Context: an optimization exercise on an open-source flow, tuned for small area and a short achievable clock period. The choices shown serve that exercise and are no tape-out recipe. In this exercise RTL edits were held to simulation tests only and were not proved equivalent to the original. Some runs may be left out. An edit can pass the tests and still lose a function that they never use.

### flow/config.mk
export PLATFORM = sky130hd
export DESIGN_NAME = Conway
export DESIGN_NICKNAME = Conway
export VERILOG_FILES = /design/flow/design.v
export SDC_FILE = /design/flow/constraint.sdc
export NUM_CORES = 4
export LEC_CHECK = 0
export CAP_MARGIN = 20
export CORE_MARGIN = 2
export CORE_UTILIZATION = 40
export SLEW_MARGIN = 20
### flow/constraint.sdc
create_clock -name core_clock -period 5.0 [get_ports {clk}]
set_input_delay 1.0000 -clock core_clock [delete_from_list [all_inputs] [get_ports {clk}]]
set_output_delay 1.0000 -clock core_clock [all_outputs]
set_load 0.01 [all_outputs]
### flow/design.v
module Conway(
    input clk,
    input load,
    input [255:0] data,
    output reg [255:0] q
);
reg [15:0] q_2d[15:0];
reg [255:0] q_rt;
integer i, j;
integer cnt;
integer u, d, l, r;
always @(*) begin
    for (i = 0; i < 16; i = i + 1)
        q_2d[i] = q[16*i +: 16];
    for (i = 0; i < 16; i = i + 1)
        for (j = 0; j < 16; j = j + 1) begin
            u = i == 15 ? 0 : i + 1;
            d = i == 0 ? 15 : i - 1;
            l = j == 15 ? 0 : j + 1;
            r = j == 0 ? 15 : j - 1;
            cnt = q_2d[u][l] + q_2d[u][j] + q_2d[u][r] +
                  q_2d[i][l] +            + q_2d[i][r] +
                  q_2d[d][l] + q_2d[d][j] + q_2d[d][r];
            case (cnt)
                2: q_rt[16*i+j] = q_2d[i][j];
                3: q_rt[16*i+j] = 1;
                default: q_rt[16*i+j] = 0;
            endcase
        end
end
always @(posedge clk)
    if (load) q <= data;
    else q <= q_rt;
endmodule
### flow/run.sh
#!/bin/bash
# synth_recipe.tcl (not shown) runs the flow's synth.tcl, then flattens the netlist and writes it again
# the make line also repeats each setting of config.mk as NAME=value (left out here)
make -C /OpenROAD-flow-scripts/flow DESIGN_CONFIG=/design/flow/config.mk WORK_HOME=/design/flow/orfs CLKGATE_MAP_FILE= SYNTH_SCRIPT=/design/flow/synth_recipe.tcl finish
Run 1, placement view:
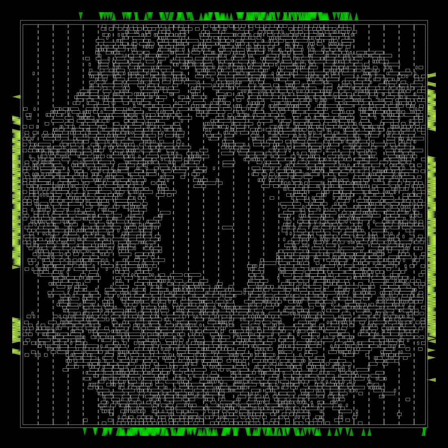
count of flip-flops and latches: 256
final std cells w/o fill: 7776
Core ar.: 136000 sq um
# rows: 135

Run 1, routed metal per tile:
Drawn at 1 px/micron. 37 x 37 tiles, from white (low) to dark blue (high), scaled to the fullest tile. Values are wire area over tile area, all layers added.
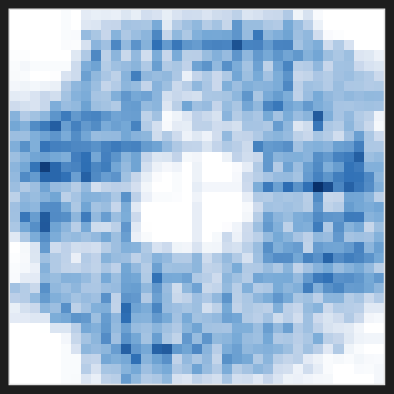
nearly empty tiles: 11%
fullest tile: 0.54
emptiest ninth of the die: middle
mean over tiles: 0.18
tiles over half the peak: 24%
Vias: 39680
GRT Total Usage: 23.0%
total wire length: 157 mm

Run 1, metal layers overlaid:
Drawn at 1 px/micron. Only two layers are drawn.
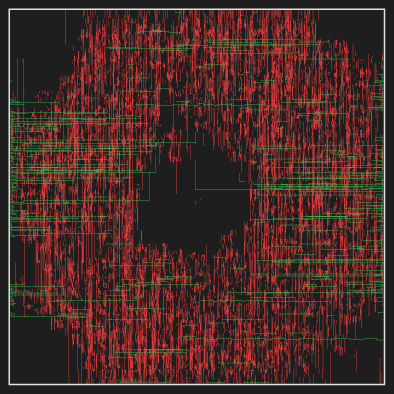
| layer | colour | wire length |
|---|---|---|
| metal 2 | red | 72.4 mm |
| metal 3 | green | 11400 microns |
Routed wire per std cell: 20.2 microns

-- run 1: per-stage QoR --
step | hold WS [ns] | std cells
6_report | 0.764 | 7776
5_1_grt | 0.796 | 7776
4_1_cts | 0.763 | 7776
3_5_place_dp | 0.754 | 7698
3_3_place_gp | 0.733 | 7698
2_1_floorplan | 0.776 | 5447
-- run 1: cells in the mapped netlist, drive strengths merged --
cell,n,area (sq um)
nor2,245,920
buf,75,532
nor2b,11,68.8
a21o,11,82.6
clkbuf,9,33.8
nand3b,12,90.1
o21ai,12,60.1
or2,11,68.8
fa,1023,20500
o31ai,244,1830
nand2,500,1880
a21oi,490,2450
ha,768,9610
or4b,245,2450
inv,1279,4800
edfxtp,256,7690
a32o,11,110
and2,245,1530
-- run 1: placed cells by master (no fill, tap or decap), drive strengths merged, types with 12 or more instances in the layout --
master	Yosys	final
nand3b	12	12
o21ai	12	12
ha	768	768
clkinv	0	15
edfxtp	256	256
and2	245	245
inv	1279	1279
clkbuf	9	62
buf	75	42
or4b	245	245
nor2	245	245
fa	1023	1023
o31ai	244	244
nand2	500	500
clkdlybuf4s50	0	512
a21oi	490	490
-- run 1: area by class of cell --
type                            instances  area, sq um
Clock inverter                         16         95.1
Inverter                             1279         4800
Multi-Input combinational cell       3828        41600
Fill cell                           12702        72500
Timing Repair Buffer                  554         5540
Clock buffer                           62         1190
Tap cell                             1781         2230
Sequential cell                       256         7690
-- run 1: kinds of logic (layout without fill, tap and decap cells) --
family	Yosys count	in the layout	synth area share (%)
AND/OR/NAND/NOR	1269	1269	12.8
AO/OA/AOI/OAI	768	768	8.30
adder cells (fa/ha/maj)	1791	1791	55.0
buffers and inverters	1363	1911	9.81
flip-flops	256	256	14.1
-- run 1: critical path: stages, from the launching register on --
cell and delay, ns:
edfxtp_1 0.56, inv_1 0.51, fa_1 0.54, fa_1 0.46
fa_1 0.49, inv_1 0.04, ha_1 0.20, fa_1 0.38
nor2_1 0.12, a21oi_1 0.06, or4b_1 0.50
==> flow_metrics.py, run 1 <==
metrics = {
    "placed_design": {
        "dp_hpwl_mm": 134,
        "postPlaceCellArea_sq_um": 61900,
        "io_buffers": 513,
        "place_ws_ns": 0.888,
    },
    "global_routing": {
        "met1_usage_pct": 30.2,
        "met3_usage_pct": 5.83,
        "antenna_found_initial": 4,
        "grt_pass1_vias": 41671,
        "gr-usage-met2_pct": 37.5,
        "grt_first_pass_wirelength_mm": 244,
        "busiest_layer": "met2",
    },
    "synth": {
        "syn_area_sq_um": 54700,
        "postSynthCellCount": 5447,
        "ys_warn_count": 2,
        "ys_types": 20,
        "yosysSeqAreaShare_pct": 14.1,
        "syn_avg_cell_area_sq_um": 10.0,
        "ys_seq_elements": 256,
    },
    "final_layout": {
        "n_antenna_cell": 0,
        "drive_gt1_share_pct": 1.77,
        "largest_register_ffs": 256,
        "utilization_pct": 46.6,
        "reg_top3": "q: 256 flops",
    },
    "die": {
        "die_area_sq_um": 140000,
        "start_util_pct": 40.3,
        "die_h_microns": 374,
        "die_x_microns": 374,
    },
    "sta": {
        "finalWorstSetupSlack_ns": 0.882,
        "drv_slew": 0,
        "rsz0062_at_grt": "false",
        "tightest_slew_ns": 0.925,
        "finClkSkew_ns": 0.0172,
        "finalSetupViolations": 0,
        "finalCriticalPeriod_ns": 4.12,
        "hold_viol": 0,
    },
    "min_path": {
        "hp-class": "flop to flop",
        "hold_depth": 2,
        "hold_end": "q[194]$_DFFE_PP_",
        "min_from": "q[179]$_DFFE_PP_",
    },
    "cts": {
        "ctsHoldBuffers": 0,
        "cts_made_buffers": 43,
        "cts_root_buf": "clkbuf_16",
        "htree_levels": 2,
        "ctsResizeCount": 0,
        "clk_latency_ns": 0.63,
        "clkSinkCount": 256,
        "clk_pin_slew_worst_paths_ns": 0.06,
        "clockBufferDepth": 3,
        "cts_setup_buffers": 0,
    },
    "drt": {
        "drc": 0,
        "route.met2.wl_mm": 72.4,
        "first_iter_violations": 2064,
        "dr.max_layer_used": "met5",
        "vias_per_cell": 5.10,
        "m1WireLength_mm": 68.2,
        "drt_first_pass_iters": 7,
        "dr_wl_met3_mm": 11.4,
    },
    "worst_setup_path": {
        "crit_path_start": "q[13]$_DFFE_PP_",
        "critPathLaunchType": "flop",
        "endpoint_kind": "flop",
        "worstReg2RegEnd": "q[253]$_DFFE_PP_",
        "endpoint": "q[253]$_DFFE_PP_",
        "cp.arrival_ns": 4.49,
    },
    "flow_run": {
        "cap_violations": 0,
    },
    "outcome": {
        "outcome": "no timing/DRC/antenna violations",
    },
}
==> run 2: changes to the inputs <==
==> flow/design.v (replaced) <==
module Conway(
    input clk,
    input load,
    input [255:0] data,
    output reg [255:0] q
);
wire [255:0] vs, vc, nxt;
genvar i, j;
generate
for (i = 0; i < 16; i = i + 1) begin : row
    for (j = 0; j < 16; j = j + 1) begin : col
        conway_fa fv (.a(q[16*((i+15)%16) + j]), .b(q[16*i + j]), .c(q[16*((i+1)%16) + j]),
                      .s(vs[16*i+j]), .co(vc[16*i+j]));
    end
end
for (i = 0; i < 16; i = i + 1) begin : row2
    for (j = 0; j < 16; j = j + 1) begin : col2
        wire t0, t1, n0, t2, e0, e1;
        conway_fa f1 (.a(vs[16*i + (j+15)%16]), .b(vs[16*i + (j+1)%16]), .c(q[16*((i+15)%16) + j]), .s(t0), .co(t1));
        conway_ha h1 (.a(t0), .b(q[16*((i+1)%16) + j]), .s(n0), .co(t2));
        conway_fa f2 (.a(vc[16*i + (j+15)%16]), .b(vc[16*i + (j+1)%16]), .c(t1), .s(e0), .co(e1));
        conway_glue g (.n0(n0), .e0(e0), .e1(e1), .t2(t2), .x(q[16*i+j]), .load(load), .d(data[16*i+j]), .y(nxt[16*i+j]));
    end
end
endgenerate
always @(posedge clk) q <= nxt;
endmodule
module conway_fa(input a, input b, input c, output s, output co);
    assign {co, s} = a + b + c;
endmodule
module conway_ha(input a, input b, output s, output co);
    assign {co, s} = a + b;
endmodule
module conway_glue(input n0, input e0, input e1, input t2, input x, input load, input d, output y);
    wire life = ~e1 & (e0 ^ t2) & (n0 | x);
    assign y = load ? d : life;
endmodule
==> flow/flow/run.sh (new file) <==
#!/bin/bash
# Standard ORFS layout, except that the port buffers are plain buf_1 cells
# instead of the delay-buffer cells buffer_ports picks by default.
set -euo pipefail
export BUFFER_PORTS_ARGS="-buffer_cell sky130_fd_sc_hd__buf_1"
bash standard.sh > standard.log 2>&1
==> flow/standard.sh (new file) <==
#!/bin/bash
# synth_recipe.tcl (not shown) runs the flow's synth.tcl, then flattens the netlist and writes it again
# the make line also repeats each setting of config.mk as NAME=value (left out here)
make -C /OpenROAD-flow-scripts/flow DESIGN_CONFIG=/design/flow/config.mk WORK_HOME=/design/flow/orfs CLKGATE_MAP_FILE= SYNTH_SCRIPT=/design/flow/synth_recipe.tcl "${@:-finish}"
--- a/flow/config.mk
+++ b/flow/config.mk
@@ -11 +11,3 @@
 export SLEW_MARGIN = 20
+export SYNTH_HIERARCHICAL = 1
+export SYNTH_MINIMUM_KEEP_SIZE = 0
removed: flow/run.sh
==> flow_metrics.py, run 2 <==
metrics = {
    "final_layout": {
        "nFillCells": 7245,
        "largest_register_ffs": 256,
        "most-common-layout-cells": "768 x fa_1, 512 x buf_1",
        "drive_gt1_share_pct": 11.0,
        "seqCellArea_sq_um": 5120,
        "layout_commonest_cell": "fa_1",
        "n_antenna_cell": 0,
    },
    "worst_setup_path": {
        "cp.arrival_ns": 3.21,
        "critPathLaunchType": "flop",
        "endpoint_kind": "flop",
    },
    "die": {
        "die_area_sq_um": 82400,
        "start_util_pct": 40.5,
        "die_x_microns": 287,
        "die_h_microns": 287,
    },
    "sta": {
        "rsz0062_at_grt": "false",
        "finClkSkew_ns": 0.0117,
        "drv_slew": 0,
        "finalCriticalPeriod_ns": 2.75,
        "finalSetupViolations": 0,
        "hold_viol": 0,
    },
    "synth": {
        "postSynthCellCount": 2304,
        "ys_warn_count": 7,
        "ys.flop_type": "dfxtp_1",
        "ys_seq_elements": 256,
        "synth_edf_count": 0,
        "synthTopCellsByArea": "fa_1 48%, dfxtp_1 16%, o41ai_2 13%",
        "synth_top_area_cell": "fa_1",
        "async_flop_share_pct": 0,
        "ys_types": 7,
        "netlist.area_leader.share_pct": 48.0,
    },
    "cts": {
        "clk_pin_slew_worst_paths_ns": 0.06,
        "cts_made_buffers": 38,
        "clockBufferDepth": 3,
        "ctsHoldBuffers": 0,
        "clk_latency_ns": 0.57,
        "cts_root_buf": "clkbuf_16",
        "ctsResizeCount": 0,
        "htree_levels": 2,
    },
    "drt": {
        "drt_first_pass_iters": 5,
    },
    "flow_run": {
        "cap_violations": 0,
    },
    "placed_design": {
        "io_buffers": 513,
        "dp_hpwl_mm": 86.4,
        "place_ws_ns": 2.18,
    },
    "outcome": {
        "outcome": "no timing/DRC/antenna violations",
    },
    "global_routing": {
        "antenna_found_initial": 3,
        "grt_first_pass_wirelength_mm": 158,
    },
    "min_path": {
        "hp-class": "input port to flop",
    },
}
-- run 2: cell count changes in the layout (fill, tap and decap cells not counted), moves of 255 or more --
cell / previous run / this run
buf_1: 0 / 512
ha_1: 768 / 256
clkdlybuf4s50_1: 512 / 0
inv_1: 1279 / 0
xnor2_1: 0 / 256
a21oi_1: 490 / 0
edfxtp_1: 256 / 0
fa_1: 1023 / 768
dfxtp_1: 0 / 256
o41ai_2: 0 / 256
-- run 2: final timing paths --
| check | start | to | cells after the start |
|---|---|---|---|
| setup / recovery | q[44]$_DFF_P_ | q[45]$_DFF_P_ | 5 |
| hold reg to reg | q[72]$_DFF_P_ | q[72]$_DFF_P_ | 2 |
| setup reg to reg | q[44]$_DFF_P_ | q[45]$_DFF_P_ | 5 |
| hold / removal | data[198] | q[198]$_DFF_P_ | 3 |
-- run 2: final cells by class --
type,count,area share (%)
clock buffer,60,3.27
multi-input combinational,2048,73.5
timing repair buffer,523,5.58
clock inverter,1,0.0137
sequential,256,14.0
tap,1050,3.59
-- run 2: kinds of logic (layout without fill, tap and decap cells) --
group	Yosys count	count (layout)	share of synthesized area, %
xor+xnor	256	256	7.00
fa+ha+maj	1024	1024	58.0
buf+inv	0	584	0
simple gates	512	512	6.00
flops	256	256	16.0
compound gates	256	256	13.0
-- run 2: metrics by stage --
stage	hold WS, ns	area (sq um)
floorplan	0.677	32000
global placement	0.710	35400
detailed placement	0.731	35400
CTS	0.589	36600
global route	0.613	36600
finish	0.619	36600
-- run 2: routing by layer --
layer  track usage [%]  up-vias  wire, microns
met4              9.86        6           4230
li1                  -     9195              -
met2              43.0      756          50300
met3              5.46      205           6760
met5                 0        -             39
met1              32.3    11616          40700
-- run 2: critical path, cell delays in order (launching register included) --
cell and delay (ns):
dfxtp_1 0.67, fa_1 0.58, fa_1 0.46, fa_1 0.47, xnor2_1 0.16, o41ai_2 0.31
Run 2, metal layers overlaid:
Drawn at 1 px/micron. Only two layers are drawn.
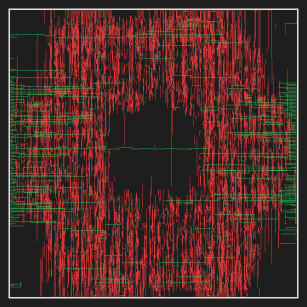
| layer | colour | wire length |
|---|---|---|
| metal 3 | green | 6760 microns |
| metal 2 | red | 50.3 mm |
GRT Total Usage: 25.6%
Routed wire per std cell: 25.9 microns
total wire length: 102 mm
Vias: 21778

Run 2, cells by drive strength:
Drawn at 2 px/micron.
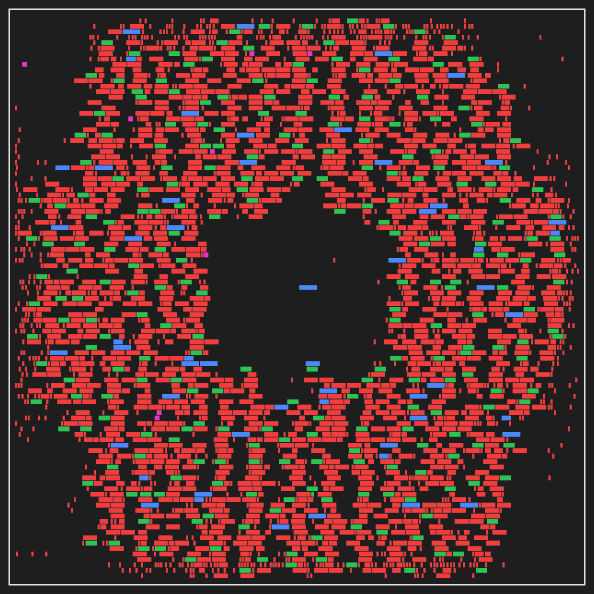
| size | colour | cells | share | most used |
|---|---|---|---|---|
| _6 and larger | blue | 54 | 1.9% | clkbuf_16 |
| _0 and _1 cells | red | 2569 | 89% | fa_1 |
| _2 cells | green | 257 | 8.9% | o41ai_2 |
| _3 and _4 cells | magenta | 8 | 0.28% | buf_4 |
cell area after layout: 36600 sq um
worst setup margin: 2.25 ns
Signal buffers: 523
Area Overhead vs Synth: 14.2%

Run 2, placement view:
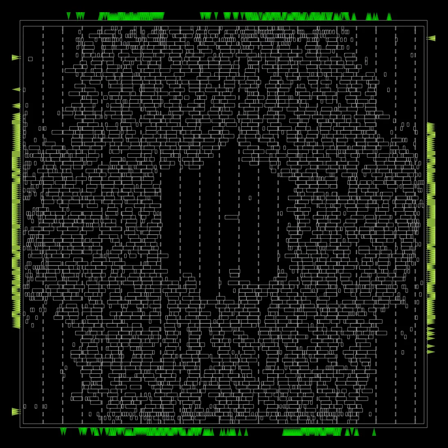
final core occ: 46.2%
Seq area share: 14.0%
# rows: 103
final std cells w/o fill: 3938
Core ar.: 79100 sq um

==> run 3: changes to the inputs <==
--- a/flow/config.mk
+++ b/flow/config.mk
@@ -10,2 +10,3 @@
 export CORE_UTILIZATION = 40
+export SETUP_SLACK_MARGIN = 2.5
 export SLEW_MARGIN = 20
==> flow_metrics.py, run 3 <==
metrics = {
    "outcome": {
        "outcome": "no timing/DRC/antenna violations",
    },
    "final_layout": {
        "layout_commonest_cell": "fa_1",
        "seqCellArea_sq_um": 6090,
        "regMostFlops": "q",
        "largest_register_ffs": 256,
        "most-common-layout-cells": "636 x fa_1, 512 x buf_1",
        "reg_top3": "q: 256 flops",
        "nNetsFinal": 4191,
        "drive_gt1_share_pct": 25.6,
        "multiInputGateArea_sq_um": 27200,
    },
    "drt": {
        "drt_first_pass_iters": 5,
        "ant_nets": 0,
        "vias_per_cell": 5.49,
        "vias": 21844,
        "first_iter_violations": 1175,
        "drc": 0,
    },
    "sta": {
        "slew-limit-headroom_pct": 40.5,
        "hold_viol": 0,
        "finalCriticalPeriod_ns": 2.47,
        "drv_slew": 0,
        "fin_crit_sh_pct": 49.5,
        "finalSetupViolations": 0,
        "rsz0062_at_grt": "true",
        "tightest_slew_ns": 0.893,
        "tns_ns": 0,
        "finClkSkew_ns": 0.0128,
        "clock.fmax_mhz": 404,
    },
    "synth": {
        "syn_area_sq_um": 32000,
        "synth_edf_count": 0,
        "ys_seq_elements": 256,
        "netlist.area_leader.share_pct": 48.0,
        "synth_nets": 3586,
        "postSynthCellCount": 2304,
        "ys.flop_type": "dfxtp_1",
        "synthTopCellsByArea": "fa_1 48%, dfxtp_1 16%, o41ai_2 13%",
        "syn_avg_cell_area_sq_um": 13.9,
        "async_flop_share_pct": 0,
        "ys_types": 7,
        "ys_warn_count": 7,
        "synth_top_area_cell": "fa_1",
        "yosysSeqAreaShare_pct": 16.0,
        "yosysMostFrequentCell": "fa_1",
    },
    "placed_design": {
        "postPlaceCellArea_sq_um": 35400,
        "dp_hpwl_mm": 86.4,
        "io_buffers": 513,
        "finalWeightedCongestion": 0.911,
    },
    "global_routing": {
        "grt_first_pass_wirelength_mm": 159,
        "grt_overflow": 0,
        "grt_pass1_vias": 25889,
        "track_usage_pct": 25.7,
        "antenna_found_initial": 3,
        "grt_max_degree": 117,
    },
    "die": {
        "core_sq_um": 79100,
        "start_util_pct": 40.5,
        "die_h_microns": 287,
        "die_x_microns": 287,
        "num_rows": 103,
        "die_area_sq_um": 82400,
        "io_pins": 514,
    },
    "worst_setup_path": {
        "cp_max_fo": 7,
        "slowest_stage": "fa_2",
        "slowest_delay_ns": 0.50,
        "required_ns": 5.44,
        "critical-path-top-delay-family": "adder cells",
        "path_cells": "fa_2 > fa_1 > fa_1 > xnor2_1 > o41ai_2",
        "crit_buf_inv": 0,
        "critPathLaunchType": "flop",
        "critPathMostFrequentCell": "fa_1",
        "cp.arrival_ns": 2.91,
        "worst-setup-path-type": "flop to flop",
        "endpoint_kind": "flop",
    },
    "cts": {
        "clk_pin_slew_worst_paths_ns": 0.06,
        "cts_tree": "built",
        "clk_latency_ns": 0.57,
        "htree_levels": 2,
        "ctsHoldBuffers": 0,
        "cts_root_buf": "clkbuf_16",
        "clkSinkCount": 256,
        "clockBufferDepth": 3,
        "cts_made_buffers": 38,
    },
    "min_path": {
        "hp-class": "input port to flop",
    },
    "flow_run": {
        "cap_violations": 0,
    },
}
## run 3: cell counts after synthesis
No cell type changed its count.
## run 3: area by class of cell
| type | count | area share, % |
|---|---|---|
| multi-input combinational | 2048 | 71.3 |
| sequential | 256 | 15.9 |
| timing repair buffer | 565 | 6.17 |
| tap | 1050 | 3.44 |
| clock buffer | 60 | 3.13 |
| clock inverter | 1 | 0.0131 |
| antenna | 1 | 0.00655 |
## run 3: cells by family (layout without fill, tap and decap cells)
group,count (synthesis),in the layout,synth area share (%)
xor gates and xnor gates,256,256,7.00
buffers and inverters,0,626,0
other,0,1,0
adders and majority gates,1024,1024,58.0
DFF,256,256,16.0
AOI/OAI and AO/OA,256,256,13.0
and+or+nand+nor,512,512,6.00
## run 3: final timing paths
| check | start | slack [ns] | cells after the start | end |
|---|---|---|---|---|
| hold / removal | data[198] | 0.62 | 3 | q[198]$_DFF_P_ |
| setup reg to reg | q[236]$_DFF_P_ | 2.53 | 5 | q[251]$_DFF_P_ |
| hold reg to reg | q[192]$_DFF_P_ | 0.62 | 2 | q[192]$_DFF_P_ |
| setup / recovery | q[236]$_DFF_P_ | 2.53 | 5 | q[251]$_DFF_P_ |
## run 3: metrics by stage
step	hold WS (ns)	instances	setup slack, ns
global route	0.612	3980	2.44
floorplan	0.677	2304	2.58
finish	0.618	3981	2.53
CTS	0.589	3938	2.44
global placement	0.710	3877	2.21
detailed placement	0.731	3877	2.18
## run 3: what timing repair did
action	4_1_cts	5_1_grt
endpoints found under the setup margin	289	253
resized for setup	323	321
pin swaps	0	16
setup buffers	0	42
## run 3: layer usage
| layer | track usage (%) | vias to the layer above | share of wire [%] | wire (microns) |
|---|---|---|---|---|
| li1 | - | 9320 | - | - |
| met1 | 32.3 | 11633 | 40 | 41400 |
| met5 | 0 | - | 0.038 | 39 |
| met2 | 43.3 | 676 | 50 | 51500 |
| met3 | 5.61 | 209 | 6.2 | 6480 |
| met4 | 9.64 | 6 | 4.1 | 4230 |
## run 3: per-module statistics from Yosys (local to each module, per instance)
| module | times used | area (sq um) |
|---|---|---|
| Conway | 1 | 5120 |
| conway_ha | 256 | 12.5 |
| conway_glue | 256 | 32.5 |
| conway_fa | 768 | 20.0 |
## run 3: tightest hold or removal path: stages
cell,delay [ns]
buf_1,0.06
nand2_1,0.05
o41ai_2,0.04
Run 3, placement view:
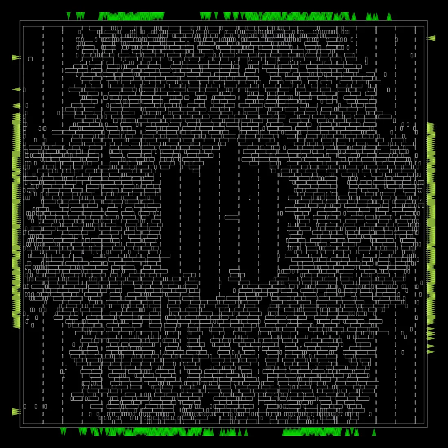
Seq area share: 15.9%
final std cells w/o fill: 3981
TAP cells: 1050
final core occ: 48.3%
# fillers: 7068

Run 3, cells by drive strength:
Drawn at 2 px/micron.
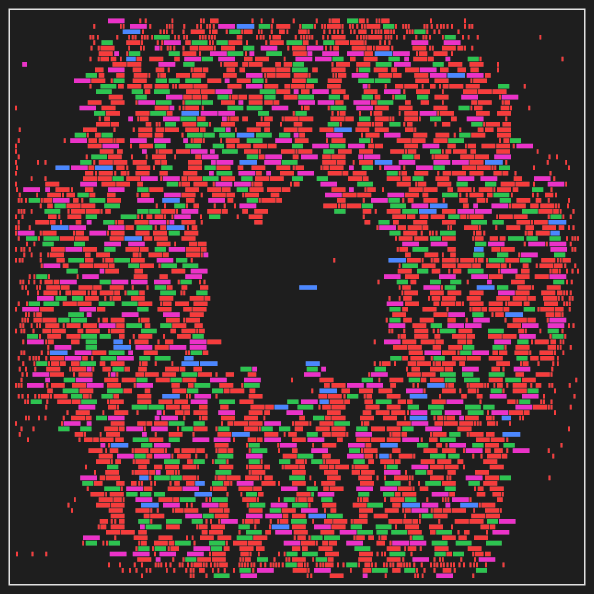
| size | colour | cells | share | most used |
|---|---|---|---|---|
| _0 and _1 cells | red | 2181 | 74% | fa_1 |
| _3 and _4 cells | magenta | 306 | 10% | dfxtp_4 |
| _2 cells | green | 389 | 13% | o41ai_2 |
| _6 and larger | blue | 54 | 1.8% | clkbuf_16 |
Area Overhead vs Synth: 19.3%
Signal buffers: 565
cell area after layout: 38200 sq um

Run 3, metal layers overlaid:
Drawn at 1 px/micron. Only two layers are drawn.
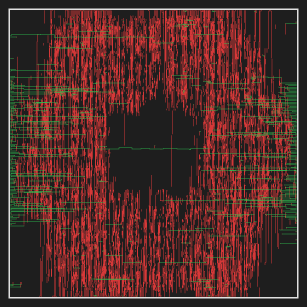
| layer | colour | wire length |
|---|---|---|
| metal 2 | red | 51.5 mm |
| metal 3 | green | 6480 microns |
Routed wire per std cell: 26.0 microns
total wire length: 104 mm

==> run 4: changes to the inputs <==
--- a/flow/config.mk
+++ b/flow/config.mk
@@ -10,3 +10,3 @@
 export CORE_UTILIZATION = 40
-export SETUP_SLACK_MARGIN = 2.5
+export SETUP_SLACK_MARGIN = 3.0
 export SLEW_MARGIN = 20
==> flow_metrics.py, run 4 <==
metrics = {
    "synth": {
        "syn_avg_cell_area_sq_um": 13.9,
        "syn_area_sq_um": 32000,
        "yosysMostFrequentCell": "fa_1",
        "synth_top_area_cell": "fa_1",
        "ys_seq_elements": 256,
        "async_flop_share_pct": 0,
        "ys_types": 7,
        "synth_edf_count": 0,
        "ys.flop_type": "dfxtp_1",
        "synth_nets": 3586,
        "synthTopCellsByArea": "fa_1 48%, dfxtp_1 16%, o41ai_2 13%",
        "postSynthCellCount": 2304,
        "netlist.area_leader.share_pct": 48.0,
        "yosysSeqAreaShare_pct": 16.0,
        "ys_warn_count": 7,
    },
    "cts": {
        "ctsHoldBuffers": 0,
        "cts_tree": "built",
        "htree_levels": 2,
        "clockBufferDepth": 3,
        "clk_latency_ns": 0.56,
        "clkSinkCount": 256,
        "cts_made_buffers": 39,
        "cts_root_buf": "clkbuf_16",
        "clk_pin_slew_worst_paths_ns": 0.06,
    },
    "die": {
        "start_util_pct": 40.5,
        "die_h_microns": 287,
        "die_area_sq_um": 82400,
        "io_pins": 514,
        "die_x_microns": 287,
        "num_rows": 103,
        "core_sq_um": 79100,
    },
    "min_path": {
        "hp-class": "input port to flop",
        "hold_depth": 3,
        "hold_end": "q[179]$_DFF_P_",
        "min_from": "data[179]",
    },
    "final_layout": {
        "regMostFlops": "q",
        "area_growth_pct": 47.7,
        "final_area_sq_um": 47300,
        "largest_register_ffs": 256,
        "layout_commonest_cell": "fa_2",
        "reg_top3": "q: 256 flops",
        "nNetsFinal": 4796,
        "drive_gt1_share_pct": 58.5,
        "most-common-layout-cells": "517 x fa_2, 488 x buf_6, 399 x buf_4",
    },
    "worst_setup_path": {
        "path_cells": "fa_2 > fa_2 > fa_1 > xnor2_1 > o41ai_2",
        "worst-setup-path-type": "flop to flop",
        "required_ns": 5.43,
        "critPathLaunchType": "flop",
        "crit_buf_inv": 0,
        "endpoint_kind": "flop",
        "worstReg2RegEnd": "q[21]$_DFF_P_",
        "cp.arrival_ns": 2.84,
        "slowest_delay_ns": 0.50,
        "reg2reg_from": "q[38]$_DFF_P_",
        "critical-path-top-delay-family": "adder cells",
        "crit_cells": 5,
        "r2r_slack_ns": 2.58,
        "reg2reg_depth": 5,
        "cp_max_fo": 6,
        "critPathMostFrequentCell": "fa_2",
        "crit_path_start": "q[38]$_DFF_P_",
        "slowest_stage": "fa_2",
    },
    "placed_design": {
        "postPlaceCellArea_sq_um": 35400,
        "dpl.cell_count": 3878,
        "io_buffers": 513,
        "finalWeightedCongestion": 0.898,
        "place_ws_ns": 2.06,
        "dp_hpwl_mm": 85.3,
    },
    "sta": {
        "clock.fmax_mhz": 414,
        "whs_ns": 0.617,
        "tightest_slew_ns": 0.711,
        "finalCriticalPeriod_ns": 2.42,
        "fin_crit_sh_pct": 48.3,
        "finClkSkew_ns": 0.0130,
        "finalSetupViolations": 0,
        "drv_slew": 0,
        "slew-limit-headroom_pct": 52.6,
        "rsz0062_at_grt": "true",
        "tns_ns": 0,
        "hold_viol": 0,
        "finalWorstSetupSlack_ns": 2.58,
    },
    "drt": {
        "drt_first_pass_iters": 7,
        "first_iter_violations": 1355,
        "drc": 0,
        "ant_nets": 0,
        "vias_per_cell": 5.39,
    },
    "global_routing": {
        "grt_overflow": 0,
        "grt_pass1_vias": 27850,
        "grt_first_pass_wirelength_mm": 170,
        "grt_max_degree": 111,
        "antenna_found_initial": 6,
    },
    "outcome": {
        "outcome": "no timing/DRC/antenna violations",
    },
    "flow_run": {
        "cap_violations": 0,
    },
}
[run 4: cell counts after synthesis]
Identical to the previous run, type by type.
[run 4: area by class of cell]
type	instances	area, sq um	share of cell area [%]
diodes	3	7.51	0.0159
clock inverters	13	90.1	0.190
repair buffers	1169	9970	21.1
well taps	1050	1310	2.78
clock buffers	54	1120	2.38
flip-flops and latches	256	6090	12.9
multi-input cells	2048	28700	60.7
[run 4: worst max-delay path by stage]
stage / to / slack (ns)
after floorplan: q[0]$_DFF_P_ / 2.58
after global placement: q[21]$_DFF_P_ / 2.12
after detailed placement: q[46]$_DFF_P_ / 2.06
after CTS: q[195]$_DFF_P_ / 2.65
after global routing: q[81]$_DFF_P_ / 2.56
final: q[21]$_DFF_P_ / 2.58
[run 4: cells by family (layout without fill, tap and decap cells)]
kind of cell,count (synthesis),after routing,share of synthesized area (%)
adder cells (fa/ha/maj),1024,1024,58.0
buffers and inverters,0,1236,0
AND/OR/NAND/NOR,512,512,6.00
flip-flops,256,256,16.0
AO/OA/AOI/OAI,256,256,13.0
XOR/XNOR,256,256,7.00
other,0,3,0
[run 4: what timing repair did]
action	in CTS	in global routing
resized for setup	1803	159
pin swaps	1024	474
setup endpoints to repair	512	512
setup buffers	395	250
[run 4: metal layers]
metal / up-vias / wire length, microns / global-route usage, %
li1: 10535 / - / -
met1: 13065 / 45300 / 34.2
met2: 916 / 57600 / 46.5
met3: 257 / 7930 / 6.51
met4: 6 / 5580 / 11.9
met5: - / 41 / 0
[run 4: modules after synthesis (local to each module, per instance)]
module,cell area [sq um],cells,copies in the design
conway_fa,20.0,1,768
conway_glue,32.5,4,256
Conway,5120,256,1
conway_ha,12.5,1,256
[run 4: worst register-to-register path, delay by kind of cell (launching register included)]
family	cells	cell delay, ns
adders and majority gates	3	1.39
AOI/OAI and AO/OA	1	0.30
DFF	1	0.42
xor gates and xnor gates	1	0.19
Run 4, placement view:
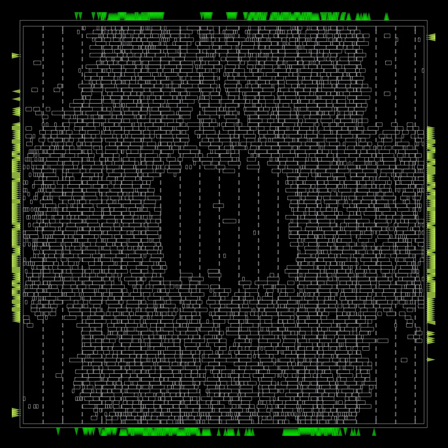
# fillers: 5970
Seq area share: 12.9%
final std cells w/o fill: 4593
final core occ: 59.8%

Run 4, metal layers overlaid:
Drawn at 1 px/micron. Only two layers are drawn.
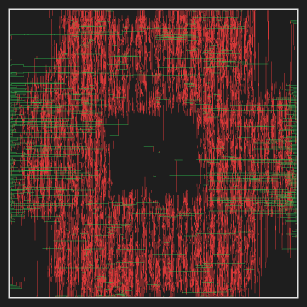
| layer | colour | wire length |
|---|---|---|
| metal 2 | red | 57.6 mm |
| metal 3 | green | 7930 microns |
total wire length: 117 mm
Routed wire per std cell: 25.4 microns

Run 4, routed metal per tile:
Drawn at 1 px/micron. 29 x 29 tiles, from white (low) to dark blue (high), scaled to the fullest tile. Values are wire area over tile area, all layers added.
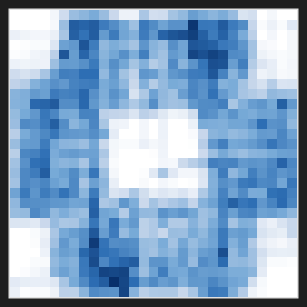
fullest tile: 0.55
tiles over half the peak: 45%
mean over tiles: 0.23
nearly empty tiles: 8.4%
emptiest ninth of the die: middle
GRT Total Usage: 27.7%
Vias: 24779

==> run 5: changes to the inputs <==
==> flow/run.sh (new file) <==
#!/bin/bash
# synth_recipe.tcl (not shown) runs the flow's synth.tcl, then flattens the netlist and writes it again
# the make line also repeats each setting of config.mk as NAME=value (left out here)
make -C /OpenROAD-flow-scripts/flow DESIGN_CONFIG=/design/flow/config.mk WORK_HOME=/design/flow/orfs CLKGATE_MAP_FILE= SYNTH_SCRIPT=/design/flow/synth_recipe.tcl finish
--- a/flow/config.mk
+++ b/flow/config.mk
@@ -10,3 +10,2 @@
 export CORE_UTILIZATION = 40
-export SETUP_SLACK_MARGIN = 3.0
 export SLEW_MARGIN = 20
removed: flow/flow/run.sh
removed: flow/standard.sh
==> flow_metrics.py, run 5 <==
metrics = {
    "final_layout": {
        "layout.cells.non_filler": 3946,
        "nFillCells": 6838,
        "nNetsFinal": 4152,
        "seqCellArea_sq_um": 5120,
        "reg_top3": "q: 256 flops",
        "regMostFlops": "q",
        "most-common-layout-cells": "768 x fa_1, 512 x clkdlybuf4s50_1",
        "n_antenna_cell": 0,
    },
    "die": {
        "num_rows": 103,
        "io_pins": 514,
    },
    "worst_setup_path": {
        "endpoint": "q[69]",
        "r2r_slack_ns": 2.22,
        "cp_max_fo": 7,
        "worstReg2RegEnd": "q[148]$_DFF_P_",
        "slowest_delay_ns": 0.73,
        "worst-setup-path-type": "flop to output port",
        "critPathLaunchType": "flop",
        "crit_buf_inv": 1,
        "cp.arrival_ns": 1.97,
    },
    "sta": {
        "tightest_slew_ns": 0.938,
        "clock.fmax_mhz": 336,
        "finClkSkew_ns": 0.00807,
        "finalSetupViolations": 0,
        "tns_ns": 0,
        "finalCriticalPeriod_ns": 2.97,
    },
    "global_routing": {
        "grt_max_degree": 88,
        "antenna_found_initial": 7,
        "grt_pass1_vias": 25363,
    },
    "placed_design": {
        "dp_hpwl_mm": 87.4,
        "dpl.cell_count": 3878,
    },
    "drt": {
        "vias_per_cell": 5.42,
        "first_iter_violations": 905,
        "ant_nets": 0,
    },
    "synth": {
        "ys.flop_type": "dfxtp_1",
        "async_flop_share_pct": 0,
        "yosysSeqAreaShare_pct": 16.0,
        "yosysMostFrequentCell": "fa_1",
        "postSynthCellCount": 2304,
        "ys_warn_count": 7,
        "ys_types": 7,
        "synthTopCellsByArea": "fa_1 48%, dfxtp_1 16%, o41ai_2 13%",
    },
    "cts": {
        "clockBufferDepth": 3,
        "clk_pin_slew_worst_paths_ns": 0.05,
        "cts_setup_buffers": 0,
        "ctsResizeCount": 0,
        "clk_latency_ns": 0.56,
    },
    "flow_run": {
        "cap_violations": 0,
    },
    "outcome": {
        "outcome": "no timing/DRC/antenna violations",
    },
}
-- run 5: Yosys stat by module, one instance, submodules excluded --
module       cells  copies in the design  flops+latches
conway_glue      4                   256              0
conway_fa        1                   768              0
Conway         256                     1            256
conway_ha        1                   256              0
-- run 5: area by class of cell --
type / count / area share, %
Multi-Input combinational cell: 2048 / 67.5
Sequential cell: 256 / 12.9
Tap cell: 1050 / 3.29
Clock inverter: 6 / 0.0753
Timing Repair Buffer: 524 / 13.3
Clock buffer: 62 / 3.05
-- run 5: worst min-delay path by stage --
stage | to | cells after the start
after floorplan | q[0]$_DFF_P_ | 2
after global placement | q[39]$_DFF_P_ | 2
after detailed placement | q[115]$_DFF_P_ | 2
after CTS | q[9]$_DFF_P_ | 2
after global routing | q[115]$_DFF_P_ | 2
final | q[9]$_DFF_P_ | 2
-- run 5: cells by family (layout without fill, tap and decap cells) --
kind of cell / count (synthesis) / after routing / synth area share, %
AOI/OAI and AO/OA: 256 / 256 / 13.0
buffers and inverters: 0 / 592 / 0
and+or+nand+nor: 512 / 512 / 6.00
xor gates and xnor gates: 256 / 256 / 7.00
DFF: 256 / 256 / 16.0
adders and majority gates: 1024 / 1024 / 58.0
-- run 5: routing by layer --
metal	up-vias	GRT usage [%]	part of all wire, %
li1	9193	-	-
met1	11383	32.8	41
met2	599	43.2	49
met3	200	6.06	6.3
met4	14	9.38	3.9
met5	-	0	0.084
-- run 5: through the flow --
stage,hold slack (ns),area (sq um),worst slack (ns),utilization [%]
6_report,0.717,39900,2.03,50.4
5_1_grt,0.761,39900,1.96,50.4
4_1_cts,0.720,39900,2.01,50.4
3_5_place_dp,0.722,38600,2.23,48.8
3_3_place_gp,0.704,38600,2.30,48.8
2_1_floorplan,0.677,32000,2.58,-
Run 5, cells by drive strength:
Drawn at 2 px/micron.
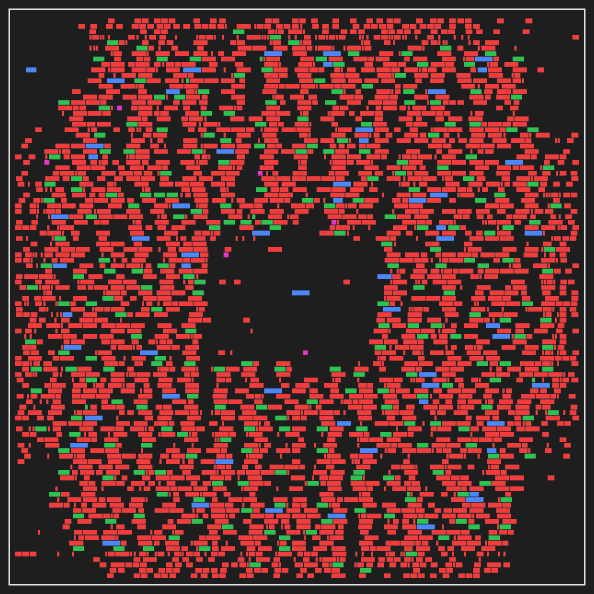
| size | colour | cells | share | most used |
|---|---|---|---|---|
| _0 and _1 cells | red | 2570 | 89% | fa_1 |
| _6 and larger | blue | 58 | 2.0% | clkbuf_16 |
| _2 cells | green | 262 | 9.0% | o41ai_2 |
| _3 and _4 cells | magenta | 6 | 0.21% | buf_4 |
Area Overhead vs Synth: 24.5%
cell area after layout: 39900 sq um
worst setup margin: 2.03 ns

Run 5, routed metal per tile:
Drawn at 1 px/micron. 29 x 29 tiles, from white (low) to dark blue (high), scaled to the fullest tile. Values are wire area over tile area, all layers added.
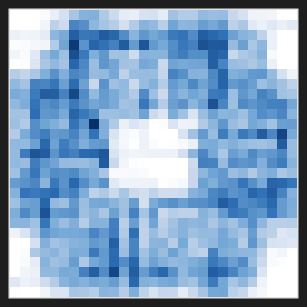
mean over tiles: 0.20
nearly empty tiles: 6.9%
fullest tile: 0.48
Routed wire per std cell: 26.1 microns
Vias: 21389
GRT Total Usage: 25.9%
total wire length: 103 mm

Run 5, metal layers overlaid:
Drawn at 1 px/micron. Only two layers are drawn.
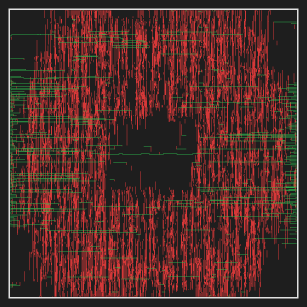
| layer | colour | wire length |
|---|---|---|
| metal 3 | green | 6520 microns |
| metal 2 | red | 50.4 mm |

==> run 6: changes to the inputs <==
--- a/flow/design.v
+++ b/flow/design.v
@@ -17,7 +17,7 @@
     for (j = 0; j < 16; j = j + 1) begin : col2
-        wire t0, t1, n0, t2, e0, e1;
-        conway_fa f1 (.a(vs[16*i + (j+15)%16]), .b(vs[16*i + (j+1)%16]), .c(q[16*((i+15)%16) + j]), .s(t0), .co(t1));
-        conway_ha h1 (.a(t0), .b(q[16*((i+1)%16) + j]), .s(n0), .co(t2));
-        conway_fa f2 (.a(vc[16*i + (j+15)%16]), .b(vc[16*i + (j+1)%16]), .c(t1), .s(e0), .co(e1));
-        conway_glue g (.n0(n0), .e0(e0), .e1(e1), .t2(t2), .x(q[16*i+j]), .load(load), .d(data[16*i+j]), .y(nxt[16*i+j]));
+        wire p, g, n0, k, e0, e1;
+        conway_ha h1 (.a(q[16*((i+15)%16) + j]), .b(q[16*((i+1)%16) + j]), .s(p), .co(g));
+        conway_fa f1 (.a(vs[16*i + (j+15)%16]), .b(vs[16*i + (j+1)%16]), .c(p), .s(n0), .co(k));
+        conway_fa f2 (.a(vc[16*i + (j+15)%16]), .b(vc[16*i + (j+1)%16]), .c(g), .s(e0), .co(e1));
+        conway_glue gl (.n0(n0), .k(k), .e0(e0), .e1(e1), .x(q[16*i+j]), .load(load), .d(data[16*i+j]), .y(nxt[16*i+j]));
     end
@@ -33,4 +33,4 @@
 endmodule
-module conway_glue(input n0, input e0, input e1, input t2, input x, input load, input d, output y);
-    wire life = ~e1 & (e0 ^ t2) & (n0 | x);
+module conway_glue(input n0, input k, input e0, input e1, input x, input load, input d, output y);
+    wire life = ~e1 & (e0 ^ k) & (n0 | x);
     assign y = load ? d : life;
==> flow/flow/run.sh (new file) <==
#!/bin/bash
# Standard ORFS layout, except that the port buffers are plain buf_1 cells
# instead of the delay-buffer cells buffer_ports picks by default.
set -euo pipefail
export BUFFER_PORTS_ARGS="-buffer_cell sky130_fd_sc_hd__buf_1"
bash standard.sh > standard.log 2>&1
==> flow/standard.sh (new file) <==
#!/bin/bash
# synth_recipe.tcl (not shown) runs the flow's synth.tcl, then flattens the netlist and writes it again
# the make line also repeats each setting of config.mk as NAME=value (left out here)
make -C /OpenROAD-flow-scripts/flow DESIGN_CONFIG=/design/flow/config.mk WORK_HOME=/design/flow/orfs CLKGATE_MAP_FILE= SYNTH_SCRIPT=/design/flow/synth_recipe.tcl "${@:-finish}"
removed: flow/run.sh
==> flow_metrics.py, run 6 <==
metrics = {
    "cts": {
        "clk_pin_slew_worst_paths_ns": 0.06,
        "cts_tree": "built",
        "clockBufferDepth": 3,
        "ctsHoldBuffers": 0,
        "cts_made_buffers": 38,
        "ctsResizeCount": 0,
        "clkSinkCount": 256,
        "cts_setup_buffers": 0,
        "clk_latency_ns": 0.56,
        "cts_root_buf": "clkbuf_16",
        "htree_levels": 2,
    },
    "synth": {
        "synthSimpleGateAreaFrac_pct": 6.00,
        "ys.flop_type": "dfxtp_1",
        "ys_types": 7,
        "synthAdderAreaFrac_pct": 58.0,
        "ys_warn_count": 7,
        "netlist.area_leader.share_pct": 48.0,
        "synth-xor-area-share_pct": 7.00,
        "yosysSeqAreaShare_pct": 16.0,
        "synth_edf_count": 0,
        "yosysMostFrequentCell": "fa_1",
        "synth_top_area_cell": "fa_1",
        "synth-compound-area-share_pct": 13.0,
        "ys_seq_elements": 256,
        "syn_area_sq_um": 32000,
        "synth.area.mux_share_pct": 0,
        "async_flop_share_pct": 0,
        "postSynthCellCount": 2304,
        "syn_avg_cell_area_sq_um": 13.9,
        "synthTopCellsByArea": "fa_1 48%, dfxtp_1 16%, o41ai_2 13%",
        "synth_nets": 3586,
        "synth_top_family_by_area": "adder cells",
    },
    "global_routing": {
        "track_usage_pct": 25.7,
        "grt_max_degree": 130,
        "antenna_found_initial": 6,
        "grt_first_pass_wirelength_mm": 159,
        "grt_overflow": 0,
        "grt_pass1_vias": 25740,
    },
    "worst_setup_path": {
        "cp.arrival_ns": 1.51,
        "required_ns": 4.00,
        "cp_max_fo": 7,
        "slowest_stage": "dfxtp_1",
        "crit_buf_inv": 1,
        "slowest_delay_ns": 0.63,
        "critPathLaunchType": "flop",
        "path_cells": "buf_1",
        "reg2reg_depth": 4,
        "critical-path-top-delay-family": "flip-flops",
        "endpoint_kind": "output port",
        "crit_cells": 1,
        "worst-setup-path-type": "flop to output port",
    },
    "placed_design": {
        "io_buffers": 513,
        "dpl.cell_count": 3883,
        "dp_hpwl_mm": 87.6,
        "place_ws_ns": 2.05,
        "finalWeightedCongestion": 0.919,
    },
    "sta": {
        "slew-limit-headroom_pct": 36.9,
        "rsz0062_at_grt": "false",
        "clock.fmax_mhz": 398,
        "tightest_slew_ns": 0.946,
        "whs_ns": 0.629,
        "finClkSkew_ns": 0.0128,
        "finalSetupViolations": 0,
        "fin_crit_sh_pct": 50.2,
        "drv_slew": 0,
        "hold_viol": 0,
        "finalCriticalPeriod_ns": 2.51,
        "tns_ns": 0,
    },
    "drt": {
        "vias_per_cell": 5.56,
        "first_iter_violations": 1192,
        "drc": 0,
        "wl_per_cell_microns": 26.1,
        "drt_first_pass_iters": 5,
        "ant_nets": 0,
    },
    "final_layout": {
        "nNetsFinal": 4155,
        "reg_top3": "q: 256 flops",
        "nFillCells": 7222,
        "largest_register_ffs": 256,
        "regMostFlops": "q",
        "drive_gt1_share_pct": 11.1,
        "layout_commonest_cell": "fa_1",
        "most-common-layout-cells": "768 x fa_1, 512 x buf_1",
    },
    "flow_run": {
        "cap_violations": 0,
    },
    "die": {
        "die_x_microns": 287,
        "core_sq_um": 79100,
        "io_pins": 514,
        "start_util_pct": 40.5,
        "die_h_microns": 287,
        "die_area_sq_um": 82400,
        "num_rows": 103,
    },
    "outcome": {
        "outcome": "no timing/DRC/antenna violations",
    },
    "min_path": {
        "hp-class": "input port to flop",
        "hold_depth": 3,
    },
}
-- run 6: cell counts after synthesis --
No cell type changed its count.
-- run 6: cell families (layout without fill, tap and decap cells) --
logic type	count (synthesis)	in the layout
AOI/OAI and AO/OA	256	256
adders and majority gates	1024	1024
buffers and inverters	0	592
DFF	256	256
xor gates and xnor gates	256	256
other	0	5
and+or+nand+nor	512	512
-- run 6: worst register-to-register path: stages, from the launching register on --
cell,delay (ns)
dfxtp_1,0.66
fa_1,0.61
fa_1,0.44
xnor2_1,0.15
o41ai_2,0.34
-- run 6: path summary, 6_finish.rpt --
kind                  start              to  slack [ns]
max           q[90]$_DFF_P_           q[90]        2.49
min               data[209]  q[209]$_DFF_P_        0.63
max reg2reg   q[71]$_DFF_P_   q[54]$_DFF_P_        2.69
min reg2reg  q[181]$_DFF_P_  q[181]$_DFF_P_        0.73
-- run 6: metrics by stage --
stage	area, sq um	util [%]
global placement	35400	44.8
finish	36700	46.3
CTS	36600	46.3
detailed placement	35400	44.8
global route	36700	46.3
floorplan	32000	-
-- run 6: metal layers --
metal	part of all wire (%)	GRT usage, %	vias up
met5	0.013	0	-
met1	40	32.9	11760
li1	-	-	9217
met2	49	42.7	782
met4	4.6	10.9	2
met3	6.1	4.97	208
-- run 6: Yosys stat by module (local to each module, per instance) --
| module | times used | cell area [sq um] | cells | flops+latches |
|---|---|---|---|---|
| Conway | 1 | 5120 | 256 | 256 |
| conway_glue | 256 | 32.5 | 4 | 0 |
| conway_fa | 768 | 20.0 | 1 | 0 |
| conway_ha | 256 | 12.5 | 1 | 0 |
-- run 6: cell type report --
type                       count  area [sq um]  share of cell area (%)
tap                         1050          1310                    3.58
clock buffer                  61          1160                    3.17
sequential                   256          5120                    14.0
antenna                        5          12.5                  0.0341
multi-input combinational   2048         26900                    73.4
timing repair buffer         529          2100                    5.73
clock inverter                 2          35.0                  0.0956
Run 6, metal layers overlaid:
Drawn at 1 px/micron. Only two layers are drawn.
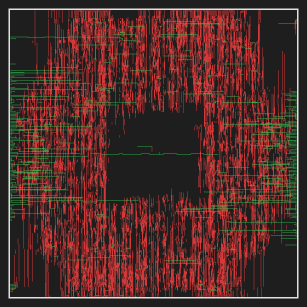
| layer | colour | wire length |
|---|---|---|
| metal 2 | red | 50.4 mm |
| metal 3 | green | 6260 microns |
Vias: 21969
total wire length: 103 mm

Run 6, cells by drive strength:
Drawn at 2 px/micron.
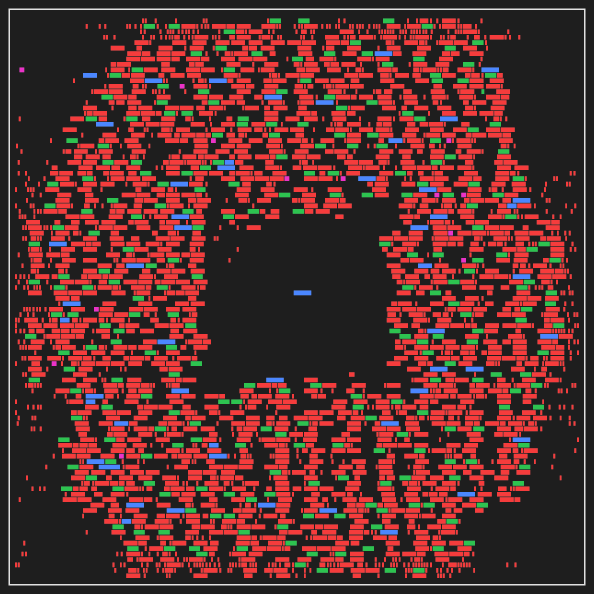
| size | colour | cells | share | most used |
|---|---|---|---|---|
| _0 and _1 cells | red | 2574 | 89% | fa_1 |
| _6 and larger | blue | 52 | 1.8% | clkbuf_16 |
| _3 and _4 cells | magenta | 13 | 0.45% | buf_4 |
| _2 cells | green | 257 | 8.9% | o41ai_2 |
cell area after layout: 36700 sq um
worst setup margin: 2.49 ns
Area Overhead vs Synth: 14.4%

Run 6, placement view:
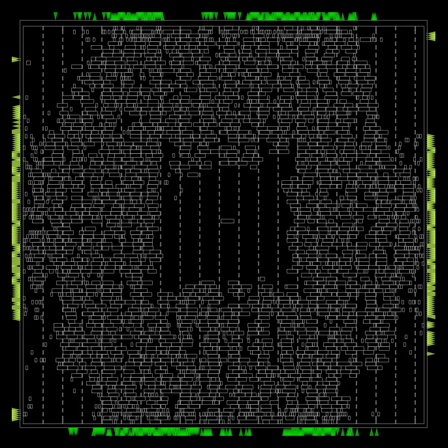
final core occ: 46.3%
Seq area share: 14.0%
final std cells w/o fill: 3951

==> run 7: changes to the inputs <==
--- a/flow/config.mk
+++ b/flow/config.mk
@@ -9,3 +9,4 @@
 export CORE_MARGIN = 2
-export CORE_UTILIZATION = 40
+export CORE_UTILIZATION = 65
+export SETUP_SLACK_MARGIN = 2.7
 export SLEW_MARGIN = 20
==> flow_metrics.py, run 7 <==
metrics = {
    "outcome": {
        "outcome": "no timing/DRC/antenna violations",
    },
    "final_layout": {
        "multiInputGateArea_sq_um": 26900,
        "layout.cells.non_filler": 3567,
        "seqCellArea_sq_um": 5480,
        "most-common-layout-cells": "768 x fa_1, 488 x buf_1",
        "largest_register_ffs": 256,
        "nNetsFinal": 4145,
        "reg_top3": "q: 256 flops",
        "layout_commonest_cell": "fa_1",
        "nFillCells": 3323,
        "area_growth_pct": 13.9,
    },
    "synth": {
        "ys_seq_elements": 256,
        "syn_area_sq_um": 32000,
        "ys_warn_count": 7,
        "ys_types": 7,
        "synthTopCellsByArea": "fa_1 48%, dfxtp_1 16%, o41ai_2 13%",
        "synth_top_area_cell": "fa_1",
        "syn_avg_cell_area_sq_um": 13.9,
    },
    "cts": {
        "clkSinkCount": 256,
        "ctsResizeCount": 279,
        "cts_made_buffers": 37,
        "cts_root_buf": "clkbuf_16",
        "ctsHoldBuffers": 0,
        "htree_levels": 2,
    },
    "min_path": {
        "hold_end": "q[81]$_DFF_P_",
    },
    "sta": {
        "clock.fmax_mhz": 436,
        "finalCriticalPeriod_ns": 2.29,
        "finalSetupViolations": 0,
        "fin_crit_sh_pct": 45.8,
        "hold_viol": 0,
        "rsz0062_at_grt": "false",
        "drv_slew": 0,
        "tightest_slew_ns": 0.831,
    },
    "drt": {
        "ant_nets": 0,
        "drc": 0,
        "drt_first_pass_iters": 5,
    },
    "global_routing": {
        "grt_first_pass_wirelength_mm": 149,
        "grt_pass1_vias": 25492,
        "antenna_found_initial": 25,
    },
    "worst_setup_path": {
        "slowest_delay_ns": 0.47,
        "crit_buf_inv": 1,
        "reg2reg_depth": 4,
        "endpoint_kind": "output port",
        "critical-path-top-delay-family": "flip-flops",
        "cp.arrival_ns": 1.29,
        "worst-setup-path-type": "flop to output port",
        "slowest_stage": "dfxtp_2",
        "path_cells": "buf_1",
    },
    "placed_design": {
        "finalWeightedCongestion": 0.966,
        "io_buffers": 513,
        "dpl.cell_count": 3488,
    },
    "die": {
        "core_sq_um": 48700,
        "die_x_microns": 226,
    },
}
==> run 7: changes by cell type in the layout (fill, tap and decap cells not counted), sizes merged <==
cell / change
buf: -16
clkinv: +2
diode: +10
clkbuf: +5
inv: +1
==> run 7: cell families (layout without fill, tap and decap cells) <==
group                    after synthesis  count (layout)  synth area share [%]
AO/OA/AOI/OAI                        256             256                  13.0
XOR/XNOR                             256             256                  7.00
adder cells (fa/ha/maj)             1024            1024                  58.0
buffers and inverters                  0             584                     0
flip-flops                           256             256                  16.0
other                                  0              15                     0
AND/OR/NAND/NOR                      512             512                  6.00
==> run 7: final cells by class <==
class	instances	area share (%)
well taps	664	2.28
multi-input cells	2048	73.7
repair buffers	520	5.63
clock inverters	5	0.147
clock buffers	59	3.07
flip-flops and latches	256	15.0
diodes	15	0.103
==> run 7: per-layer routing <==
metal | part of all wire (%) | GRT usage, %
met5 | 0.12 | 0
met3 | 8.0 | 8.57
met1 | 38 | 51.6
met2 | 48 | 63.2
met4 | 5.3 | 19.8
==> run 7: Yosys stat by module (local to each module, per instance) <==
| module | cell area, sq um | cells inside |
|---|---|---|
| conway_glue | 32.5 | 4 |
| Conway | 5120 | 256 |
| conway_fa | 20.0 | 1 |
| conway_ha | 12.5 | 1 |
==> run 7: how the worst max path moves through the flow <==
stage	slack, ns	depth (start not counted)	end
6_report	2.71	1	q[154]
5_1_grt	2.70	1	q[239]
4_1_cts	2.68	1	q[83]
3_5_place_dp	2.18	4	q[105]$_DFF_P_
3_3_place_gp	2.28	4	q[93]$_DFF_P_
2_1_floorplan	3.04	4	q[0]$_DFF_P_
==> run 7: stage by stage <==
stage	hold slack, ns	utilization (%)	setup WS, ns
after floorplan	0.670	-	3.04
after global placement	0.690	71.6	2.28
after detailed placement	0.702	71.6	2.18
after CTS	0.603	74.7	2.68
after global routing	0.629	74.8	2.70
final	0.621	74.8	2.71
Run 7, placement view:
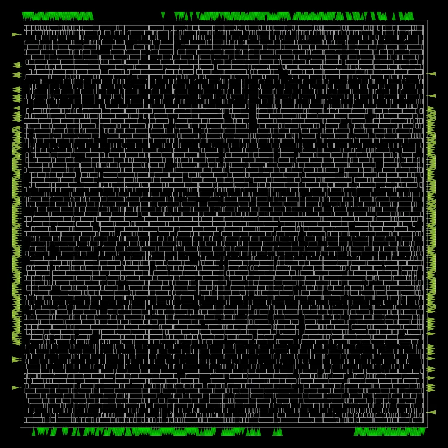
final core occ: 74.8%
# rows: 81

Run 7, metal layers overlaid:
Drawn at 1.5 px/micron. Only two layers are drawn.
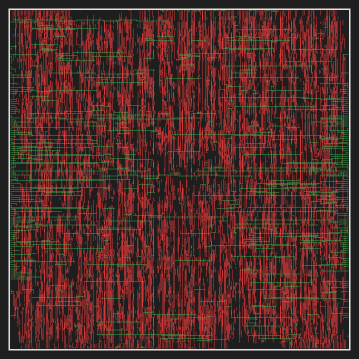
| layer | colour | wire length |
|---|---|---|
| metal 3 | green | 7770 microns |
| metal 2 | red | 47.0 mm |
GRT Total Usage: 39.6%
Vias: 22534
Routed wire per std cell: 27.2 microns
total wire length: 97.0 mm

Run 7, routed metal per tile:
Drawn at 1.5 px/micron. 23 x 23 tiles, from white (low) to dark blue (high), scaled to the fullest tile. Values are wire area over tile area, all layers added.
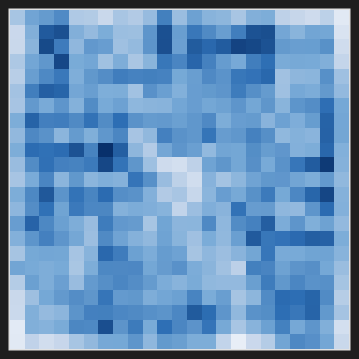
tiles over half the peak: 61%
mean over tiles: 0.32
fullest tile: 0.59

==> run 8: changes to the inputs <==
--- a/flow/config.mk
+++ b/flow/config.mk
@@ -10,3 +10,2 @@
 export CORE_UTILIZATION = 65
-export SETUP_SLACK_MARGIN = 2.7
 export SLEW_MARGIN = 20
==> flow_metrics.py, run 8 <==
metrics = {
    "drt": {
        "drt_first_pass_iters": 5,
        "vias_per_cell": 6.29,
        "ant_nets": 0,
        "drc": 0,
    },
    "cts": {
        "clk_pin_slew_worst_paths_ns": 0.06,
        "cts_made_buffers": 37,
        "clockBufferDepth": 3,
        "htree_levels": 2,
        "cts_tree": "built",
        "cts_root_buf": "clkbuf_16",
    },
    "sta": {
        "hold_viol": 0,
        "slew-limit-headroom_pct": 45.4,
        "tns_ns": 0,
        "clock.fmax_mhz": 394,
        "finalSetupViolations": 0,
        "finalCriticalPeriod_ns": 2.54,
        "finClkSkew_ns": 0.0186,
        "tightest_slew_ns": 0.819,
        "fin_crit_sh_pct": 50.7,
        "rsz0062_at_grt": "false",
    },
    "die": {
        "die_area_sq_um": 51100,
        "io_pins": 514,
        "die_x_microns": 226,
        "die_h_microns": 226,
    },
    "synth": {
        "yosysSeqAreaShare_pct": 16.0,
        "synthTopCellsByArea": "fa_1 48%, dfxtp_1 16%, o41ai_2 13%",
        "synth_nets": 3586,
        "syn_area_sq_um": 32000,
        "ys_types": 7,
        "netlist.area_leader.share_pct": 48.0,
        "yosysMostFrequentCell": "fa_1",
        "async_flop_share_pct": 0,
        "ys.flop_type": "dfxtp_1",
        "synth_edf_count": 0,
    },
    "worst_setup_path": {
        "cp.arrival_ns": 1.54,
        "cp_max_fo": 7,
        "r2r_slack_ns": 2.62,
        "slowest_delay_ns": 0.75,
        "crit_buf_inv": 1,
        "slowest_stage": "dfxtp_1",
    },
    "global_routing": {
        "grt_max_degree": 114,
        "grt_overflow": 0,
        "antenna_found_initial": 26,
        "grt_pass1_vias": 25396,
    },
    "final_layout": {
        "reg_top3": "q: 256 flops",
        "most-common-layout-cells": "768 x fa_1, 512 x buf_1",
        "final_area_sq_um": 36100,
        "drive_gt1_share_pct": 10.9,
    },
    "flow_run": {
        "cap_violations": 0,
    },
    "placed_design": {
        "postPlaceCellArea_sq_um": 34900,
        "dpl.cell_count": 3488,
    },
    "outcome": {
        "outcome": "no timing/DRC/antenna violations",
    },
}
==> run 8: cell counts after synthesis <==
No cell type changed its count.
==> run 8: final timing paths <==
kind,startpoint,end,cells past startpoint
min reg2reg,q[250]$_DFF_P_,q[250]$_DFF_P_,2
max reg2reg,q[83]$_DFF_P_,q[84]$_DFF_P_,4
max,q[83]$_DFF_P_,q[83],1
min,data[70],q[70]$_DFF_P_,3
==> run 8: layout make-up <==
class	count	area, sq um
diodes	15	37.5
clock buffers	59	1120
clock inverters	5	53.8
fillers	3365	12700
multi-input cells	2048	26900
flip-flops and latches	256	5120
well taps	664	831
repair buffers	520	2020
==> run 8: logic make-up after synthesis <==
family,synth area share (%)
AOI/OAI and AO/OA,13.0
DFF,16.0
adders and majority gates,58.0
xor gates and xnor gates,7.00
and+or+nand+nor,6.00
==> run 8: per-stage QoR <==
stage,setup WS [ns],hold slack (ns)
2_1_floorplan,3.04,0.670
6_report,2.46,0.619
3_3_place_gp,2.28,0.690
4_1_cts,2.47,0.603
5_1_grt,2.45,0.627
3_5_place_dp,2.18,0.702
==> run 8: metal layers <==
layer  vias up  GRT usage [%]  part of all wire [%]
li1       9197              -                     -
met1     11949           51.4                    38
met2       989           62.9                    48
met3       272           8.55                   7.6
met4        20           19.2                   5.3
met5         -              0                  0.12
==> run 8: modules after synthesis, one instance, submodules excluded <==
module / area, sq um / cells inside
Conway: 5120 / 256
conway_glue: 32.5 / 4
conway_fa: 20.0 / 1
conway_ha: 12.5 / 1
Run 8, selected gate families:
Drawn at 1.5 px/micron.
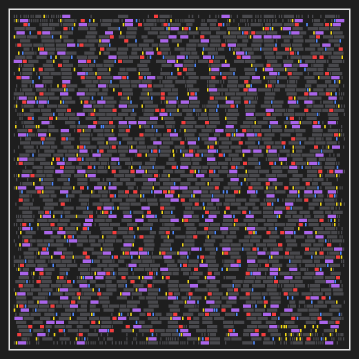
| family | colour | cells | most used | where |
|---|---|---|---|---|
| xor and xnor cells | red | 256 | xnor2_1 | spread over the die |
| nor cells | blue | 256 | nor2_1 | spread over the die |
| aoi and oai cells | purple | 256 | o41ai_2 | spread over the die |
| nand cells | yellow | 256 | nand2_1 | spread over the die |
final std cells w/o fill: 3567
multi-input combinational area share: 74.5%
most common cell after layout, fill and taps aside: fa_1

Run 8, metal layers overlaid:
Drawn at 1.5 px/micron. Only two layers are drawn.
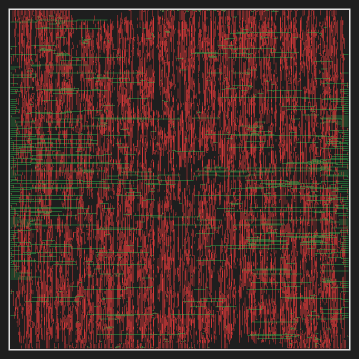
| layer | colour | wire length |
|---|---|---|
| metal 2 | red | 46.8 mm |
| metal 3 | green | 7390 microns |
total wire length: 96.6 mm
Routed wire per std cell: 27.1 microns
Vias: 22427
GRT Total Usage: 39.3%

Run 8, placement view:
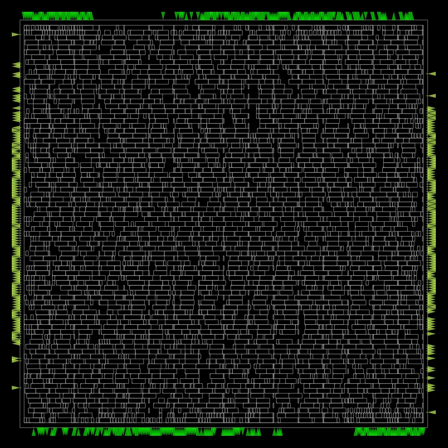
Seq area share: 14.2%
TAP cells: 664

==> run 9: changes to the inputs <==
--- a/flow/config.mk
+++ b/flow/config.mk
@@ -10,2 +10,5 @@
 export CORE_UTILIZATION = 65
+export CTS_CLUSTER_DIAMETER = 100
+export CTS_CLUSTER_SIZE = 32
+export SETUP_SLACK_MARGIN = 2.7
 export SLEW_MARGIN = 20
==> flow_metrics.py, run 9 <==
metrics = {
    "worst_setup_path": {
        "reg2reg_depth": 4,
        "crit_path_start": "q[223]$_DFF_P_",
        "slowest_stage": "dfxtp_2",
        "endpoint": "q[223]",
        "path_cells": "buf_1",
        "critPathLaunchType": "flop",
        "worst-setup-path-type": "flop to output port",
        "endpoint_kind": "output port",
        "r2r_slack_ns": 2.87,
        "worstReg2RegEnd": "q[67]$_DFF_P_",
        "critical-path-top-delay-family": "flip-flops",
        "required_ns": 4.00,
        "crit_buf_inv": 1,
        "reg2reg_from": "q[82]$_DFF_P_",
        "crit_cells": 1,
        "cp_max_fo": 7,
        "slowest_delay_ns": 0.48,
        "cp.arrival_ns": 1.28,
    },
    "drt": {
        "first_iter_violations": 1510,
        "ant_nets": 0,
        "drt_first_pass_iters": 5,
        "drc": 0,
        "vias_per_cell": 6.27,
    },
    "cts": {
        "cts_made_buffers": 18,
        "clockBufferDepth": 3,
        "cts_root_buf": "clkbuf_16",
        "clk_pin_slew_worst_paths_ns": 0.10,
        "clkSinkCount": 256,
        "htree_levels": 1,
        "clk_latency_ns": 0.54,
        "cts_setup_buffers": 0,
        "cts_tree": "built",
        "ctsHoldBuffers": 0,
    },
    "final_layout": {
        "drive_gt1_share_pct": 19.8,
        "layout_commonest_cell": "fa_1",
        "multiInputGateArea_sq_um": 26900,
        "nNetsFinal": 4126,
        "largest_register_ffs": 256,
        "regMostFlops": "q",
        "seqCellArea_sq_um": 5500,
        "most-common-layout-cells": "768 x fa_1, 498 x buf_1",
        "utilization_pct": 73.8,
        "reg_top3": "q: 256 flops",
        "area_growth_pct": 12.3,
    },
    "die": {
        "start_util_pct": 65.7,
        "io_pins": 514,
        "die_x_microns": 226,
        "die_h_microns": 226,
        "die_area_sq_um": 51100,
        "num_rows": 81,
    },
    "synth": {
        "yosysMostFrequentCell": "fa_1",
        "yosysSeqAreaShare_pct": 16.0,
        "ys_seq_elements": 256,
        "synthTopCellsByArea": "fa_1 48%, dfxtp_1 16%, o41ai_2 13%",
        "syn_avg_cell_area_sq_um": 13.9,
        "synth_nets": 3586,
        "ys.flop_type": "dfxtp_1",
        "synth_top_area_cell": "fa_1",
        "ys_warn_count": 7,
        "netlist.area_leader.share_pct": 48.0,
        "syn_area_sq_um": 32000,
        "postSynthCellCount": 2304,
        "async_flop_share_pct": 0,
        "ys_types": 7,
        "synth_edf_count": 0,
    },
    "sta": {
        "tns_ns": 0,
        "clock.fmax_mhz": 439,
        "drv_slew": 0,
        "slew-limit-headroom_pct": 45.2,
        "tightest_slew_ns": 0.822,
        "rsz0062_at_grt": "false",
        "fin_crit_sh_pct": 45.6,
        "finalWorstSetupSlack_ns": 2.72,
        "hold_viol": 0,
        "finalCriticalPeriod_ns": 2.28,
        "finalSetupViolations": 0,
        "finClkSkew_ns": 0.0191,
    },
    "global_routing": {
        "grt_pass1_vias": 25230,
        "grt_overflow": 0,
        "antenna_found_initial": 25,
        "grt_first_pass_wirelength_mm": 148,
        "grt_max_degree": 114,
    },
    "placed_design": {
        "finalWeightedCongestion": 0.966,
        "io_buffers": 513,
        "dp_hpwl_mm": 81.2,
        "place_ws_ns": 2.18,
    },
    "outcome": {
        "outcome": "no timing/DRC/antenna violations",
    },
    "flow_run": {
        "cap_violations": 0,
    },
    "min_path": {
        "hp-class": "flop to flop",
    },
}
-- run 9: cell counts after synthesis --
No cell type changed its count.
-- run 9: routing by layer --
metal  vias to the layer above  global-route usage [%]  part of all wire [%]
li1                       9154                       -                     -
met1                     11812                    51.1                    39
met2                       934                    64.0                    49
met3                       236                    8.12                   7.4
met4                        22                    16.7                   4.6
met5                         -                       0                  0.14
-- run 9: layout make-up --
class	instances	area share [%]
multi-input combinational	2048	74.8
tap	664	2.31
timing repair buffer	520	5.67
clock inverter	9	0.376
clock buffer	23	1.45
sequential	256	15.3
antenna	13	0.0905
-- run 9: logic make-up after synthesis --
| group | synth area share [%] |
|---|---|
| adder cells (fa/ha/maj) | 58.0 |
| AND/OR/NAND/NOR | 6.00 |
| AO/OA/AOI/OAI | 13.0 |
| XOR/XNOR | 7.00 |
| flip-flops | 16.0 |
-- run 9: worst min-delay path by stage --
stage | startpoint | endpoint | slack (ns) | cells after the start
final | q[175]$_DFF_P_ | q[175]$_DFF_P_ | 0.64 | 2
after global routing | data[231] | q[231]$_DFF_P_ | 0.64 | 3
after CTS | data[81] | q[81]$_DFF_P_ | 0.62 | 3
after detailed placement | q[66]$_DFF_P_ | q[66]$_DFF_P_ | 0.70 | 2
after global placement | q[118]$_DFF_P_ | q[118]$_DFF_P_ | 0.69 | 2
after floorplan | q[0]$_DFF_P_ | q[0]$_DFF_P_ | 0.67 | 2
-- run 9: metrics by stage --
stage / hold slack (ns) / instance area, sq um / std cells
after CTS: 0.621 / 35900 / 3520
after floorplan: 0.670 / 32000 / 2304
after detailed placement: 0.702 / 34900 / 3488
after global placement: 0.690 / 34900 / 3488
after global routing: 0.639 / 36000 / 3532
final: 0.638 / 36000 / 3533
-- run 9: per-module statistics from Yosys (local to each module, per instance) --
module       cells  cell area [sq um]
conway_glue      4               32.5
conway_ha        1               12.5
Conway         256               5120
conway_fa        1               20.0
-- run 9: what timing repair did --
action	in CTS	in global routing
gates cloned	0	0
pin swaps	0	0
gates resized for setup	266	27
setup endpoints to repair	259	41
Run 9, placement view:
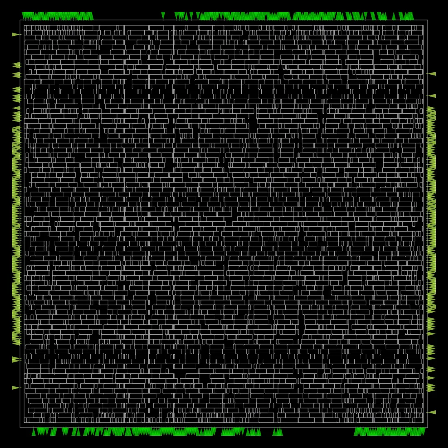
final std cells w/o fill: 3533
Seq area share: 15.3%
# fillers: 3417
Core ar.: 48700 sq um

Run 9, cells by drive strength:
Drawn at 2 px/micron.
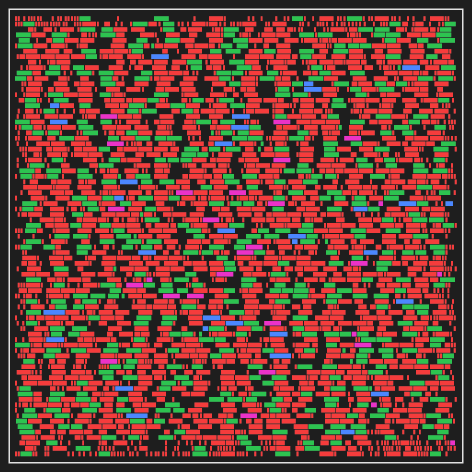
| size | colour | cells | share | most used |
|---|---|---|---|---|
| _3 and _4 cells | magenta | 28 | 0.98% | dfxtp_4 |
| _0 and _1 cells | red | 2291 | 80% | fa_1 |
| _6 and larger | blue | 31 | 1.1% | clkbuf_16 |
| _2 cells | green | 506 | 18% | o41ai_2 |
Signal buffers: 520
cell area after layout: 36000 sq um

Run 9, routed metal per tile:
Drawn at 1.5 px/micron. 23 x 23 tiles, from white (low) to dark blue (high), scaled to the fullest tile. Values are wire area over tile area, all layers added.
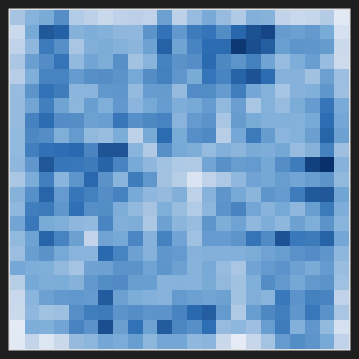
mean over tiles: 0.32
tiles over half the peak: 56%
fullest tile: 0.60
Routed wire per std cell: 27.2 microns
GRT Total Usage: 39.1%
total wire length: 96.2 mm
Vias: 22158

==> run 10: changes to the inputs <==
==> flow/flow/run.sh (replaced) <==
#!/bin/bash
# Standard ORFS layout with two changes:
#  - port buffers are plain buf_1 cells instead of the delay-buffer cells
#    buffer_ports picks by default;
#  - before floorplanning, combinational cells are set to drive strength 1
#    (flow/downsize.tcl); timing repair upsizes where needed.
set -euo pipefail
here=$(pwd)
export BUFFER_PORTS_ARGS="-buffer_cell sky130_fd_sc_hd__buf_1"
export PRE_FLOORPLAN_TCL="$here/flow/downsize.tcl"
bash standard.sh > standard.log 2>&1
==> flow/flow/downsize.tcl (new file) <==
# Before floorplanning: give every combinational cell that synthesis mapped at
# a drive strength above 1 its _1 variant, when the library has one. Timing
# repair later upsizes again where a path needs it.
set db [ord::get_db]
set n 0
foreach inst [[ord::get_db_block] getInsts] {
  set master [$inst getMaster]
  set name [$master getName]
  if {[$master isSequential]} { continue }
  if {[regexp {^(sky130_fd_sc_hd__[a-z0-9]+)_([2-9]|1[0-9])$} $name -> base drive]} {
    set small [$db findMaster ${base}_1]
    if {$small ne "NULL" && $small ne ""} {
      $inst swapMaster $small
      incr n
    }
  }
}
puts "downsize: $n cells set to drive strength 1"
--- a/flow/config.mk
+++ b/flow/config.mk
@@ -12,3 +12,3 @@
 export CTS_CLUSTER_SIZE = 32
-export SETUP_SLACK_MARGIN = 2.7
+export SETUP_SLACK_MARGIN = 2.9
 export SLEW_MARGIN = 20
==> flow_metrics.py, run 10 <==
metrics = {
    "die": {
        "io_pins": 514,
        "die_x_microns": 219,
        "num_rows": 78,
        "die_h_microns": 219,
        "start_util_pct": 66.1,
    },
    "cts": {
        "htree_levels": 1,
        "cts_made_buffers": 16,
        "ctsHoldBuffers": 0,
        "cts_root_buf": "clkbuf_16",
        "clockBufferDepth": 3,
    },
    "outcome": {
        "outcome": "stopped before the end",
        "error_line": "[ERROR GRT-0232] Routing congestion too high. Check the congestion heatmap in the GUI.",
        "haltStage": "5_1_grt",
    },
    "synth": {
        "ys_warn_count": 7,
        "synth_nets": 3586,
        "postSynthCellCount": 2304,
    },
    "placed_design": {
        "dp_hpwl_mm": 78.1,
        "io_buffers": 513,
        "finalWeightedCongestion": 0.960,
    },
    "global_routing": {
        "grt_overflow": 27,
        "track_usage_pct": 79.8,
        "grt_max_degree": 191,
    },
    "sta": {
        "worst-ep-kind": "register input",
        "postGrtWorstEndpoint": "q[16]$_DFF_P_/D",
    },
}
[run 10: stage by stage]
stage	cell area (sq um)	cells	worst slack, ns
4_1_cts	40200	3963	2.85
2_1_floorplan	30100	2304	3.03
3_3_place_gp	32900	3422	2.45
3_5_place_dp	32900	3422	2.36
[run 10: how the worst min path moves through the flow]
stage,to,slack (ns),depth (start not counted)
CTS,q[30]$_DFF_P_,0.56,2
global placement,q[139]$_DFF_P_,0.65,2
floorplan,q[0]$_DFF_P_,0.64,2
detailed placement,q[154]$_DFF_P_,0.66,2
[run 10: routing by layer]
metal  GRT usage, %  overflow
met4           78.0        13
met5           39.0         3
met3           70.0         7
met1           78.0         0
met2           94.1         4
[run 10: timing repair]
item / CTS
setup endpoints to repair: 512
resized for setup: 1029
setup buffers: 513
pin swaps: 5
==> run 11: changes to the inputs <==
--- a/flow/config.mk
+++ b/flow/config.mk
@@ -10,5 +10,3 @@
 export CORE_UTILIZATION = 65
-export CTS_CLUSTER_DIAMETER = 100
-export CTS_CLUSTER_SIZE = 32
-export SETUP_SLACK_MARGIN = 2.9
+export SETUP_SLACK_MARGIN = 2.8
 export SLEW_MARGIN = 20
==> flow_metrics.py, run 11 <==
metrics = {
    "sta": {
        "clock.fmax_mhz": 451,
        "drv_slew": 0,
        "tightest_slew_ns": 0.882,
        "finalCriticalPeriod_ns": 2.22,
        "finalSetupViolations": 0,
        "slew-limit-headroom_pct": 41.2,
        "rsz0062_at_grt": "true",
        "tns_ns": 0,
        "finClkSkew_ns": 0.0224,
        "hold_viol": 0,
        "fin_crit_sh_pct": 44.3,
    },
    "worst_setup_path": {
        "endpoint": "q[16]",
        "path_cells": "buf_1",
        "reg2reg_from": "q[232]$_DFF_P_",
        "required_ns": 4.00,
        "cp_max_fo": 7,
        "crit_cells": 1,
        "r2r_slack_ns": 2.83,
        "worstReg2RegEnd": "q[249]$_DFF_P_",
        "crit_path_start": "q[16]$_DFF_P_",
        "endpoint_kind": "output port",
        "cp.arrival_ns": 1.22,
        "slowest_stage": "dfxtp_4",
        "reg2reg_depth": 4,
        "critPathLaunchType": "flop",
        "critical-path-top-delay-family": "flip-flops",
        "crit_buf_inv": 1,
        "slowest_delay_ns": 0.48,
        "worst-setup-path-type": "flop to output port",
    },
    "die": {
        "io_pins": 514,
        "die_area_sq_um": 48100,
        "die_h_microns": 219,
        "die_x_microns": 219,
        "core_sq_um": 45600,
        "num_rows": 78,
        "start_util_pct": 66.1,
    },
    "cts": {
        "ctsHoldBuffers": 0,
        "clkSinkCount": 256,
        "htree_levels": 2,
        "cts_root_buf": "clkbuf_16",
        "cts_tree": "built",
        "clk_latency_ns": 0.56,
        "clk_pin_slew_worst_paths_ns": 0.05,
        "cts_made_buffers": 36,
        "clockBufferDepth": 3,
    },
    "final_layout": {
        "layout_commonest_cell": "fa_1",
        "regMostFlops": "q",
        "nNetsFinal": 4170,
        "most-common-layout-cells": "762 x fa_1, 380 x buf_1",
        "reg_top3": "q: 256 flops",
        "largest_register_ffs": 256,
        "nFillCells": 2878,
        "utilization_pct": 77.7,
        "drive_gt1_share_pct": 16.5,
    },
    "placed_design": {
        "dpl.cell_count": 3422,
        "io_buffers": 513,
        "dp_hpwl_mm": 78.1,
        "finalWeightedCongestion": 0.960,
        "place_ws_ns": 2.36,
    },
    "flow_run": {
        "cap_violations": 0,
    },
    "global_routing": {
        "grt_overflow": 0,
        "antenna_found_initial": 13,
        "grt_first_pass_wirelength_mm": 148,
        "grt_pass1_vias": 25255,
        "grt_max_degree": 191,
    },
    "drt": {
        "first_iter_violations": 2063,
        "ant_nets": 0,
        "drc": 0,
        "drt_first_pass_iters": 5,
        "vias_per_cell": 6.41,
    },
    "outcome": {
        "outcome": "no timing/DRC/antenna violations",
    },
    "min_path": {
        "min_from": "q[201]$_DFF_P_",
        "hp-class": "flop to flop",
    },
    "synth": {
        "postSynthCellCount": 2304,
        "synth_nets": 3586,
        "ys_warn_count": 7,
    },
}
## run 11: area by class of cell
type / count / area (sq um) / share of cell area, %
antenna: 10 / 25.0 / 0.0707
clock buffer: 56 / 1050 / 2.96
clock inverter: 4 / 47.5 / 0.134
multi-input combinational: 2048 / 25000 / 70.7
sequential: 256 / 6080 / 17.2
tap: 600 / 751 / 2.12
timing repair buffer: 546 / 2420 / 6.85
## run 11: worst min path at each step
stage | cells after the start | slack, ns | end
2_1_floorplan | 2 | 0.64 | q[0]$_DFF_P_
3_3_place_gp | 2 | 0.65 | q[139]$_DFF_P_
3_5_place_dp | 2 | 0.66 | q[154]$_DFF_P_
4_1_cts | 2 | 0.59 | q[201]$_DFF_P_
5_1_grt | 2 | 0.61 | q[6]$_DFF_P_
6_report | 2 | 0.58 | q[201]$_DFF_P_
## run 11: routing by layer
metal	vias up	share of wire, %	track usage, %
met3	271	9.6	10.6
met5	-	0.054	0
li1	9283	-	-
met1	11757	38	54.4
met2	1244	48	66.6
met4	8	4.9	19.3
## run 11: timing repair
| action | CTS | global route |
|---|---|---|
| setup buffers | 19 | 9 |
| cloned | 0 | 0 |
| resized for setup | 610 | 45 |
| pin swaps | 0 | 0 |
| setup endpoints to repair | 396 | 58 |
## run 11: worst min-delay path, stage by stage (launching register included)
cell and delay [ns]:
dfxtp_4 0.38, nor2_1 0.11, o41ai_1 0.06
## run 11: stage by stage
stage / instance area [sq um] / hold slack [ns]
final: 35400 / 0.583
after global routing: 35400 / 0.613
after CTS: 35200 / 0.587
after detailed placement: 32900 / 0.662
after global placement: 32900 / 0.647
after floorplan: 30100 / 0.638
Run 11, cells by drive strength:
Drawn at 2 px/micron.
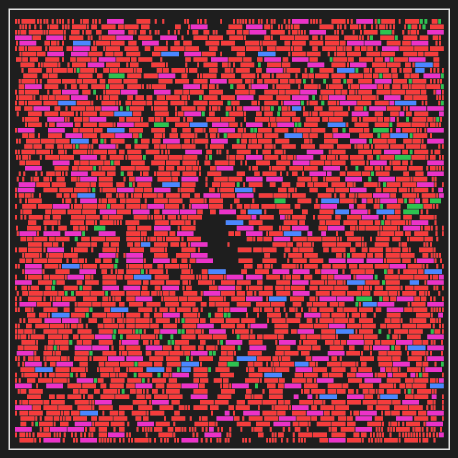
| size | colour | cells | share | most used |
|---|---|---|---|---|
| _0 and _1 cells | red | 2431 | 84% | fa_1 |
| _6 and larger | blue | 49 | 1.7% | clkbuf_16 |
| _3 and _4 cells | magenta | 284 | 9.8% | dfxtp_4 |
| _2 cells | green | 146 | 5.0% | buf_2 |
Signal buffers: 546
worst setup margin: 2.78 ns
cell area after layout: 35400 sq um

Run 11, routed metal per tile:
Drawn at 1.5 px/micron. 22 x 22 tiles, from white (low) to dark blue (high), scaled to the fullest tile. Values are wire area over tile area, all layers added.
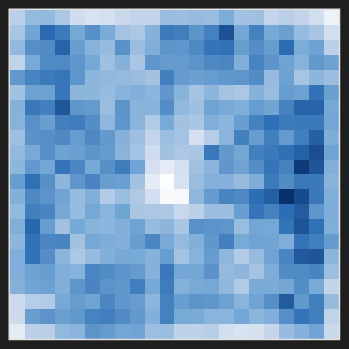
fullest tile: 0.66
emptiest ninth of the die: middle
nearly empty tiles: 0.20%
GRT Total Usage: 41.8%
Routed wire per std cell: 27.3 microns
Vias: 22563
total wire length: 96.0 mm

Run 11, selected gate families:
Drawn at 1.5 px/micron.
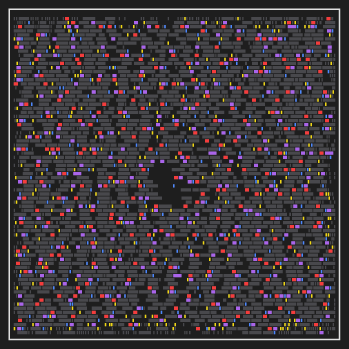
| family | colour | cells | most used | where |
|---|---|---|---|---|
| xor and xnor cells | red | 256 | xnor2_1 | spread over the die |
| nand cells | yellow | 256 | nand2_1 | spread over the die |
| nor cells | blue | 256 | nor2_1 | spread over the die |
| aoi and oai cells | purple | 256 | o41ai_1 | spread over the die |
multi-input combinational area share: 70.7%
final std cells w/o fill: 3520

==> run 12: changes to the inputs <==
--- a/flow/config.mk
+++ b/flow/config.mk
@@ -10,3 +10,3 @@
 export CORE_UTILIZATION = 65
-export SETUP_SLACK_MARGIN = 2.8
+export SETUP_SLACK_MARGIN = 2.7
 export SLEW_MARGIN = 20
==> flow_metrics.py, run 12 <==
metrics = {
    "outcome": {
        "outcome": "no timing/DRC/antenna violations",
    },
    "drt": {
        "ant_nets": 0,
        "drt_first_pass_iters": 6,
        "wirelength_mm": 94.6,
        "drc": 0,
        "wl_per_cell_microns": 27.1,
        "first_iter_violations": 2026,
        "vias": 22448,
        "vias_per_cell": 6.43,
    },
    "placed_design": {
        "finalWeightedCongestion": 0.960,
        "dpl.cell_count": 3422,
        "dp_hpwl_mm": 78.1,
        "io_buffers": 513,
        "postPlaceCellArea_sq_um": 32900,
    },
    "sta": {
        "rsz0062_at_grt": "false",
        "hold_viol": 0,
        "finalSetupViolations": 0,
        "clock.fmax_mhz": 437,
        "tightest_slew_ns": 0.896,
        "tns_ns": 0,
        "fin_crit_sh_pct": 45.8,
        "slew-limit-headroom_pct": 40.3,
        "finalCriticalPeriod_ns": 2.29,
        "finClkSkew_ns": 0.0226,
    },
    "die": {
        "num_rows": 78,
        "start_util_pct": 66.1,
        "die_x_microns": 219,
        "core_sq_um": 45600,
        "die_h_microns": 219,
        "die_area_sq_um": 48100,
        "io_pins": 514,
    },
    "final_layout": {
        "multiInputGateArea_sq_um": 25000,
        "drive_gt1_share_pct": 11.3,
        "utilization_pct": 75.4,
        "regMostFlops": "q",
        "largest_register_ffs": 256,
        "seqCellArea_sq_um": 5490,
        "most-common-layout-cells": "768 x fa_1, 495 x buf_1",
        "nNetsFinal": 4142,
        "layout_commonest_cell": "fa_1",
        "reg_top3": "q: 256 flops",
    },
    "worst_setup_path": {
        "worstReg2RegEnd": "q[34]$_DFF_P_",
        "r2r_slack_ns": 2.81,
        "path_cells": "buf_1",
        "endpoint_kind": "output port",
        "crit_cells": 1,
        "crit_buf_inv": 1,
        "critPathLaunchType": "flop",
        "critical-path-top-delay-family": "flip-flops",
        "cp_max_fo": 7,
        "cp.arrival_ns": 1.29,
        "reg2reg_depth": 4,
        "worst-setup-path-type": "flop to output port",
        "endpoint": "q[60]",
        "required_ns": 4.00,
        "slowest_delay_ns": 0.51,
        "slowest_stage": "dfxtp_2",
        "crit_path_start": "q[60]$_DFF_P_",
    },
    "cts": {
        "clkSinkCount": 256,
        "cts_tree": "built",
        "clk_pin_slew_worst_paths_ns": 0.06,
        "cts_setup_buffers": 0,
        "htree_levels": 2,
        "ctsResizeCount": 263,
        "clk_latency_ns": 0.56,
        "ctsHoldBuffers": 0,
        "cts_made_buffers": 36,
        "cts_root_buf": "clkbuf_16",
        "clockBufferDepth": 3,
    },
    "min_path": {
        "hp-class": "flop to flop",
    },
    "synth": {
        "postSynthCellCount": 2304,
        "synth_nets": 3586,
        "ys_warn_count": 7,
    },
    "global_routing": {
        "grt_pass1_vias": 25009,
        "met3_usage_pct": 10.2,
        "grt_overflow": 0,
        "antenna_found_initial": 13,
        "busiest_layer": "met2",
        "met1_usage_pct": 54.6,
        "grt_max_degree": 191,
        "grt_first_pass_wirelength_mm": 146,
        "gr-usage-met2_pct": 64.5,
        "track_usage_pct": 41.3,
    },
    "flow_run": {
        "cap_violations": 0,
    },
}
==> run 12: per-layer routing <==
metal,vias up,wire [microns],part of all wire [%]
met3,284,9500,10
met5,-,36,0.038
li1,9189,-,-
met1,11703,35700,38
met2,1266,44400,47
met4,6,5020,5.3
==> run 12: final cells by class <==
type	instances	share of cell area (%)
Antenna cell	11	0.0801
Timing Repair Buffer	518	5.89
Clock inverter	4	0.138
Tap cell	600	2.18
Sequential cell	256	16.0
Clock buffer	56	3.05
Multi-Input combinational cell	2048	72.7
==> run 12: how the worst min path moves through the flow <==
| stage | to | start | cells past startpoint |
|---|---|---|---|
| after global placement | q[139]$_DFF_P_ | q[139]$_DFF_P_ | 2 |
| after CTS | q[201]$_DFF_P_ | q[201]$_DFF_P_ | 2 |
| final | q[201]$_DFF_P_ | q[201]$_DFF_P_ | 2 |
| after floorplan | q[0]$_DFF_P_ | q[0]$_DFF_P_ | 2 |
| after detailed placement | q[154]$_DFF_P_ | q[154]$_DFF_P_ | 2 |
| after global routing | q[139]$_DFF_P_ | q[139]$_DFF_P_ | 2 |
==> run 12: per-stage QoR <==
step | hold slack (ns) | setup slack [ns]
final | 0.595 | 2.71
after global routing | 0.632 | 2.70
after floorplan | 0.638 | 3.03
after global placement | 0.647 | 2.45
after CTS | 0.598 | 2.67
after detailed placement | 0.662 | 2.36
Run 12, placement view:
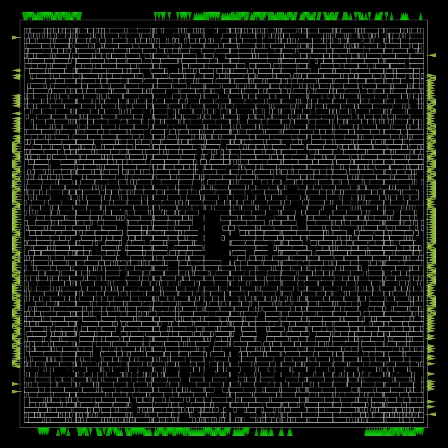
TAP cells: 600
final std cells w/o fill: 3493
# fillers: 3037

Run 12, selected gate families:
Drawn at 1.5 px/micron.
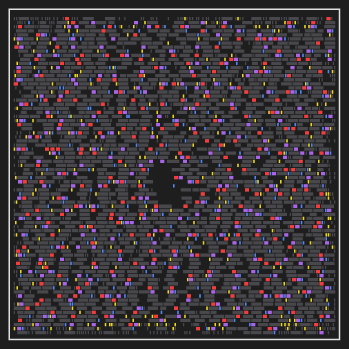
| family | colour | cells | most used | where |
|---|---|---|---|---|
| xor and xnor cells | red | 256 | xnor2_1 | spread over the die |
| aoi and oai cells | purple | 256 | o41ai_1 | spread over the die |
| nor cells | blue | 256 | nor2_1 | spread over the die |
| nand cells | yellow | 256 | nand2_1 | spread over the die |
multi-input combinational area share: 72.7%

Run 12, cells by drive strength:
Drawn at 2 px/micron.
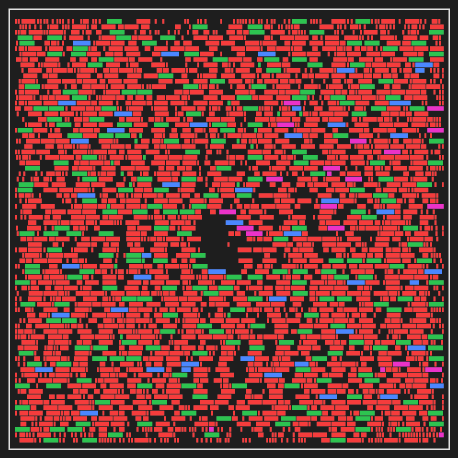
| size | colour | cells | share | most used |
|---|---|---|---|---|
| _6 and larger | blue | 46 | 1.6% | clkbuf_16 |
| _2 cells | green | 258 | 9.0% | dfxtp_2 |
| _0 and _1 cells | red | 2557 | 89% | fa_1 |
| _3 and _4 cells | magenta | 21 | 0.73% | dfxtp_4 |
worst setup margin: 2.71 ns
Signal buffers: 518
cell area after layout: 34400 sq um

==> run 13: changes to the inputs <==
--- a/flow/config.mk
+++ b/flow/config.mk
@@ -9,3 +9,3 @@
 export CORE_MARGIN = 2
-export CORE_UTILIZATION = 65
+export CORE_UTILIZATION = 75
 export SETUP_SLACK_MARGIN = 2.7
==> flow_metrics.py, run 13 <==
metrics = {
    "sta": {
        "slew-limit-headroom_pct": 50.2,
        "clock.fmax_mhz": 398,
        "finalSetupViolations": 0,
        "tns_ns": 0,
        "drv_slew": 0,
        "tightest_slew_ns": 0.746,
        "fin_crit_sh_pct": 50.2,
        "hold_viol": 0,
        "finalCriticalPeriod_ns": 2.51,
        "whs_ns": 0.600,
        "finalWorstSetupSlack_ns": 2.49,
        "finClkSkew_ns": 0.0161,
        "rsz0062_at_grt": "false",
    },
    "worst_setup_path": {
        "r2r_slack_ns": 2.49,
        "crit_path_start": "q[223]$_DFF_P_",
        "cp_max_fo": 7,
        "critPathLaunchType": "flop",
        "crit_cells": 4,
        "reg2reg_depth": 4,
        "slowest_stage": "fa_1",
        "reg2reg_from": "q[223]$_DFF_P_",
        "critical-path-top-delay-family": "adder cells",
        "path_cells": "fa_2 > fa_1 > xnor2_1 > o41ai_1",
        "cp.arrival_ns": 2.96,
        "endpoint_kind": "flop",
        "worst-setup-path-type": "flop to flop",
        "crit_buf_inv": 0,
        "worstReg2RegEnd": "q[208]$_DFF_P_",
        "endpoint": "q[208]$_DFF_P_",
        "required_ns": 5.45,
        "slowest_delay_ns": 0.69,
    },
    "final_layout": {
        "layout_commonest_cell": "fa_1",
        "most-common-layout-cells": "766 x fa_1, 481 x buf_1",
        "nFillCells": 1852,
        "largest_register_ffs": 256,
        "regMostFlops": "q",
        "drive_gt1_share_pct": 12.2,
        "reg_top3": "q: 256 flops",
        "multiInputGateArea_sq_um": 25000,
        "nNetsFinal": 4140,
        "seqCellArea_sq_um": 5500,
    },
    "synth": {
        "postSynthCellCount": 2304,
        "synth_nets": 3586,
        "ys_warn_count": 7,
    },
    "drt": {
        "drc": 0,
        "vias_per_cell": 7.21,
        "first_iter_violations": 3188,
        "ant_nets": 0,
        "drt_first_pass_iters": 6,
    },
    "cts": {
        "cts_made_buffers": 35,
        "clockBufferDepth": 3,
        "htree_levels": 2,
        "cts_root_buf": "clkbuf_16",
        "clkSinkCount": 256,
        "clk_latency_ns": 0.58,
        "cts_tree": "built",
        "clk_pin_slew_worst_paths_ns": 0.06,
    },
    "global_routing": {
        "antenna_found_initial": 29,
        "grt_first_pass_wirelength_mm": 157,
        "grt_max_degree": 179,
        "grt_pass1_vias": 26999,
        "grt_overflow": 0,
    },
    "placed_design": {
        "io_buffers": 513,
        "place_ws_ns": 2.31,
        "dp_hpwl_mm": 81.0,
        "finalWeightedCongestion": 0.956,
    },
    "die": {
        "die_h_microns": 204,
        "io_pins": 514,
        "die_area_sq_um": 41800,
        "core_sq_um": 39600,
        "num_rows": 73,
        "die_x_microns": 204,
        "start_util_pct": 76.0,
    },
    "flow_run": {
        "cap_violations": 0,
    },
    "outcome": {
        "outcome": "no timing/DRC/antenna violations",
    },
    "min_path": {
        "hp-class": "flop to flop",
    },
}
## run 13: layout make-up
class / instances / area share (%)
Multi-Input combinational cell: 2048 / 72.7
Sequential cell: 256 / 16.0
Timing Repair Buffer: 517 / 5.97
Clock buffer: 55 / 3.08
Tap cell: 525 / 1.91
Clock inverter: 7 / 0.207
Antenna cell: 24 / 0.174
## run 13: worst min path at each step
stage	from	cells past startpoint	slack (ns)	endpoint
finish	q[184]$_DFF_P_	2	0.60	q[184]$_DFF_P_
global route	data[82]	3	0.62	q[82]$_DFF_P_
CTS	data[82]	3	0.59	q[82]$_DFF_P_
detailed placement	q[71]$_DFF_P_	2	0.67	q[71]$_DFF_P_
global placement	q[26]$_DFF_P_	2	0.65	q[26]$_DFF_P_
floorplan	q[0]$_DFF_P_	2	0.64	q[0]$_DFF_P_
## run 13: worst register-to-register path: stages (launching register included)
cell     delay (ns)
dfxtp_4        0.46
fa_2           0.61
fa_1           0.70
xnor2_1        0.24
o41ai_1        0.38
## run 13: routing by layer
metal	GRT usage (%)	wire length (microns)
met1	61.5	33600
met2	80.7	49500
met3	17.5	15400
met4	32.7	9640
met5	0	111
## run 13: timing repair
item / CTS / global route
hold buffers: 0 / 0
setup buffers: 0 / 0
endpoints found under the setup margin: 284 / 38
gates cloned: 0 / 0
resized for setup: 275 / 42
## run 13: through the flow
stage | cell area [sq um] | util [%] | std cells
after CTS | 34300 | 86.4 | 3408
after detailed placement | 32800 | 82.7 | 3346
after floorplan | 30100 | - | 2304
after global routing | 34400 | 86.8 | 3425
after global placement | 32800 | 82.7 | 3346
final | 34400 | 86.9 | 3432
Run 13, routed metal per tile:
Drawn at 2 px/micron. 20 x 20 tiles, from white (low) to dark blue (high), scaled to the fullest tile. Values are wire area over tile area, all layers added.
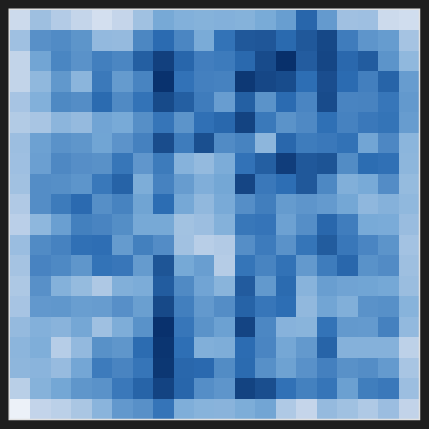
fullest tile: 0.81
tiles over half the peak: 70%
mean over tiles: 0.48
GRT Total Usage: 51.4%
Routed wire per std cell: 31.5 microns
Vias: 24751

Run 13, metal layers overlaid:
Drawn at 2 px/micron. Only two layers are drawn.
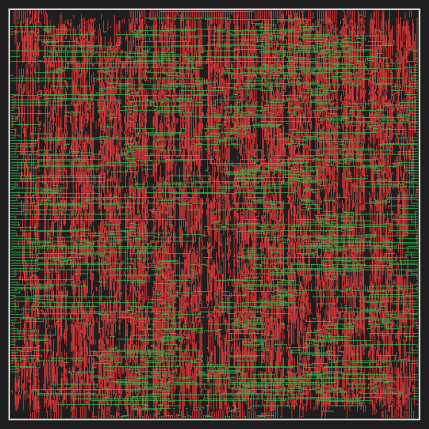
| layer | colour | wire length |
|---|---|---|
| metal 3 | green | 15400 microns |
| metal 2 | red | 49.5 mm |
total wire length: 108 mm

Run 13, selected gate families:
Drawn at 2 px/micron.
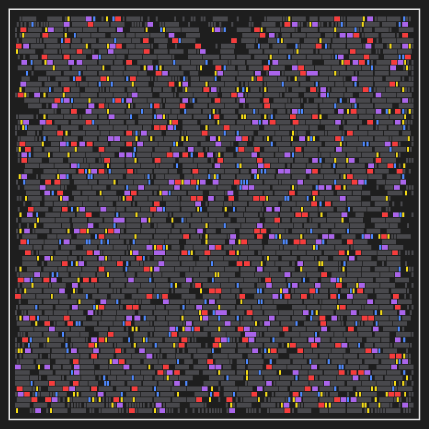
| family | colour | cells | most used | where |
|---|---|---|---|---|
| nand cells | yellow | 256 | nand2_1 | spread over the die |
| xor and xnor cells | red | 256 | xnor2_1 | spread over the die |
| aoi and oai cells | purple | 256 | o41ai_1 | spread over the die |
| nor cells | blue | 256 | nor2_1 | spread over the die |
final std cells w/o fill: 3432
multi-input combinational area share: 72.7%

==> run 14: changes to the inputs <==
--- a/flow/flow/run.sh
+++ b/flow/flow/run.sh
@@ -10,2 +10,3 @@
 export PRE_FLOORPLAN_TCL="$here/flow/downsize.tcl"
+export CTS_ARGS="-sink_clustering_enable -repair_clock_nets -sink_clustering_size 16 -sink_clustering_max_diameter 60 -sink_clustering_levels 1"
 bash standard.sh > standard.log 2>&1
--- a/flow/config.mk
+++ b/flow/config.mk
@@ -9,4 +9,4 @@
 export CORE_MARGIN = 2
-export CORE_UTILIZATION = 75
-export SETUP_SLACK_MARGIN = 2.7
+export CORE_UTILIZATION = 65
+export SETUP_SLACK_MARGIN = 2.8
 export SLEW_MARGIN = 20
==> flow_metrics.py, run 14 <==
metrics = {
    "cts": {
        "clockBufferDepth": 3,
        "cts_root_buf": "clkbuf_16",
        "clk_latency_ns": 0.57,
        "cts_tree": "built",
        "clkSinkCount": 256,
        "cts_made_buffers": 39,
        "clk_pin_slew_worst_paths_ns": 0.06,
        "htree_levels": 2,
        "ctsHoldBuffers": 0,
    },
    "placed_design": {
        "dpl.cell_count": 3422,
        "dp_hpwl_mm": 78.1,
        "io_buffers": 513,
        "finalWeightedCongestion": 0.960,
        "place_ws_ns": 2.36,
    },
    "synth": {
        "ys_warn_count": 7,
        "postSynthCellCount": 2304,
        "synth_nets": 3586,
    },
    "final_layout": {
        "nNetsFinal": 4250,
        "regMostFlops": "q",
        "drive_gt1_share_pct": 21.0,
        "layout.cells.non_filler": 3608,
        "largest_register_ffs": 256,
        "nFillCells": 2705,
        "multiInputGateArea_sq_um": 25100,
        "reg_top3": "q: 256 flops",
        "layout_commonest_cell": "fa_1",
        "most-common-layout-cells": "762 x fa_1, 333 x buf_1",
        "utilization_pct": 80.1,
    },
    "worst_setup_path": {
        "critical-path-top-delay-family": "adder cells",
        "crit_cells": 5,
        "cp.arrival_ns": 2.68,
        "path_cells": "buf_4 > fa_1 > fa_1 > xnor2_1 > o41ai_1",
        "crit_buf_inv": 1,
        "cp_max_fo": 6,
        "reg2reg_depth": 5,
        "required_ns": 5.43,
        "critPathMostFrequentCell": "fa_1",
        "worst-setup-path-type": "flop to flop",
        "slowest_stage": "fa_1",
        "slowest_delay_ns": 0.55,
        "critPathLaunchType": "flop",
        "endpoint_kind": "flop",
    },
    "die": {
        "core_sq_um": 45600,
        "io_pins": 514,
        "die_area_sq_um": 48100,
        "start_util_pct": 66.1,
        "die_h_microns": 219,
        "die_x_microns": 219,
        "num_rows": 78,
    },
    "sta": {
        "finClkSkew_ns": 0.0176,
        "rsz0062_at_grt": "true",
        "finalSetupViolations": 0,
        "drv_slew": 0,
        "tightest_slew_ns": 0.876,
        "finalCriticalPeriod_ns": 2.25,
        "fin_crit_sh_pct": 44.9,
        "hold_viol": 0,
        "tns_ns": 0,
        "clock.fmax_mhz": 445,
        "slew-limit-headroom_pct": 41.6,
    },
    "outcome": {
        "outcome": "no timing/DRC/antenna violations",
    },
    "drt": {
        "vias_per_cell": 6.44,
        "ant_nets": 0,
        "drc": 0,
        "drt_first_pass_iters": 5,
        "first_iter_violations": 2173,
    },
    "global_routing": {
        "grt_max_degree": 191,
        "grt_first_pass_wirelength_mm": 150,
        "grt_overflow": 0,
        "grt_pass1_vias": 25418,
        "antenna_found_initial": 13,
    },
    "min_path": {
        "hold_depth": 2,
        "hp-class": "flop to flop",
    },
    "flow_run": {
        "cap_violations": 0,
    },
}
run 14: final cells by class:
type / count / area share (%)
clock buffer: 49 / 3.03
clock inverter: 21 / 0.700
sequential: 256 / 16.7
multi-input combinational: 2048 / 68.7
tap: 600 / 2.06
antenna: 11 / 0.0754
timing repair buffer: 623 / 8.75
run 14: tightest hold or removal path, stage by stage (launching register included):
cell	delay (ns)
dfxtp_4	0.38
nor2_1	0.11
o41ai_1	0.06
run 14: per-layer routing:
metal	part of all wire, %	routed length [microns]	global-route usage (%)	vias to the layer above
met4	5.7	5590	20.3	6
met1	37	36300	55.2	12080
li1	-	-	-	9452
met5	0.036	36	0	-
met3	11	10400	11.6	333
met2	47	46600	66.2	1371
run 14: repair_timing:
action / CTS / global route
buffers inserted: 29 / 76
setup endpoints to repair: 398 / 120
resized for setup: 637 / 78
endpoints found under the hold margin: 0 / 0
run 14: worst paths after layout:
check | start | to | slack (ns)
setup / recovery | q[148]$_DFF_P_ | q[149]$_DFF_P_ | 2.75
hold reg to reg | q[54]$_DFF_P_ | q[54]$_DFF_P_ | 0.58
setup reg to reg | q[148]$_DFF_P_ | q[149]$_DFF_P_ | 2.75
hold / removal | q[54]$_DFF_P_ | q[54]$_DFF_P_ | 0.58
run 14: stage by stage:
stage / instance area (sq um) / hold WS (ns)
finish: 36500 / 0.585
CTS: 35600 / 0.588
global placement: 32900 / 0.647
global route: 36500 / 0.590
floorplan: 30100 / 0.638
detailed placement: 32900 / 0.662
Run 14, routed metal per tile:
Drawn at 1.5 px/micron. 22 x 22 tiles, from white (low) to dark blue (high), scaled to the fullest tile. Values are wire area over tile area, all layers added.
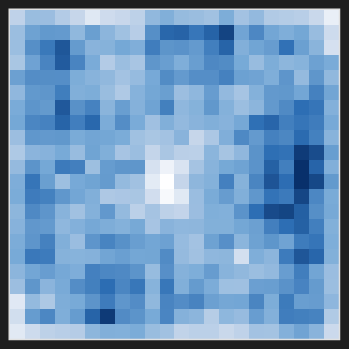
densest ninth of the die: right middle
fullest tile: 0.69
nearly empty tiles: 0.20%
emptiest ninth of the die: middle
total wire length: 98.9 mm
GRT Total Usage: 42.3%
Routed wire per std cell: 27.4 microns
Vias: 23242

Run 14, metal layers overlaid:
Drawn at 1.5 px/micron. Only two layers are drawn.
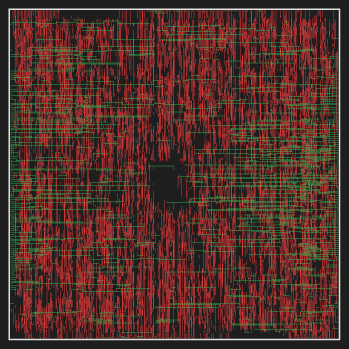
| layer | colour | wire length |
|---|---|---|
| metal 3 | green | 10400 microns |
| metal 2 | red | 46.6 mm |

Run 14, cells by drive strength:
Drawn at 2 px/micron.
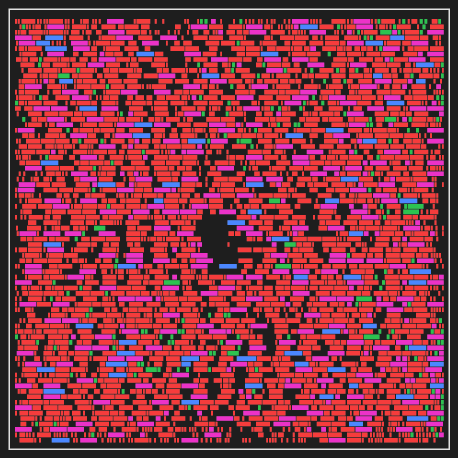
| size | colour | cells | share | most used |
|---|---|---|---|---|
| _2 cells | green | 194 | 6.5% | buf_2 |
| _3 and _4 cells | magenta | 368 | 12% | dfxtp_4 |
| _6 and larger | blue | 66 | 2.2% | clkbuf_16 |
| _0 and _1 cells | red | 2369 | 79% | fa_1 |
Signal buffers: 623
cell area after layout: 36500 sq um
worst setup margin: 2.75 ns

==> run 15: changes to the inputs <==
--- a/flow/flow/run.sh
+++ b/flow/flow/run.sh
@@ -10,3 +10,3 @@
 export PRE_FLOORPLAN_TCL="$here/flow/downsize.tcl"
-export CTS_ARGS="-sink_clustering_enable -repair_clock_nets -sink_clustering_size 16 -sink_clustering_max_diameter 60 -sink_clustering_levels 1"
+export CTS_ARGS="-sink_clustering_enable -repair_clock_nets -sink_clustering_size 20 -sink_clustering_max_diameter 80"
 bash standard.sh > standard.log 2>&1
==> flow_metrics.py, run 15 <==
metrics = {
    "drt": {
        "drc": 0,
        "first_iter_violations": 2768,
        "drt_first_pass_iters": 5,
        "vias_per_cell": 6.59,
    },
    "die": {
        "start_util_pct": 66.1,
        "die_h_microns": 219,
        "io_pins": 514,
        "die_area_sq_um": 48100,
        "num_rows": 78,
    },
    "sta": {
        "fin_crit_sh_pct": 50.8,
        "tightest_slew_ns": 0.953,
        "finalSetupViolations": 0,
        "finalCriticalPeriod_ns": 2.54,
        "clock.fmax_mhz": 393,
        "drv_slew": 0,
    },
    "placed_design": {
        "finalWeightedCongestion": 0.960,
        "postPlaceCellArea_sq_um": 32900,
    },
    "worst_setup_path": {
        "worstReg2RegEnd": "q[51]$_DFF_P_",
        "reg2reg_from": "q[50]$_DFF_P_",
        "path_cells": "buf_4 > fa_2 > fa_1 > xnor2_1 > o41ai_2",
        "slowest_delay_ns": 0.54,
        "endpoint_kind": "flop",
        "r2r_slack_ns": 2.46,
        "critPathLaunchType": "flop",
        "required_ns": 5.43,
        "cp_max_fo": 3,
        "cp.arrival_ns": 2.97,
    },
    "global_routing": {
        "grt_first_pass_wirelength_mm": 160,
        "grt_pass1_vias": 26942,
        "grt_max_degree": 191,
    },
    "final_layout": {
        "layout_commonest_cell": "fa_1",
        "largest_register_ffs": 256,
        "most-common-layout-cells": "682 x fa_1, 354 x buf_1, 344 x buf_4",
        "regMostFlops": "q",
        "reg_top3": "q: 256 flops",
    },
    "cts": {
        "clk_pin_slew_worst_paths_ns": 0.08,
        "cts_tree": "built",
        "htree_levels": 1,
        "clkSinkCount": 256,
        "ctsHoldBuffers": 0,
        "cts_root_buf": "clkbuf_16",
    },
    "min_path": {
        "hold_depth": 2,
        "hold_end": "q[80]$_DFF_P_",
        "hp-class": "flop to flop",
        "min_from": "q[80]$_DFF_P_",
    },
    "outcome": {
        "outcome": "no timing/DRC/antenna violations",
    },
    "flow_run": {
        "cap_violations": 0,
    },
    "synth": {
        "postSynthCellCount": 2304,
    },
}
-- run 15: worst max-delay path: cells and delay by family, from the launching register on --
kind	cells	cell delay, ns
XOR/XNOR	1	0.22
AO/OA/AOI/OAI	1	0.52
flip-flops	1	0.38
adder cells (fa/ha/maj)	2	1.03
buffers and inverters	1	0.20
-- run 15: routing by layer --
metal	track usage (%)	vias up	routed length, microns
met2	70.7	1928	50900
met1	58.4	12942	38700
met5	0	-	36
met4	24.0	6	7270
met3	13.0	489	12600
li1	-	9904	-
-- run 15: timing repair --
action | 4_1_cts | 5_1_grt
setup endpoints to repair | 405 | 144
pin swaps | 0 | 1
endpoints found under the hold margin | 0 | 0
buffers inserted | 314 | 34
gates resized for setup | 673 | 149
-- run 15: how the worst max path moves through the flow --
stage                              from        endpoint  cells past startpoint
after CTS                 q[16]$_DFF_P_           q[16]                      1
after floorplan           q[31]$_DFF_P_    q[0]$_DFF_P_                      4
after detailed placement           load  q[169]$_DFF_P_                      4
final                     q[50]$_DFF_P_   q[51]$_DFF_P_                      5
after global placement             load  q[149]$_DFF_P_                      3
after global routing      q[50]$_DFF_P_   q[51]$_DFF_P_                      5
-- run 15: cell type report --
class / count / area share, %
clock buffers: 31 / 1.85
well taps: 600 / 1.95
multi-input cells: 2048 / 66.6
diodes: 15 / 0.0977
flip-flops and latches: 256 / 15.8
repair buffers: 866 / 13.3
clock inverters: 17 / 0.433
-- run 15: stage by stage --
step	setup slack, ns	std cells	util, %
final	2.46	3833	84.3
after global routing	2.55	3825	84.2
after CTS	2.73	3784	82.2
after detailed placement	2.36	3422	72.1
after global placement	2.45	3422	72.1
after floorplan	3.03	2304	-
Run 15, cells by drive strength:
Drawn at 2 px/micron.
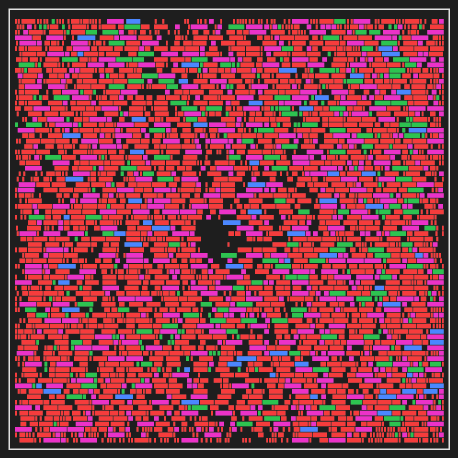
| size | colour | cells | share | most used |
|---|---|---|---|---|
| _2 cells | green | 280 | 8.7% | buf_2 |
| _6 and larger | blue | 65 | 2.0% | clkbuf_16 |
| _0 and _1 cells | red | 2268 | 70% | fa_1 |
| _3 and _4 cells | magenta | 605 | 19% | buf_4 |
cell area after layout: 38400 sq um
Signal buffers: 866
worst setup margin: 2.46 ns

Run 15, routed metal per tile:
Drawn at 1.5 px/micron. 22 x 22 tiles, from white (low) to dark blue (high), scaled to the fullest tile. Values are wire area over tile area, all layers added.
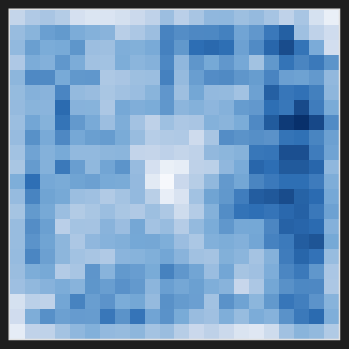
tiles over half the peak: 44%
mean over tiles: 0.40
emptiest ninth of the die: middle
fullest tile: 0.81
GRT Total Usage: 45.4%
total wire length: 110 mm
Routed wire per std cell: 28.6 microns
Vias: 25269

Run 15, metal layers overlaid:
Drawn at 1.5 px/micron. Only two layers are drawn.
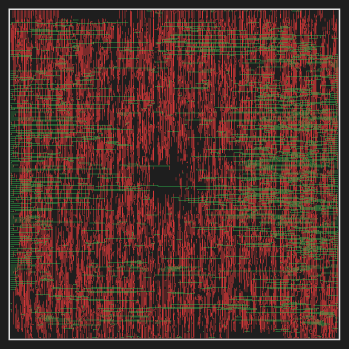
| layer | colour | wire length |
|---|---|---|
| metal 3 | green | 12600 microns |
| metal 2 | red | 50.9 mm |

==> run 16: changes to the inputs <==
==> flow/design.v (replaced) <==
module Conway(
    input clk,
    input load,
    input [255:0] data,
    output reg [255:0] q
);
wire [255:0] p, g, vs, vc, nxt;
genvar i, j;
generate
for (i = 0; i < 16; i = i + 1) begin : row
    for (j = 0; j < 16; j = j + 1) begin : col
        conway_ha hv (.a(q[16*((i+15)%16) + j]), .b(q[16*((i+1)%16) + j]),
                      .s(p[16*i+j]), .co(g[16*i+j]));
        conway_vsum vsum (.p(p[16*i+j]), .g(g[16*i+j]), .x(q[16*i+j]),
                          .s(vs[16*i+j]), .c(vc[16*i+j]));
    end
end
for (i = 0; i < 16; i = i + 1) begin : row2
    for (j = 0; j < 16; j = j + 1) begin : col2
        wire n0, k, e0, e1;
        conway_fa f1 (.a(vs[16*i + (j+15)%16]), .b(vs[16*i + (j+1)%16]), .c(p[16*i+j]), .s(n0), .co(k));
        conway_fa f2 (.a(vc[16*i + (j+15)%16]), .b(vc[16*i + (j+1)%16]), .c(g[16*i+j]), .s(e0), .co(e1));
        conway_glue gl (.n0(n0), .k(k), .e0(e0), .e1(e1), .x(q[16*i+j]), .load(load), .d(data[16*i+j]), .y(nxt[16*i+j]));
    end
end
endgenerate
always @(posedge clk) q <= nxt;
endmodule
module conway_fa(input a, input b, input c, output s, output co);
    assign {co, s} = a + b + c;
endmodule
module conway_ha(input a, input b, output s, output co);
    assign {co, s} = a + b;
endmodule
module conway_vsum(input p, input g, input x, output s, output c);
    conway_xor sx (.a(p), .b(x), .y(s));
    conway_ao  cx (.a(p), .b(x), .c(g), .y(c));
endmodule
module conway_xor(input a, input b, output y);
    assign y = a ^ b;
endmodule
module conway_ao(input a, input b, input c, output y);
    assign y = (a & b) | c;
endmodule
module conway_glue(input n0, input k, input e0, input e1, input x, input load, input d, output y);
    wire life = ~e1 & (e0 ^ k) & (n0 | x);
    assign y = load ? d : life;
endmodule
--- a/flow/flow/run.sh
+++ b/flow/flow/run.sh
@@ -10,3 +10,2 @@
 export PRE_FLOORPLAN_TCL="$here/flow/downsize.tcl"
-export CTS_ARGS="-sink_clustering_enable -repair_clock_nets -sink_clustering_size 20 -sink_clustering_max_diameter 80"
 bash standard.sh > standard.log 2>&1
--- a/flow/config.mk
+++ b/flow/config.mk
@@ -10,3 +10,3 @@
 export CORE_UTILIZATION = 65
-export SETUP_SLACK_MARGIN = 2.8
+export SETUP_SLACK_MARGIN = 2.7
 export SLEW_MARGIN = 20
==> flow_metrics.py, run 16 <==
metrics = {
    "die": {
        "num_rows": 77,
        "die_h_microns": 216,
        "die_area_sq_um": 46600,
        "io_pins": 514,
        "start_util_pct": 65.9,
        "die_x_microns": 216,
    },
    "sta": {
        "tns_ns": 0,
        "clock.fmax_mhz": 438,
        "slew-limit-headroom_pct": 39.1,
        "rsz0062_at_grt": "false",
        "tightest_slew_ns": 0.914,
        "whs_ns": 0.565,
        "fin_crit_sh_pct": 45.7,
        "finalSetupViolations": 0,
    },
    "outcome": {
        "outcome": "no timing/DRC/antenna violations",
    },
    "final_layout": {
        "layout_commonest_cell": "fa_1",
        "largest_register_ffs": 256,
        "reg_top3": "q: 256 flops",
        "most-common-layout-cells": "512 x fa_1, 483 x buf_1",
    },
    "placed_design": {
        "dp_hpwl_mm": 77.8,
        "finalWeightedCongestion": 1.02,
    },
    "cts": {
        "cts_tree": "built",
        "cts_made_buffers": 36,
        "clockBufferDepth": 3,
        "cts_root_buf": "clkbuf_16",
        "clk_pin_slew_worst_paths_ns": 0.06,
        "htree_levels": 2,
    },
    "worst_setup_path": {
        "worst-setup-path-type": "flop to output port",
        "critical-path-top-delay-family": "flip-flops",
        "r2r_slack_ns": 2.71,
        "endpoint_kind": "output port",
        "reg2reg_depth": 5,
        "cp.arrival_ns": 1.29,
        "path_cells": "buf_1",
    },
    "global_routing": {
        "grt_max_degree": 123,
        "antenna_found_initial": 30,
        "grt_pass1_vias": 25210,
    },
    "min_path": {
        "hold_depth": 2,
        "min_from": "q[7]$_DFF_P_",
        "hold_end": "q[7]$_DFF_P_",
    },
    "flow_run": {
        "cap_violations": 0,
    },
    "drt": {
        "vias_per_cell": 6.22,
        "ant_nets": 0,
        "drc": 0,
        "drt_first_pass_iters": 5,
    },
    "synth": {
        "ys_warn_count": 7,
    },
}
## run 16: changes by cell type in the layout (fill, tap and decap cells not counted), moves of 163 or more
| cell | before | now |
|---|---|---|
| buf_4 | 344 | 2 |
| a21o_1 | 0 | 256 |
| xor2_1 | 0 | 256 |
| dfxtp_4 | 256 | 6 |
| fa_1 | 682 | 512 |
| dfxtp_2 | 0 | 163 |
## run 16: metal layers
layer | vias up | track usage, % | wire length (microns)
met4 | 22 | 18.1 | 4230
met1 | 11751 | 50.7 | 36200
met2 | 1001 | 65.4 | 43700
met3 | 279 | 12.6 | 9080
met5 | - | 0 | 139
li1 | 10270 | - | -
## run 16: what timing repair did
| action | CTS | global route |
|---|---|---|
| setup endpoints to repair | 155 | 91 |
| resized for setup | 132 | 74 |
| hold endpoints to repair | 0 | 0 |
| setup buffers | 0 | 0 |
| hold buffers | 0 | 0 |
## run 16: final cells by class
cell class / instances / area, sq um
antenna: 19 / 47.5
clock buffer: 53 / 1100
clock inverter: 6 / 55.1
fill: 3177 / 10800
multi-input combinational: 2304 / 24000
sequential: 256 / 5350
tap: 592 / 741
timing repair buffer: 518 / 2050
## run 16: metrics by stage
stage	setup WS (ns)	util, %	instance area [sq um]	cells
6_report	2.71	75.5	33400	3748
5_1_grt	2.69	75.4	33400	3739
4_1_cts	2.67	75.1	33200	3729
3_5_place_dp	2.28	72.2	31900	3670
3_3_place_gp	2.32	72.2	31900	3670
2_1_floorplan	3.04	-	29100	2560
## run 16: how the worst max path moves through the flow
stage                        start        endpoint  slack, ns  depth (start not counted)
CTS                 q[193]$_DFF_P_          q[193]       2.67                          1
global route        q[163]$_DFF_P_  q[180]$_DFF_P_       2.69                          5
global placement              load    q[0]$_DFF_P_       2.32                          3
finish               q[58]$_DFF_P_           q[58]       2.71                          1
floorplan            q[31]$_DFF_P_    q[0]$_DFF_P_       3.04                          5
detailed placement            load   q[42]$_DFF_P_       2.28                          3
Run 16, placement view:
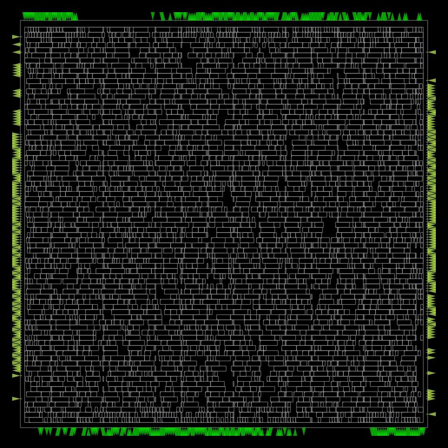
TAP cells: 592
Core ar.: 44200 sq um
Seq area share: 16.0%
# fillers: 3177

Run 16, cells by drive strength:
Drawn at 3 px/micron.
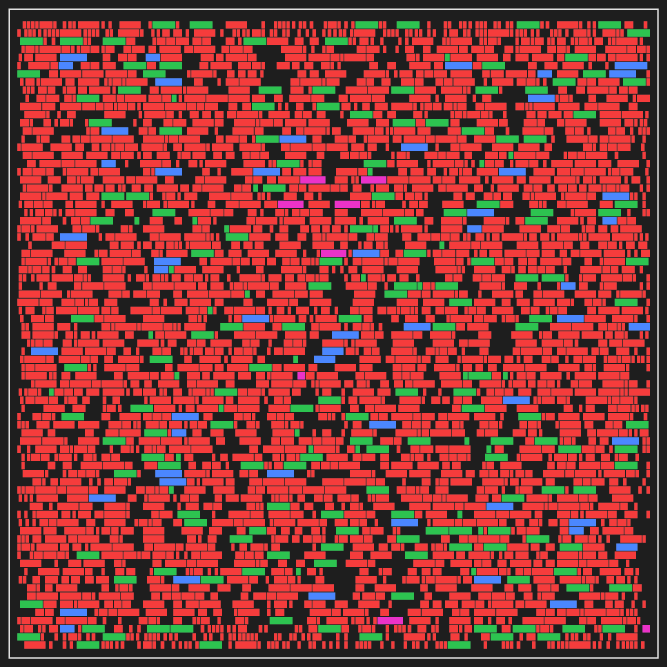
| size | colour | cells | share | most used |
|---|---|---|---|---|
| _0 and _1 cells | red | 2878 | 92% | fa_1 |
| _3 and _4 cells | magenta | 8 | 0.26% | dfxtp_4 |
| _6 and larger | blue | 53 | 1.7% | clkbuf_16 |
| _2 cells | green | 198 | 6.3% | dfxtp_2 |
cell area after layout: 33400 sq um
Signal buffers: 518

Run 16, metal layers overlaid:
Drawn at 1.5 px/micron. Only two layers are drawn.
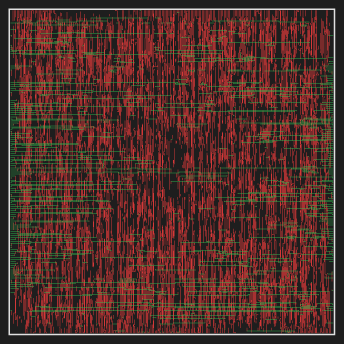
| layer | colour | wire length |
|---|---|---|
| metal 2 | red | 43.7 mm |
| metal 3 | green | 9080 microns |
Routed wire per std cell: 24.9 microns
total wire length: 93.4 mm
Vias: 23323
GRT Total Usage: 40.7%

[afterwards: timing with drivers on the ports]
In the flow no input, the clock included, has a driving cell. The finished layouts below were timed again as built, in two steps. Step 1: set_driving_cell puts a clkbuf_16 on clk and a buf_2 on each other input, an assumption about the parent block. Step 2 moves the port delays by t, midway between the first and last clock arrival at a register: inputs arrive t later, outputs are due t later. That takes back most of the time a late clock gives input paths. Slacks: no drivers / after step 1 / after step 2; pairs: no drivers / after step 1.
run	t (ns)	setup WS [ns]	worst setup path after step 2
run 1	0.698	0.882 / 0.882 / 0.882	register to register
run 2	0.629	2.246 / 2.246 / 2.150	input to register
run 3	0.627	2.527 / 2.522 / 2.114	input to register
run 4	0.623	2.583 / 2.583 / 2.245	input to register
run 5	0.625	2.026 / 1.961 / 2.221	register to register
run 6	0.620	2.490 / 2.426 / 2.056	input to register
run 7	0.618	2.708 / 2.643 / 2.288	input to register
run 8	0.621	2.464 / 2.398 / 2.148	input to register
run 9	0.595	2.721 / 2.659 / 2.286	input to register
run 11	0.612	2.785 / 2.724 / 2.308	input to register
run 12	0.611	2.712 / 2.651 / 2.196	input to register
run 13	0.631	2.490 / 2.490 / 2.199	input to register
run 14	0.623	2.755 / 2.750 / 2.248	input to register
run 15	0.653	2.458 / 2.458 / 2.203	input to register
run 16	0.617	2.715 / 2.652 / 2.263	input to register
After both steps every run listed still meets setup and hold. For run 12, which loses most, drivers alone change the setup slack by -0.061 ns; drivers and shift together by -0.516 ns.
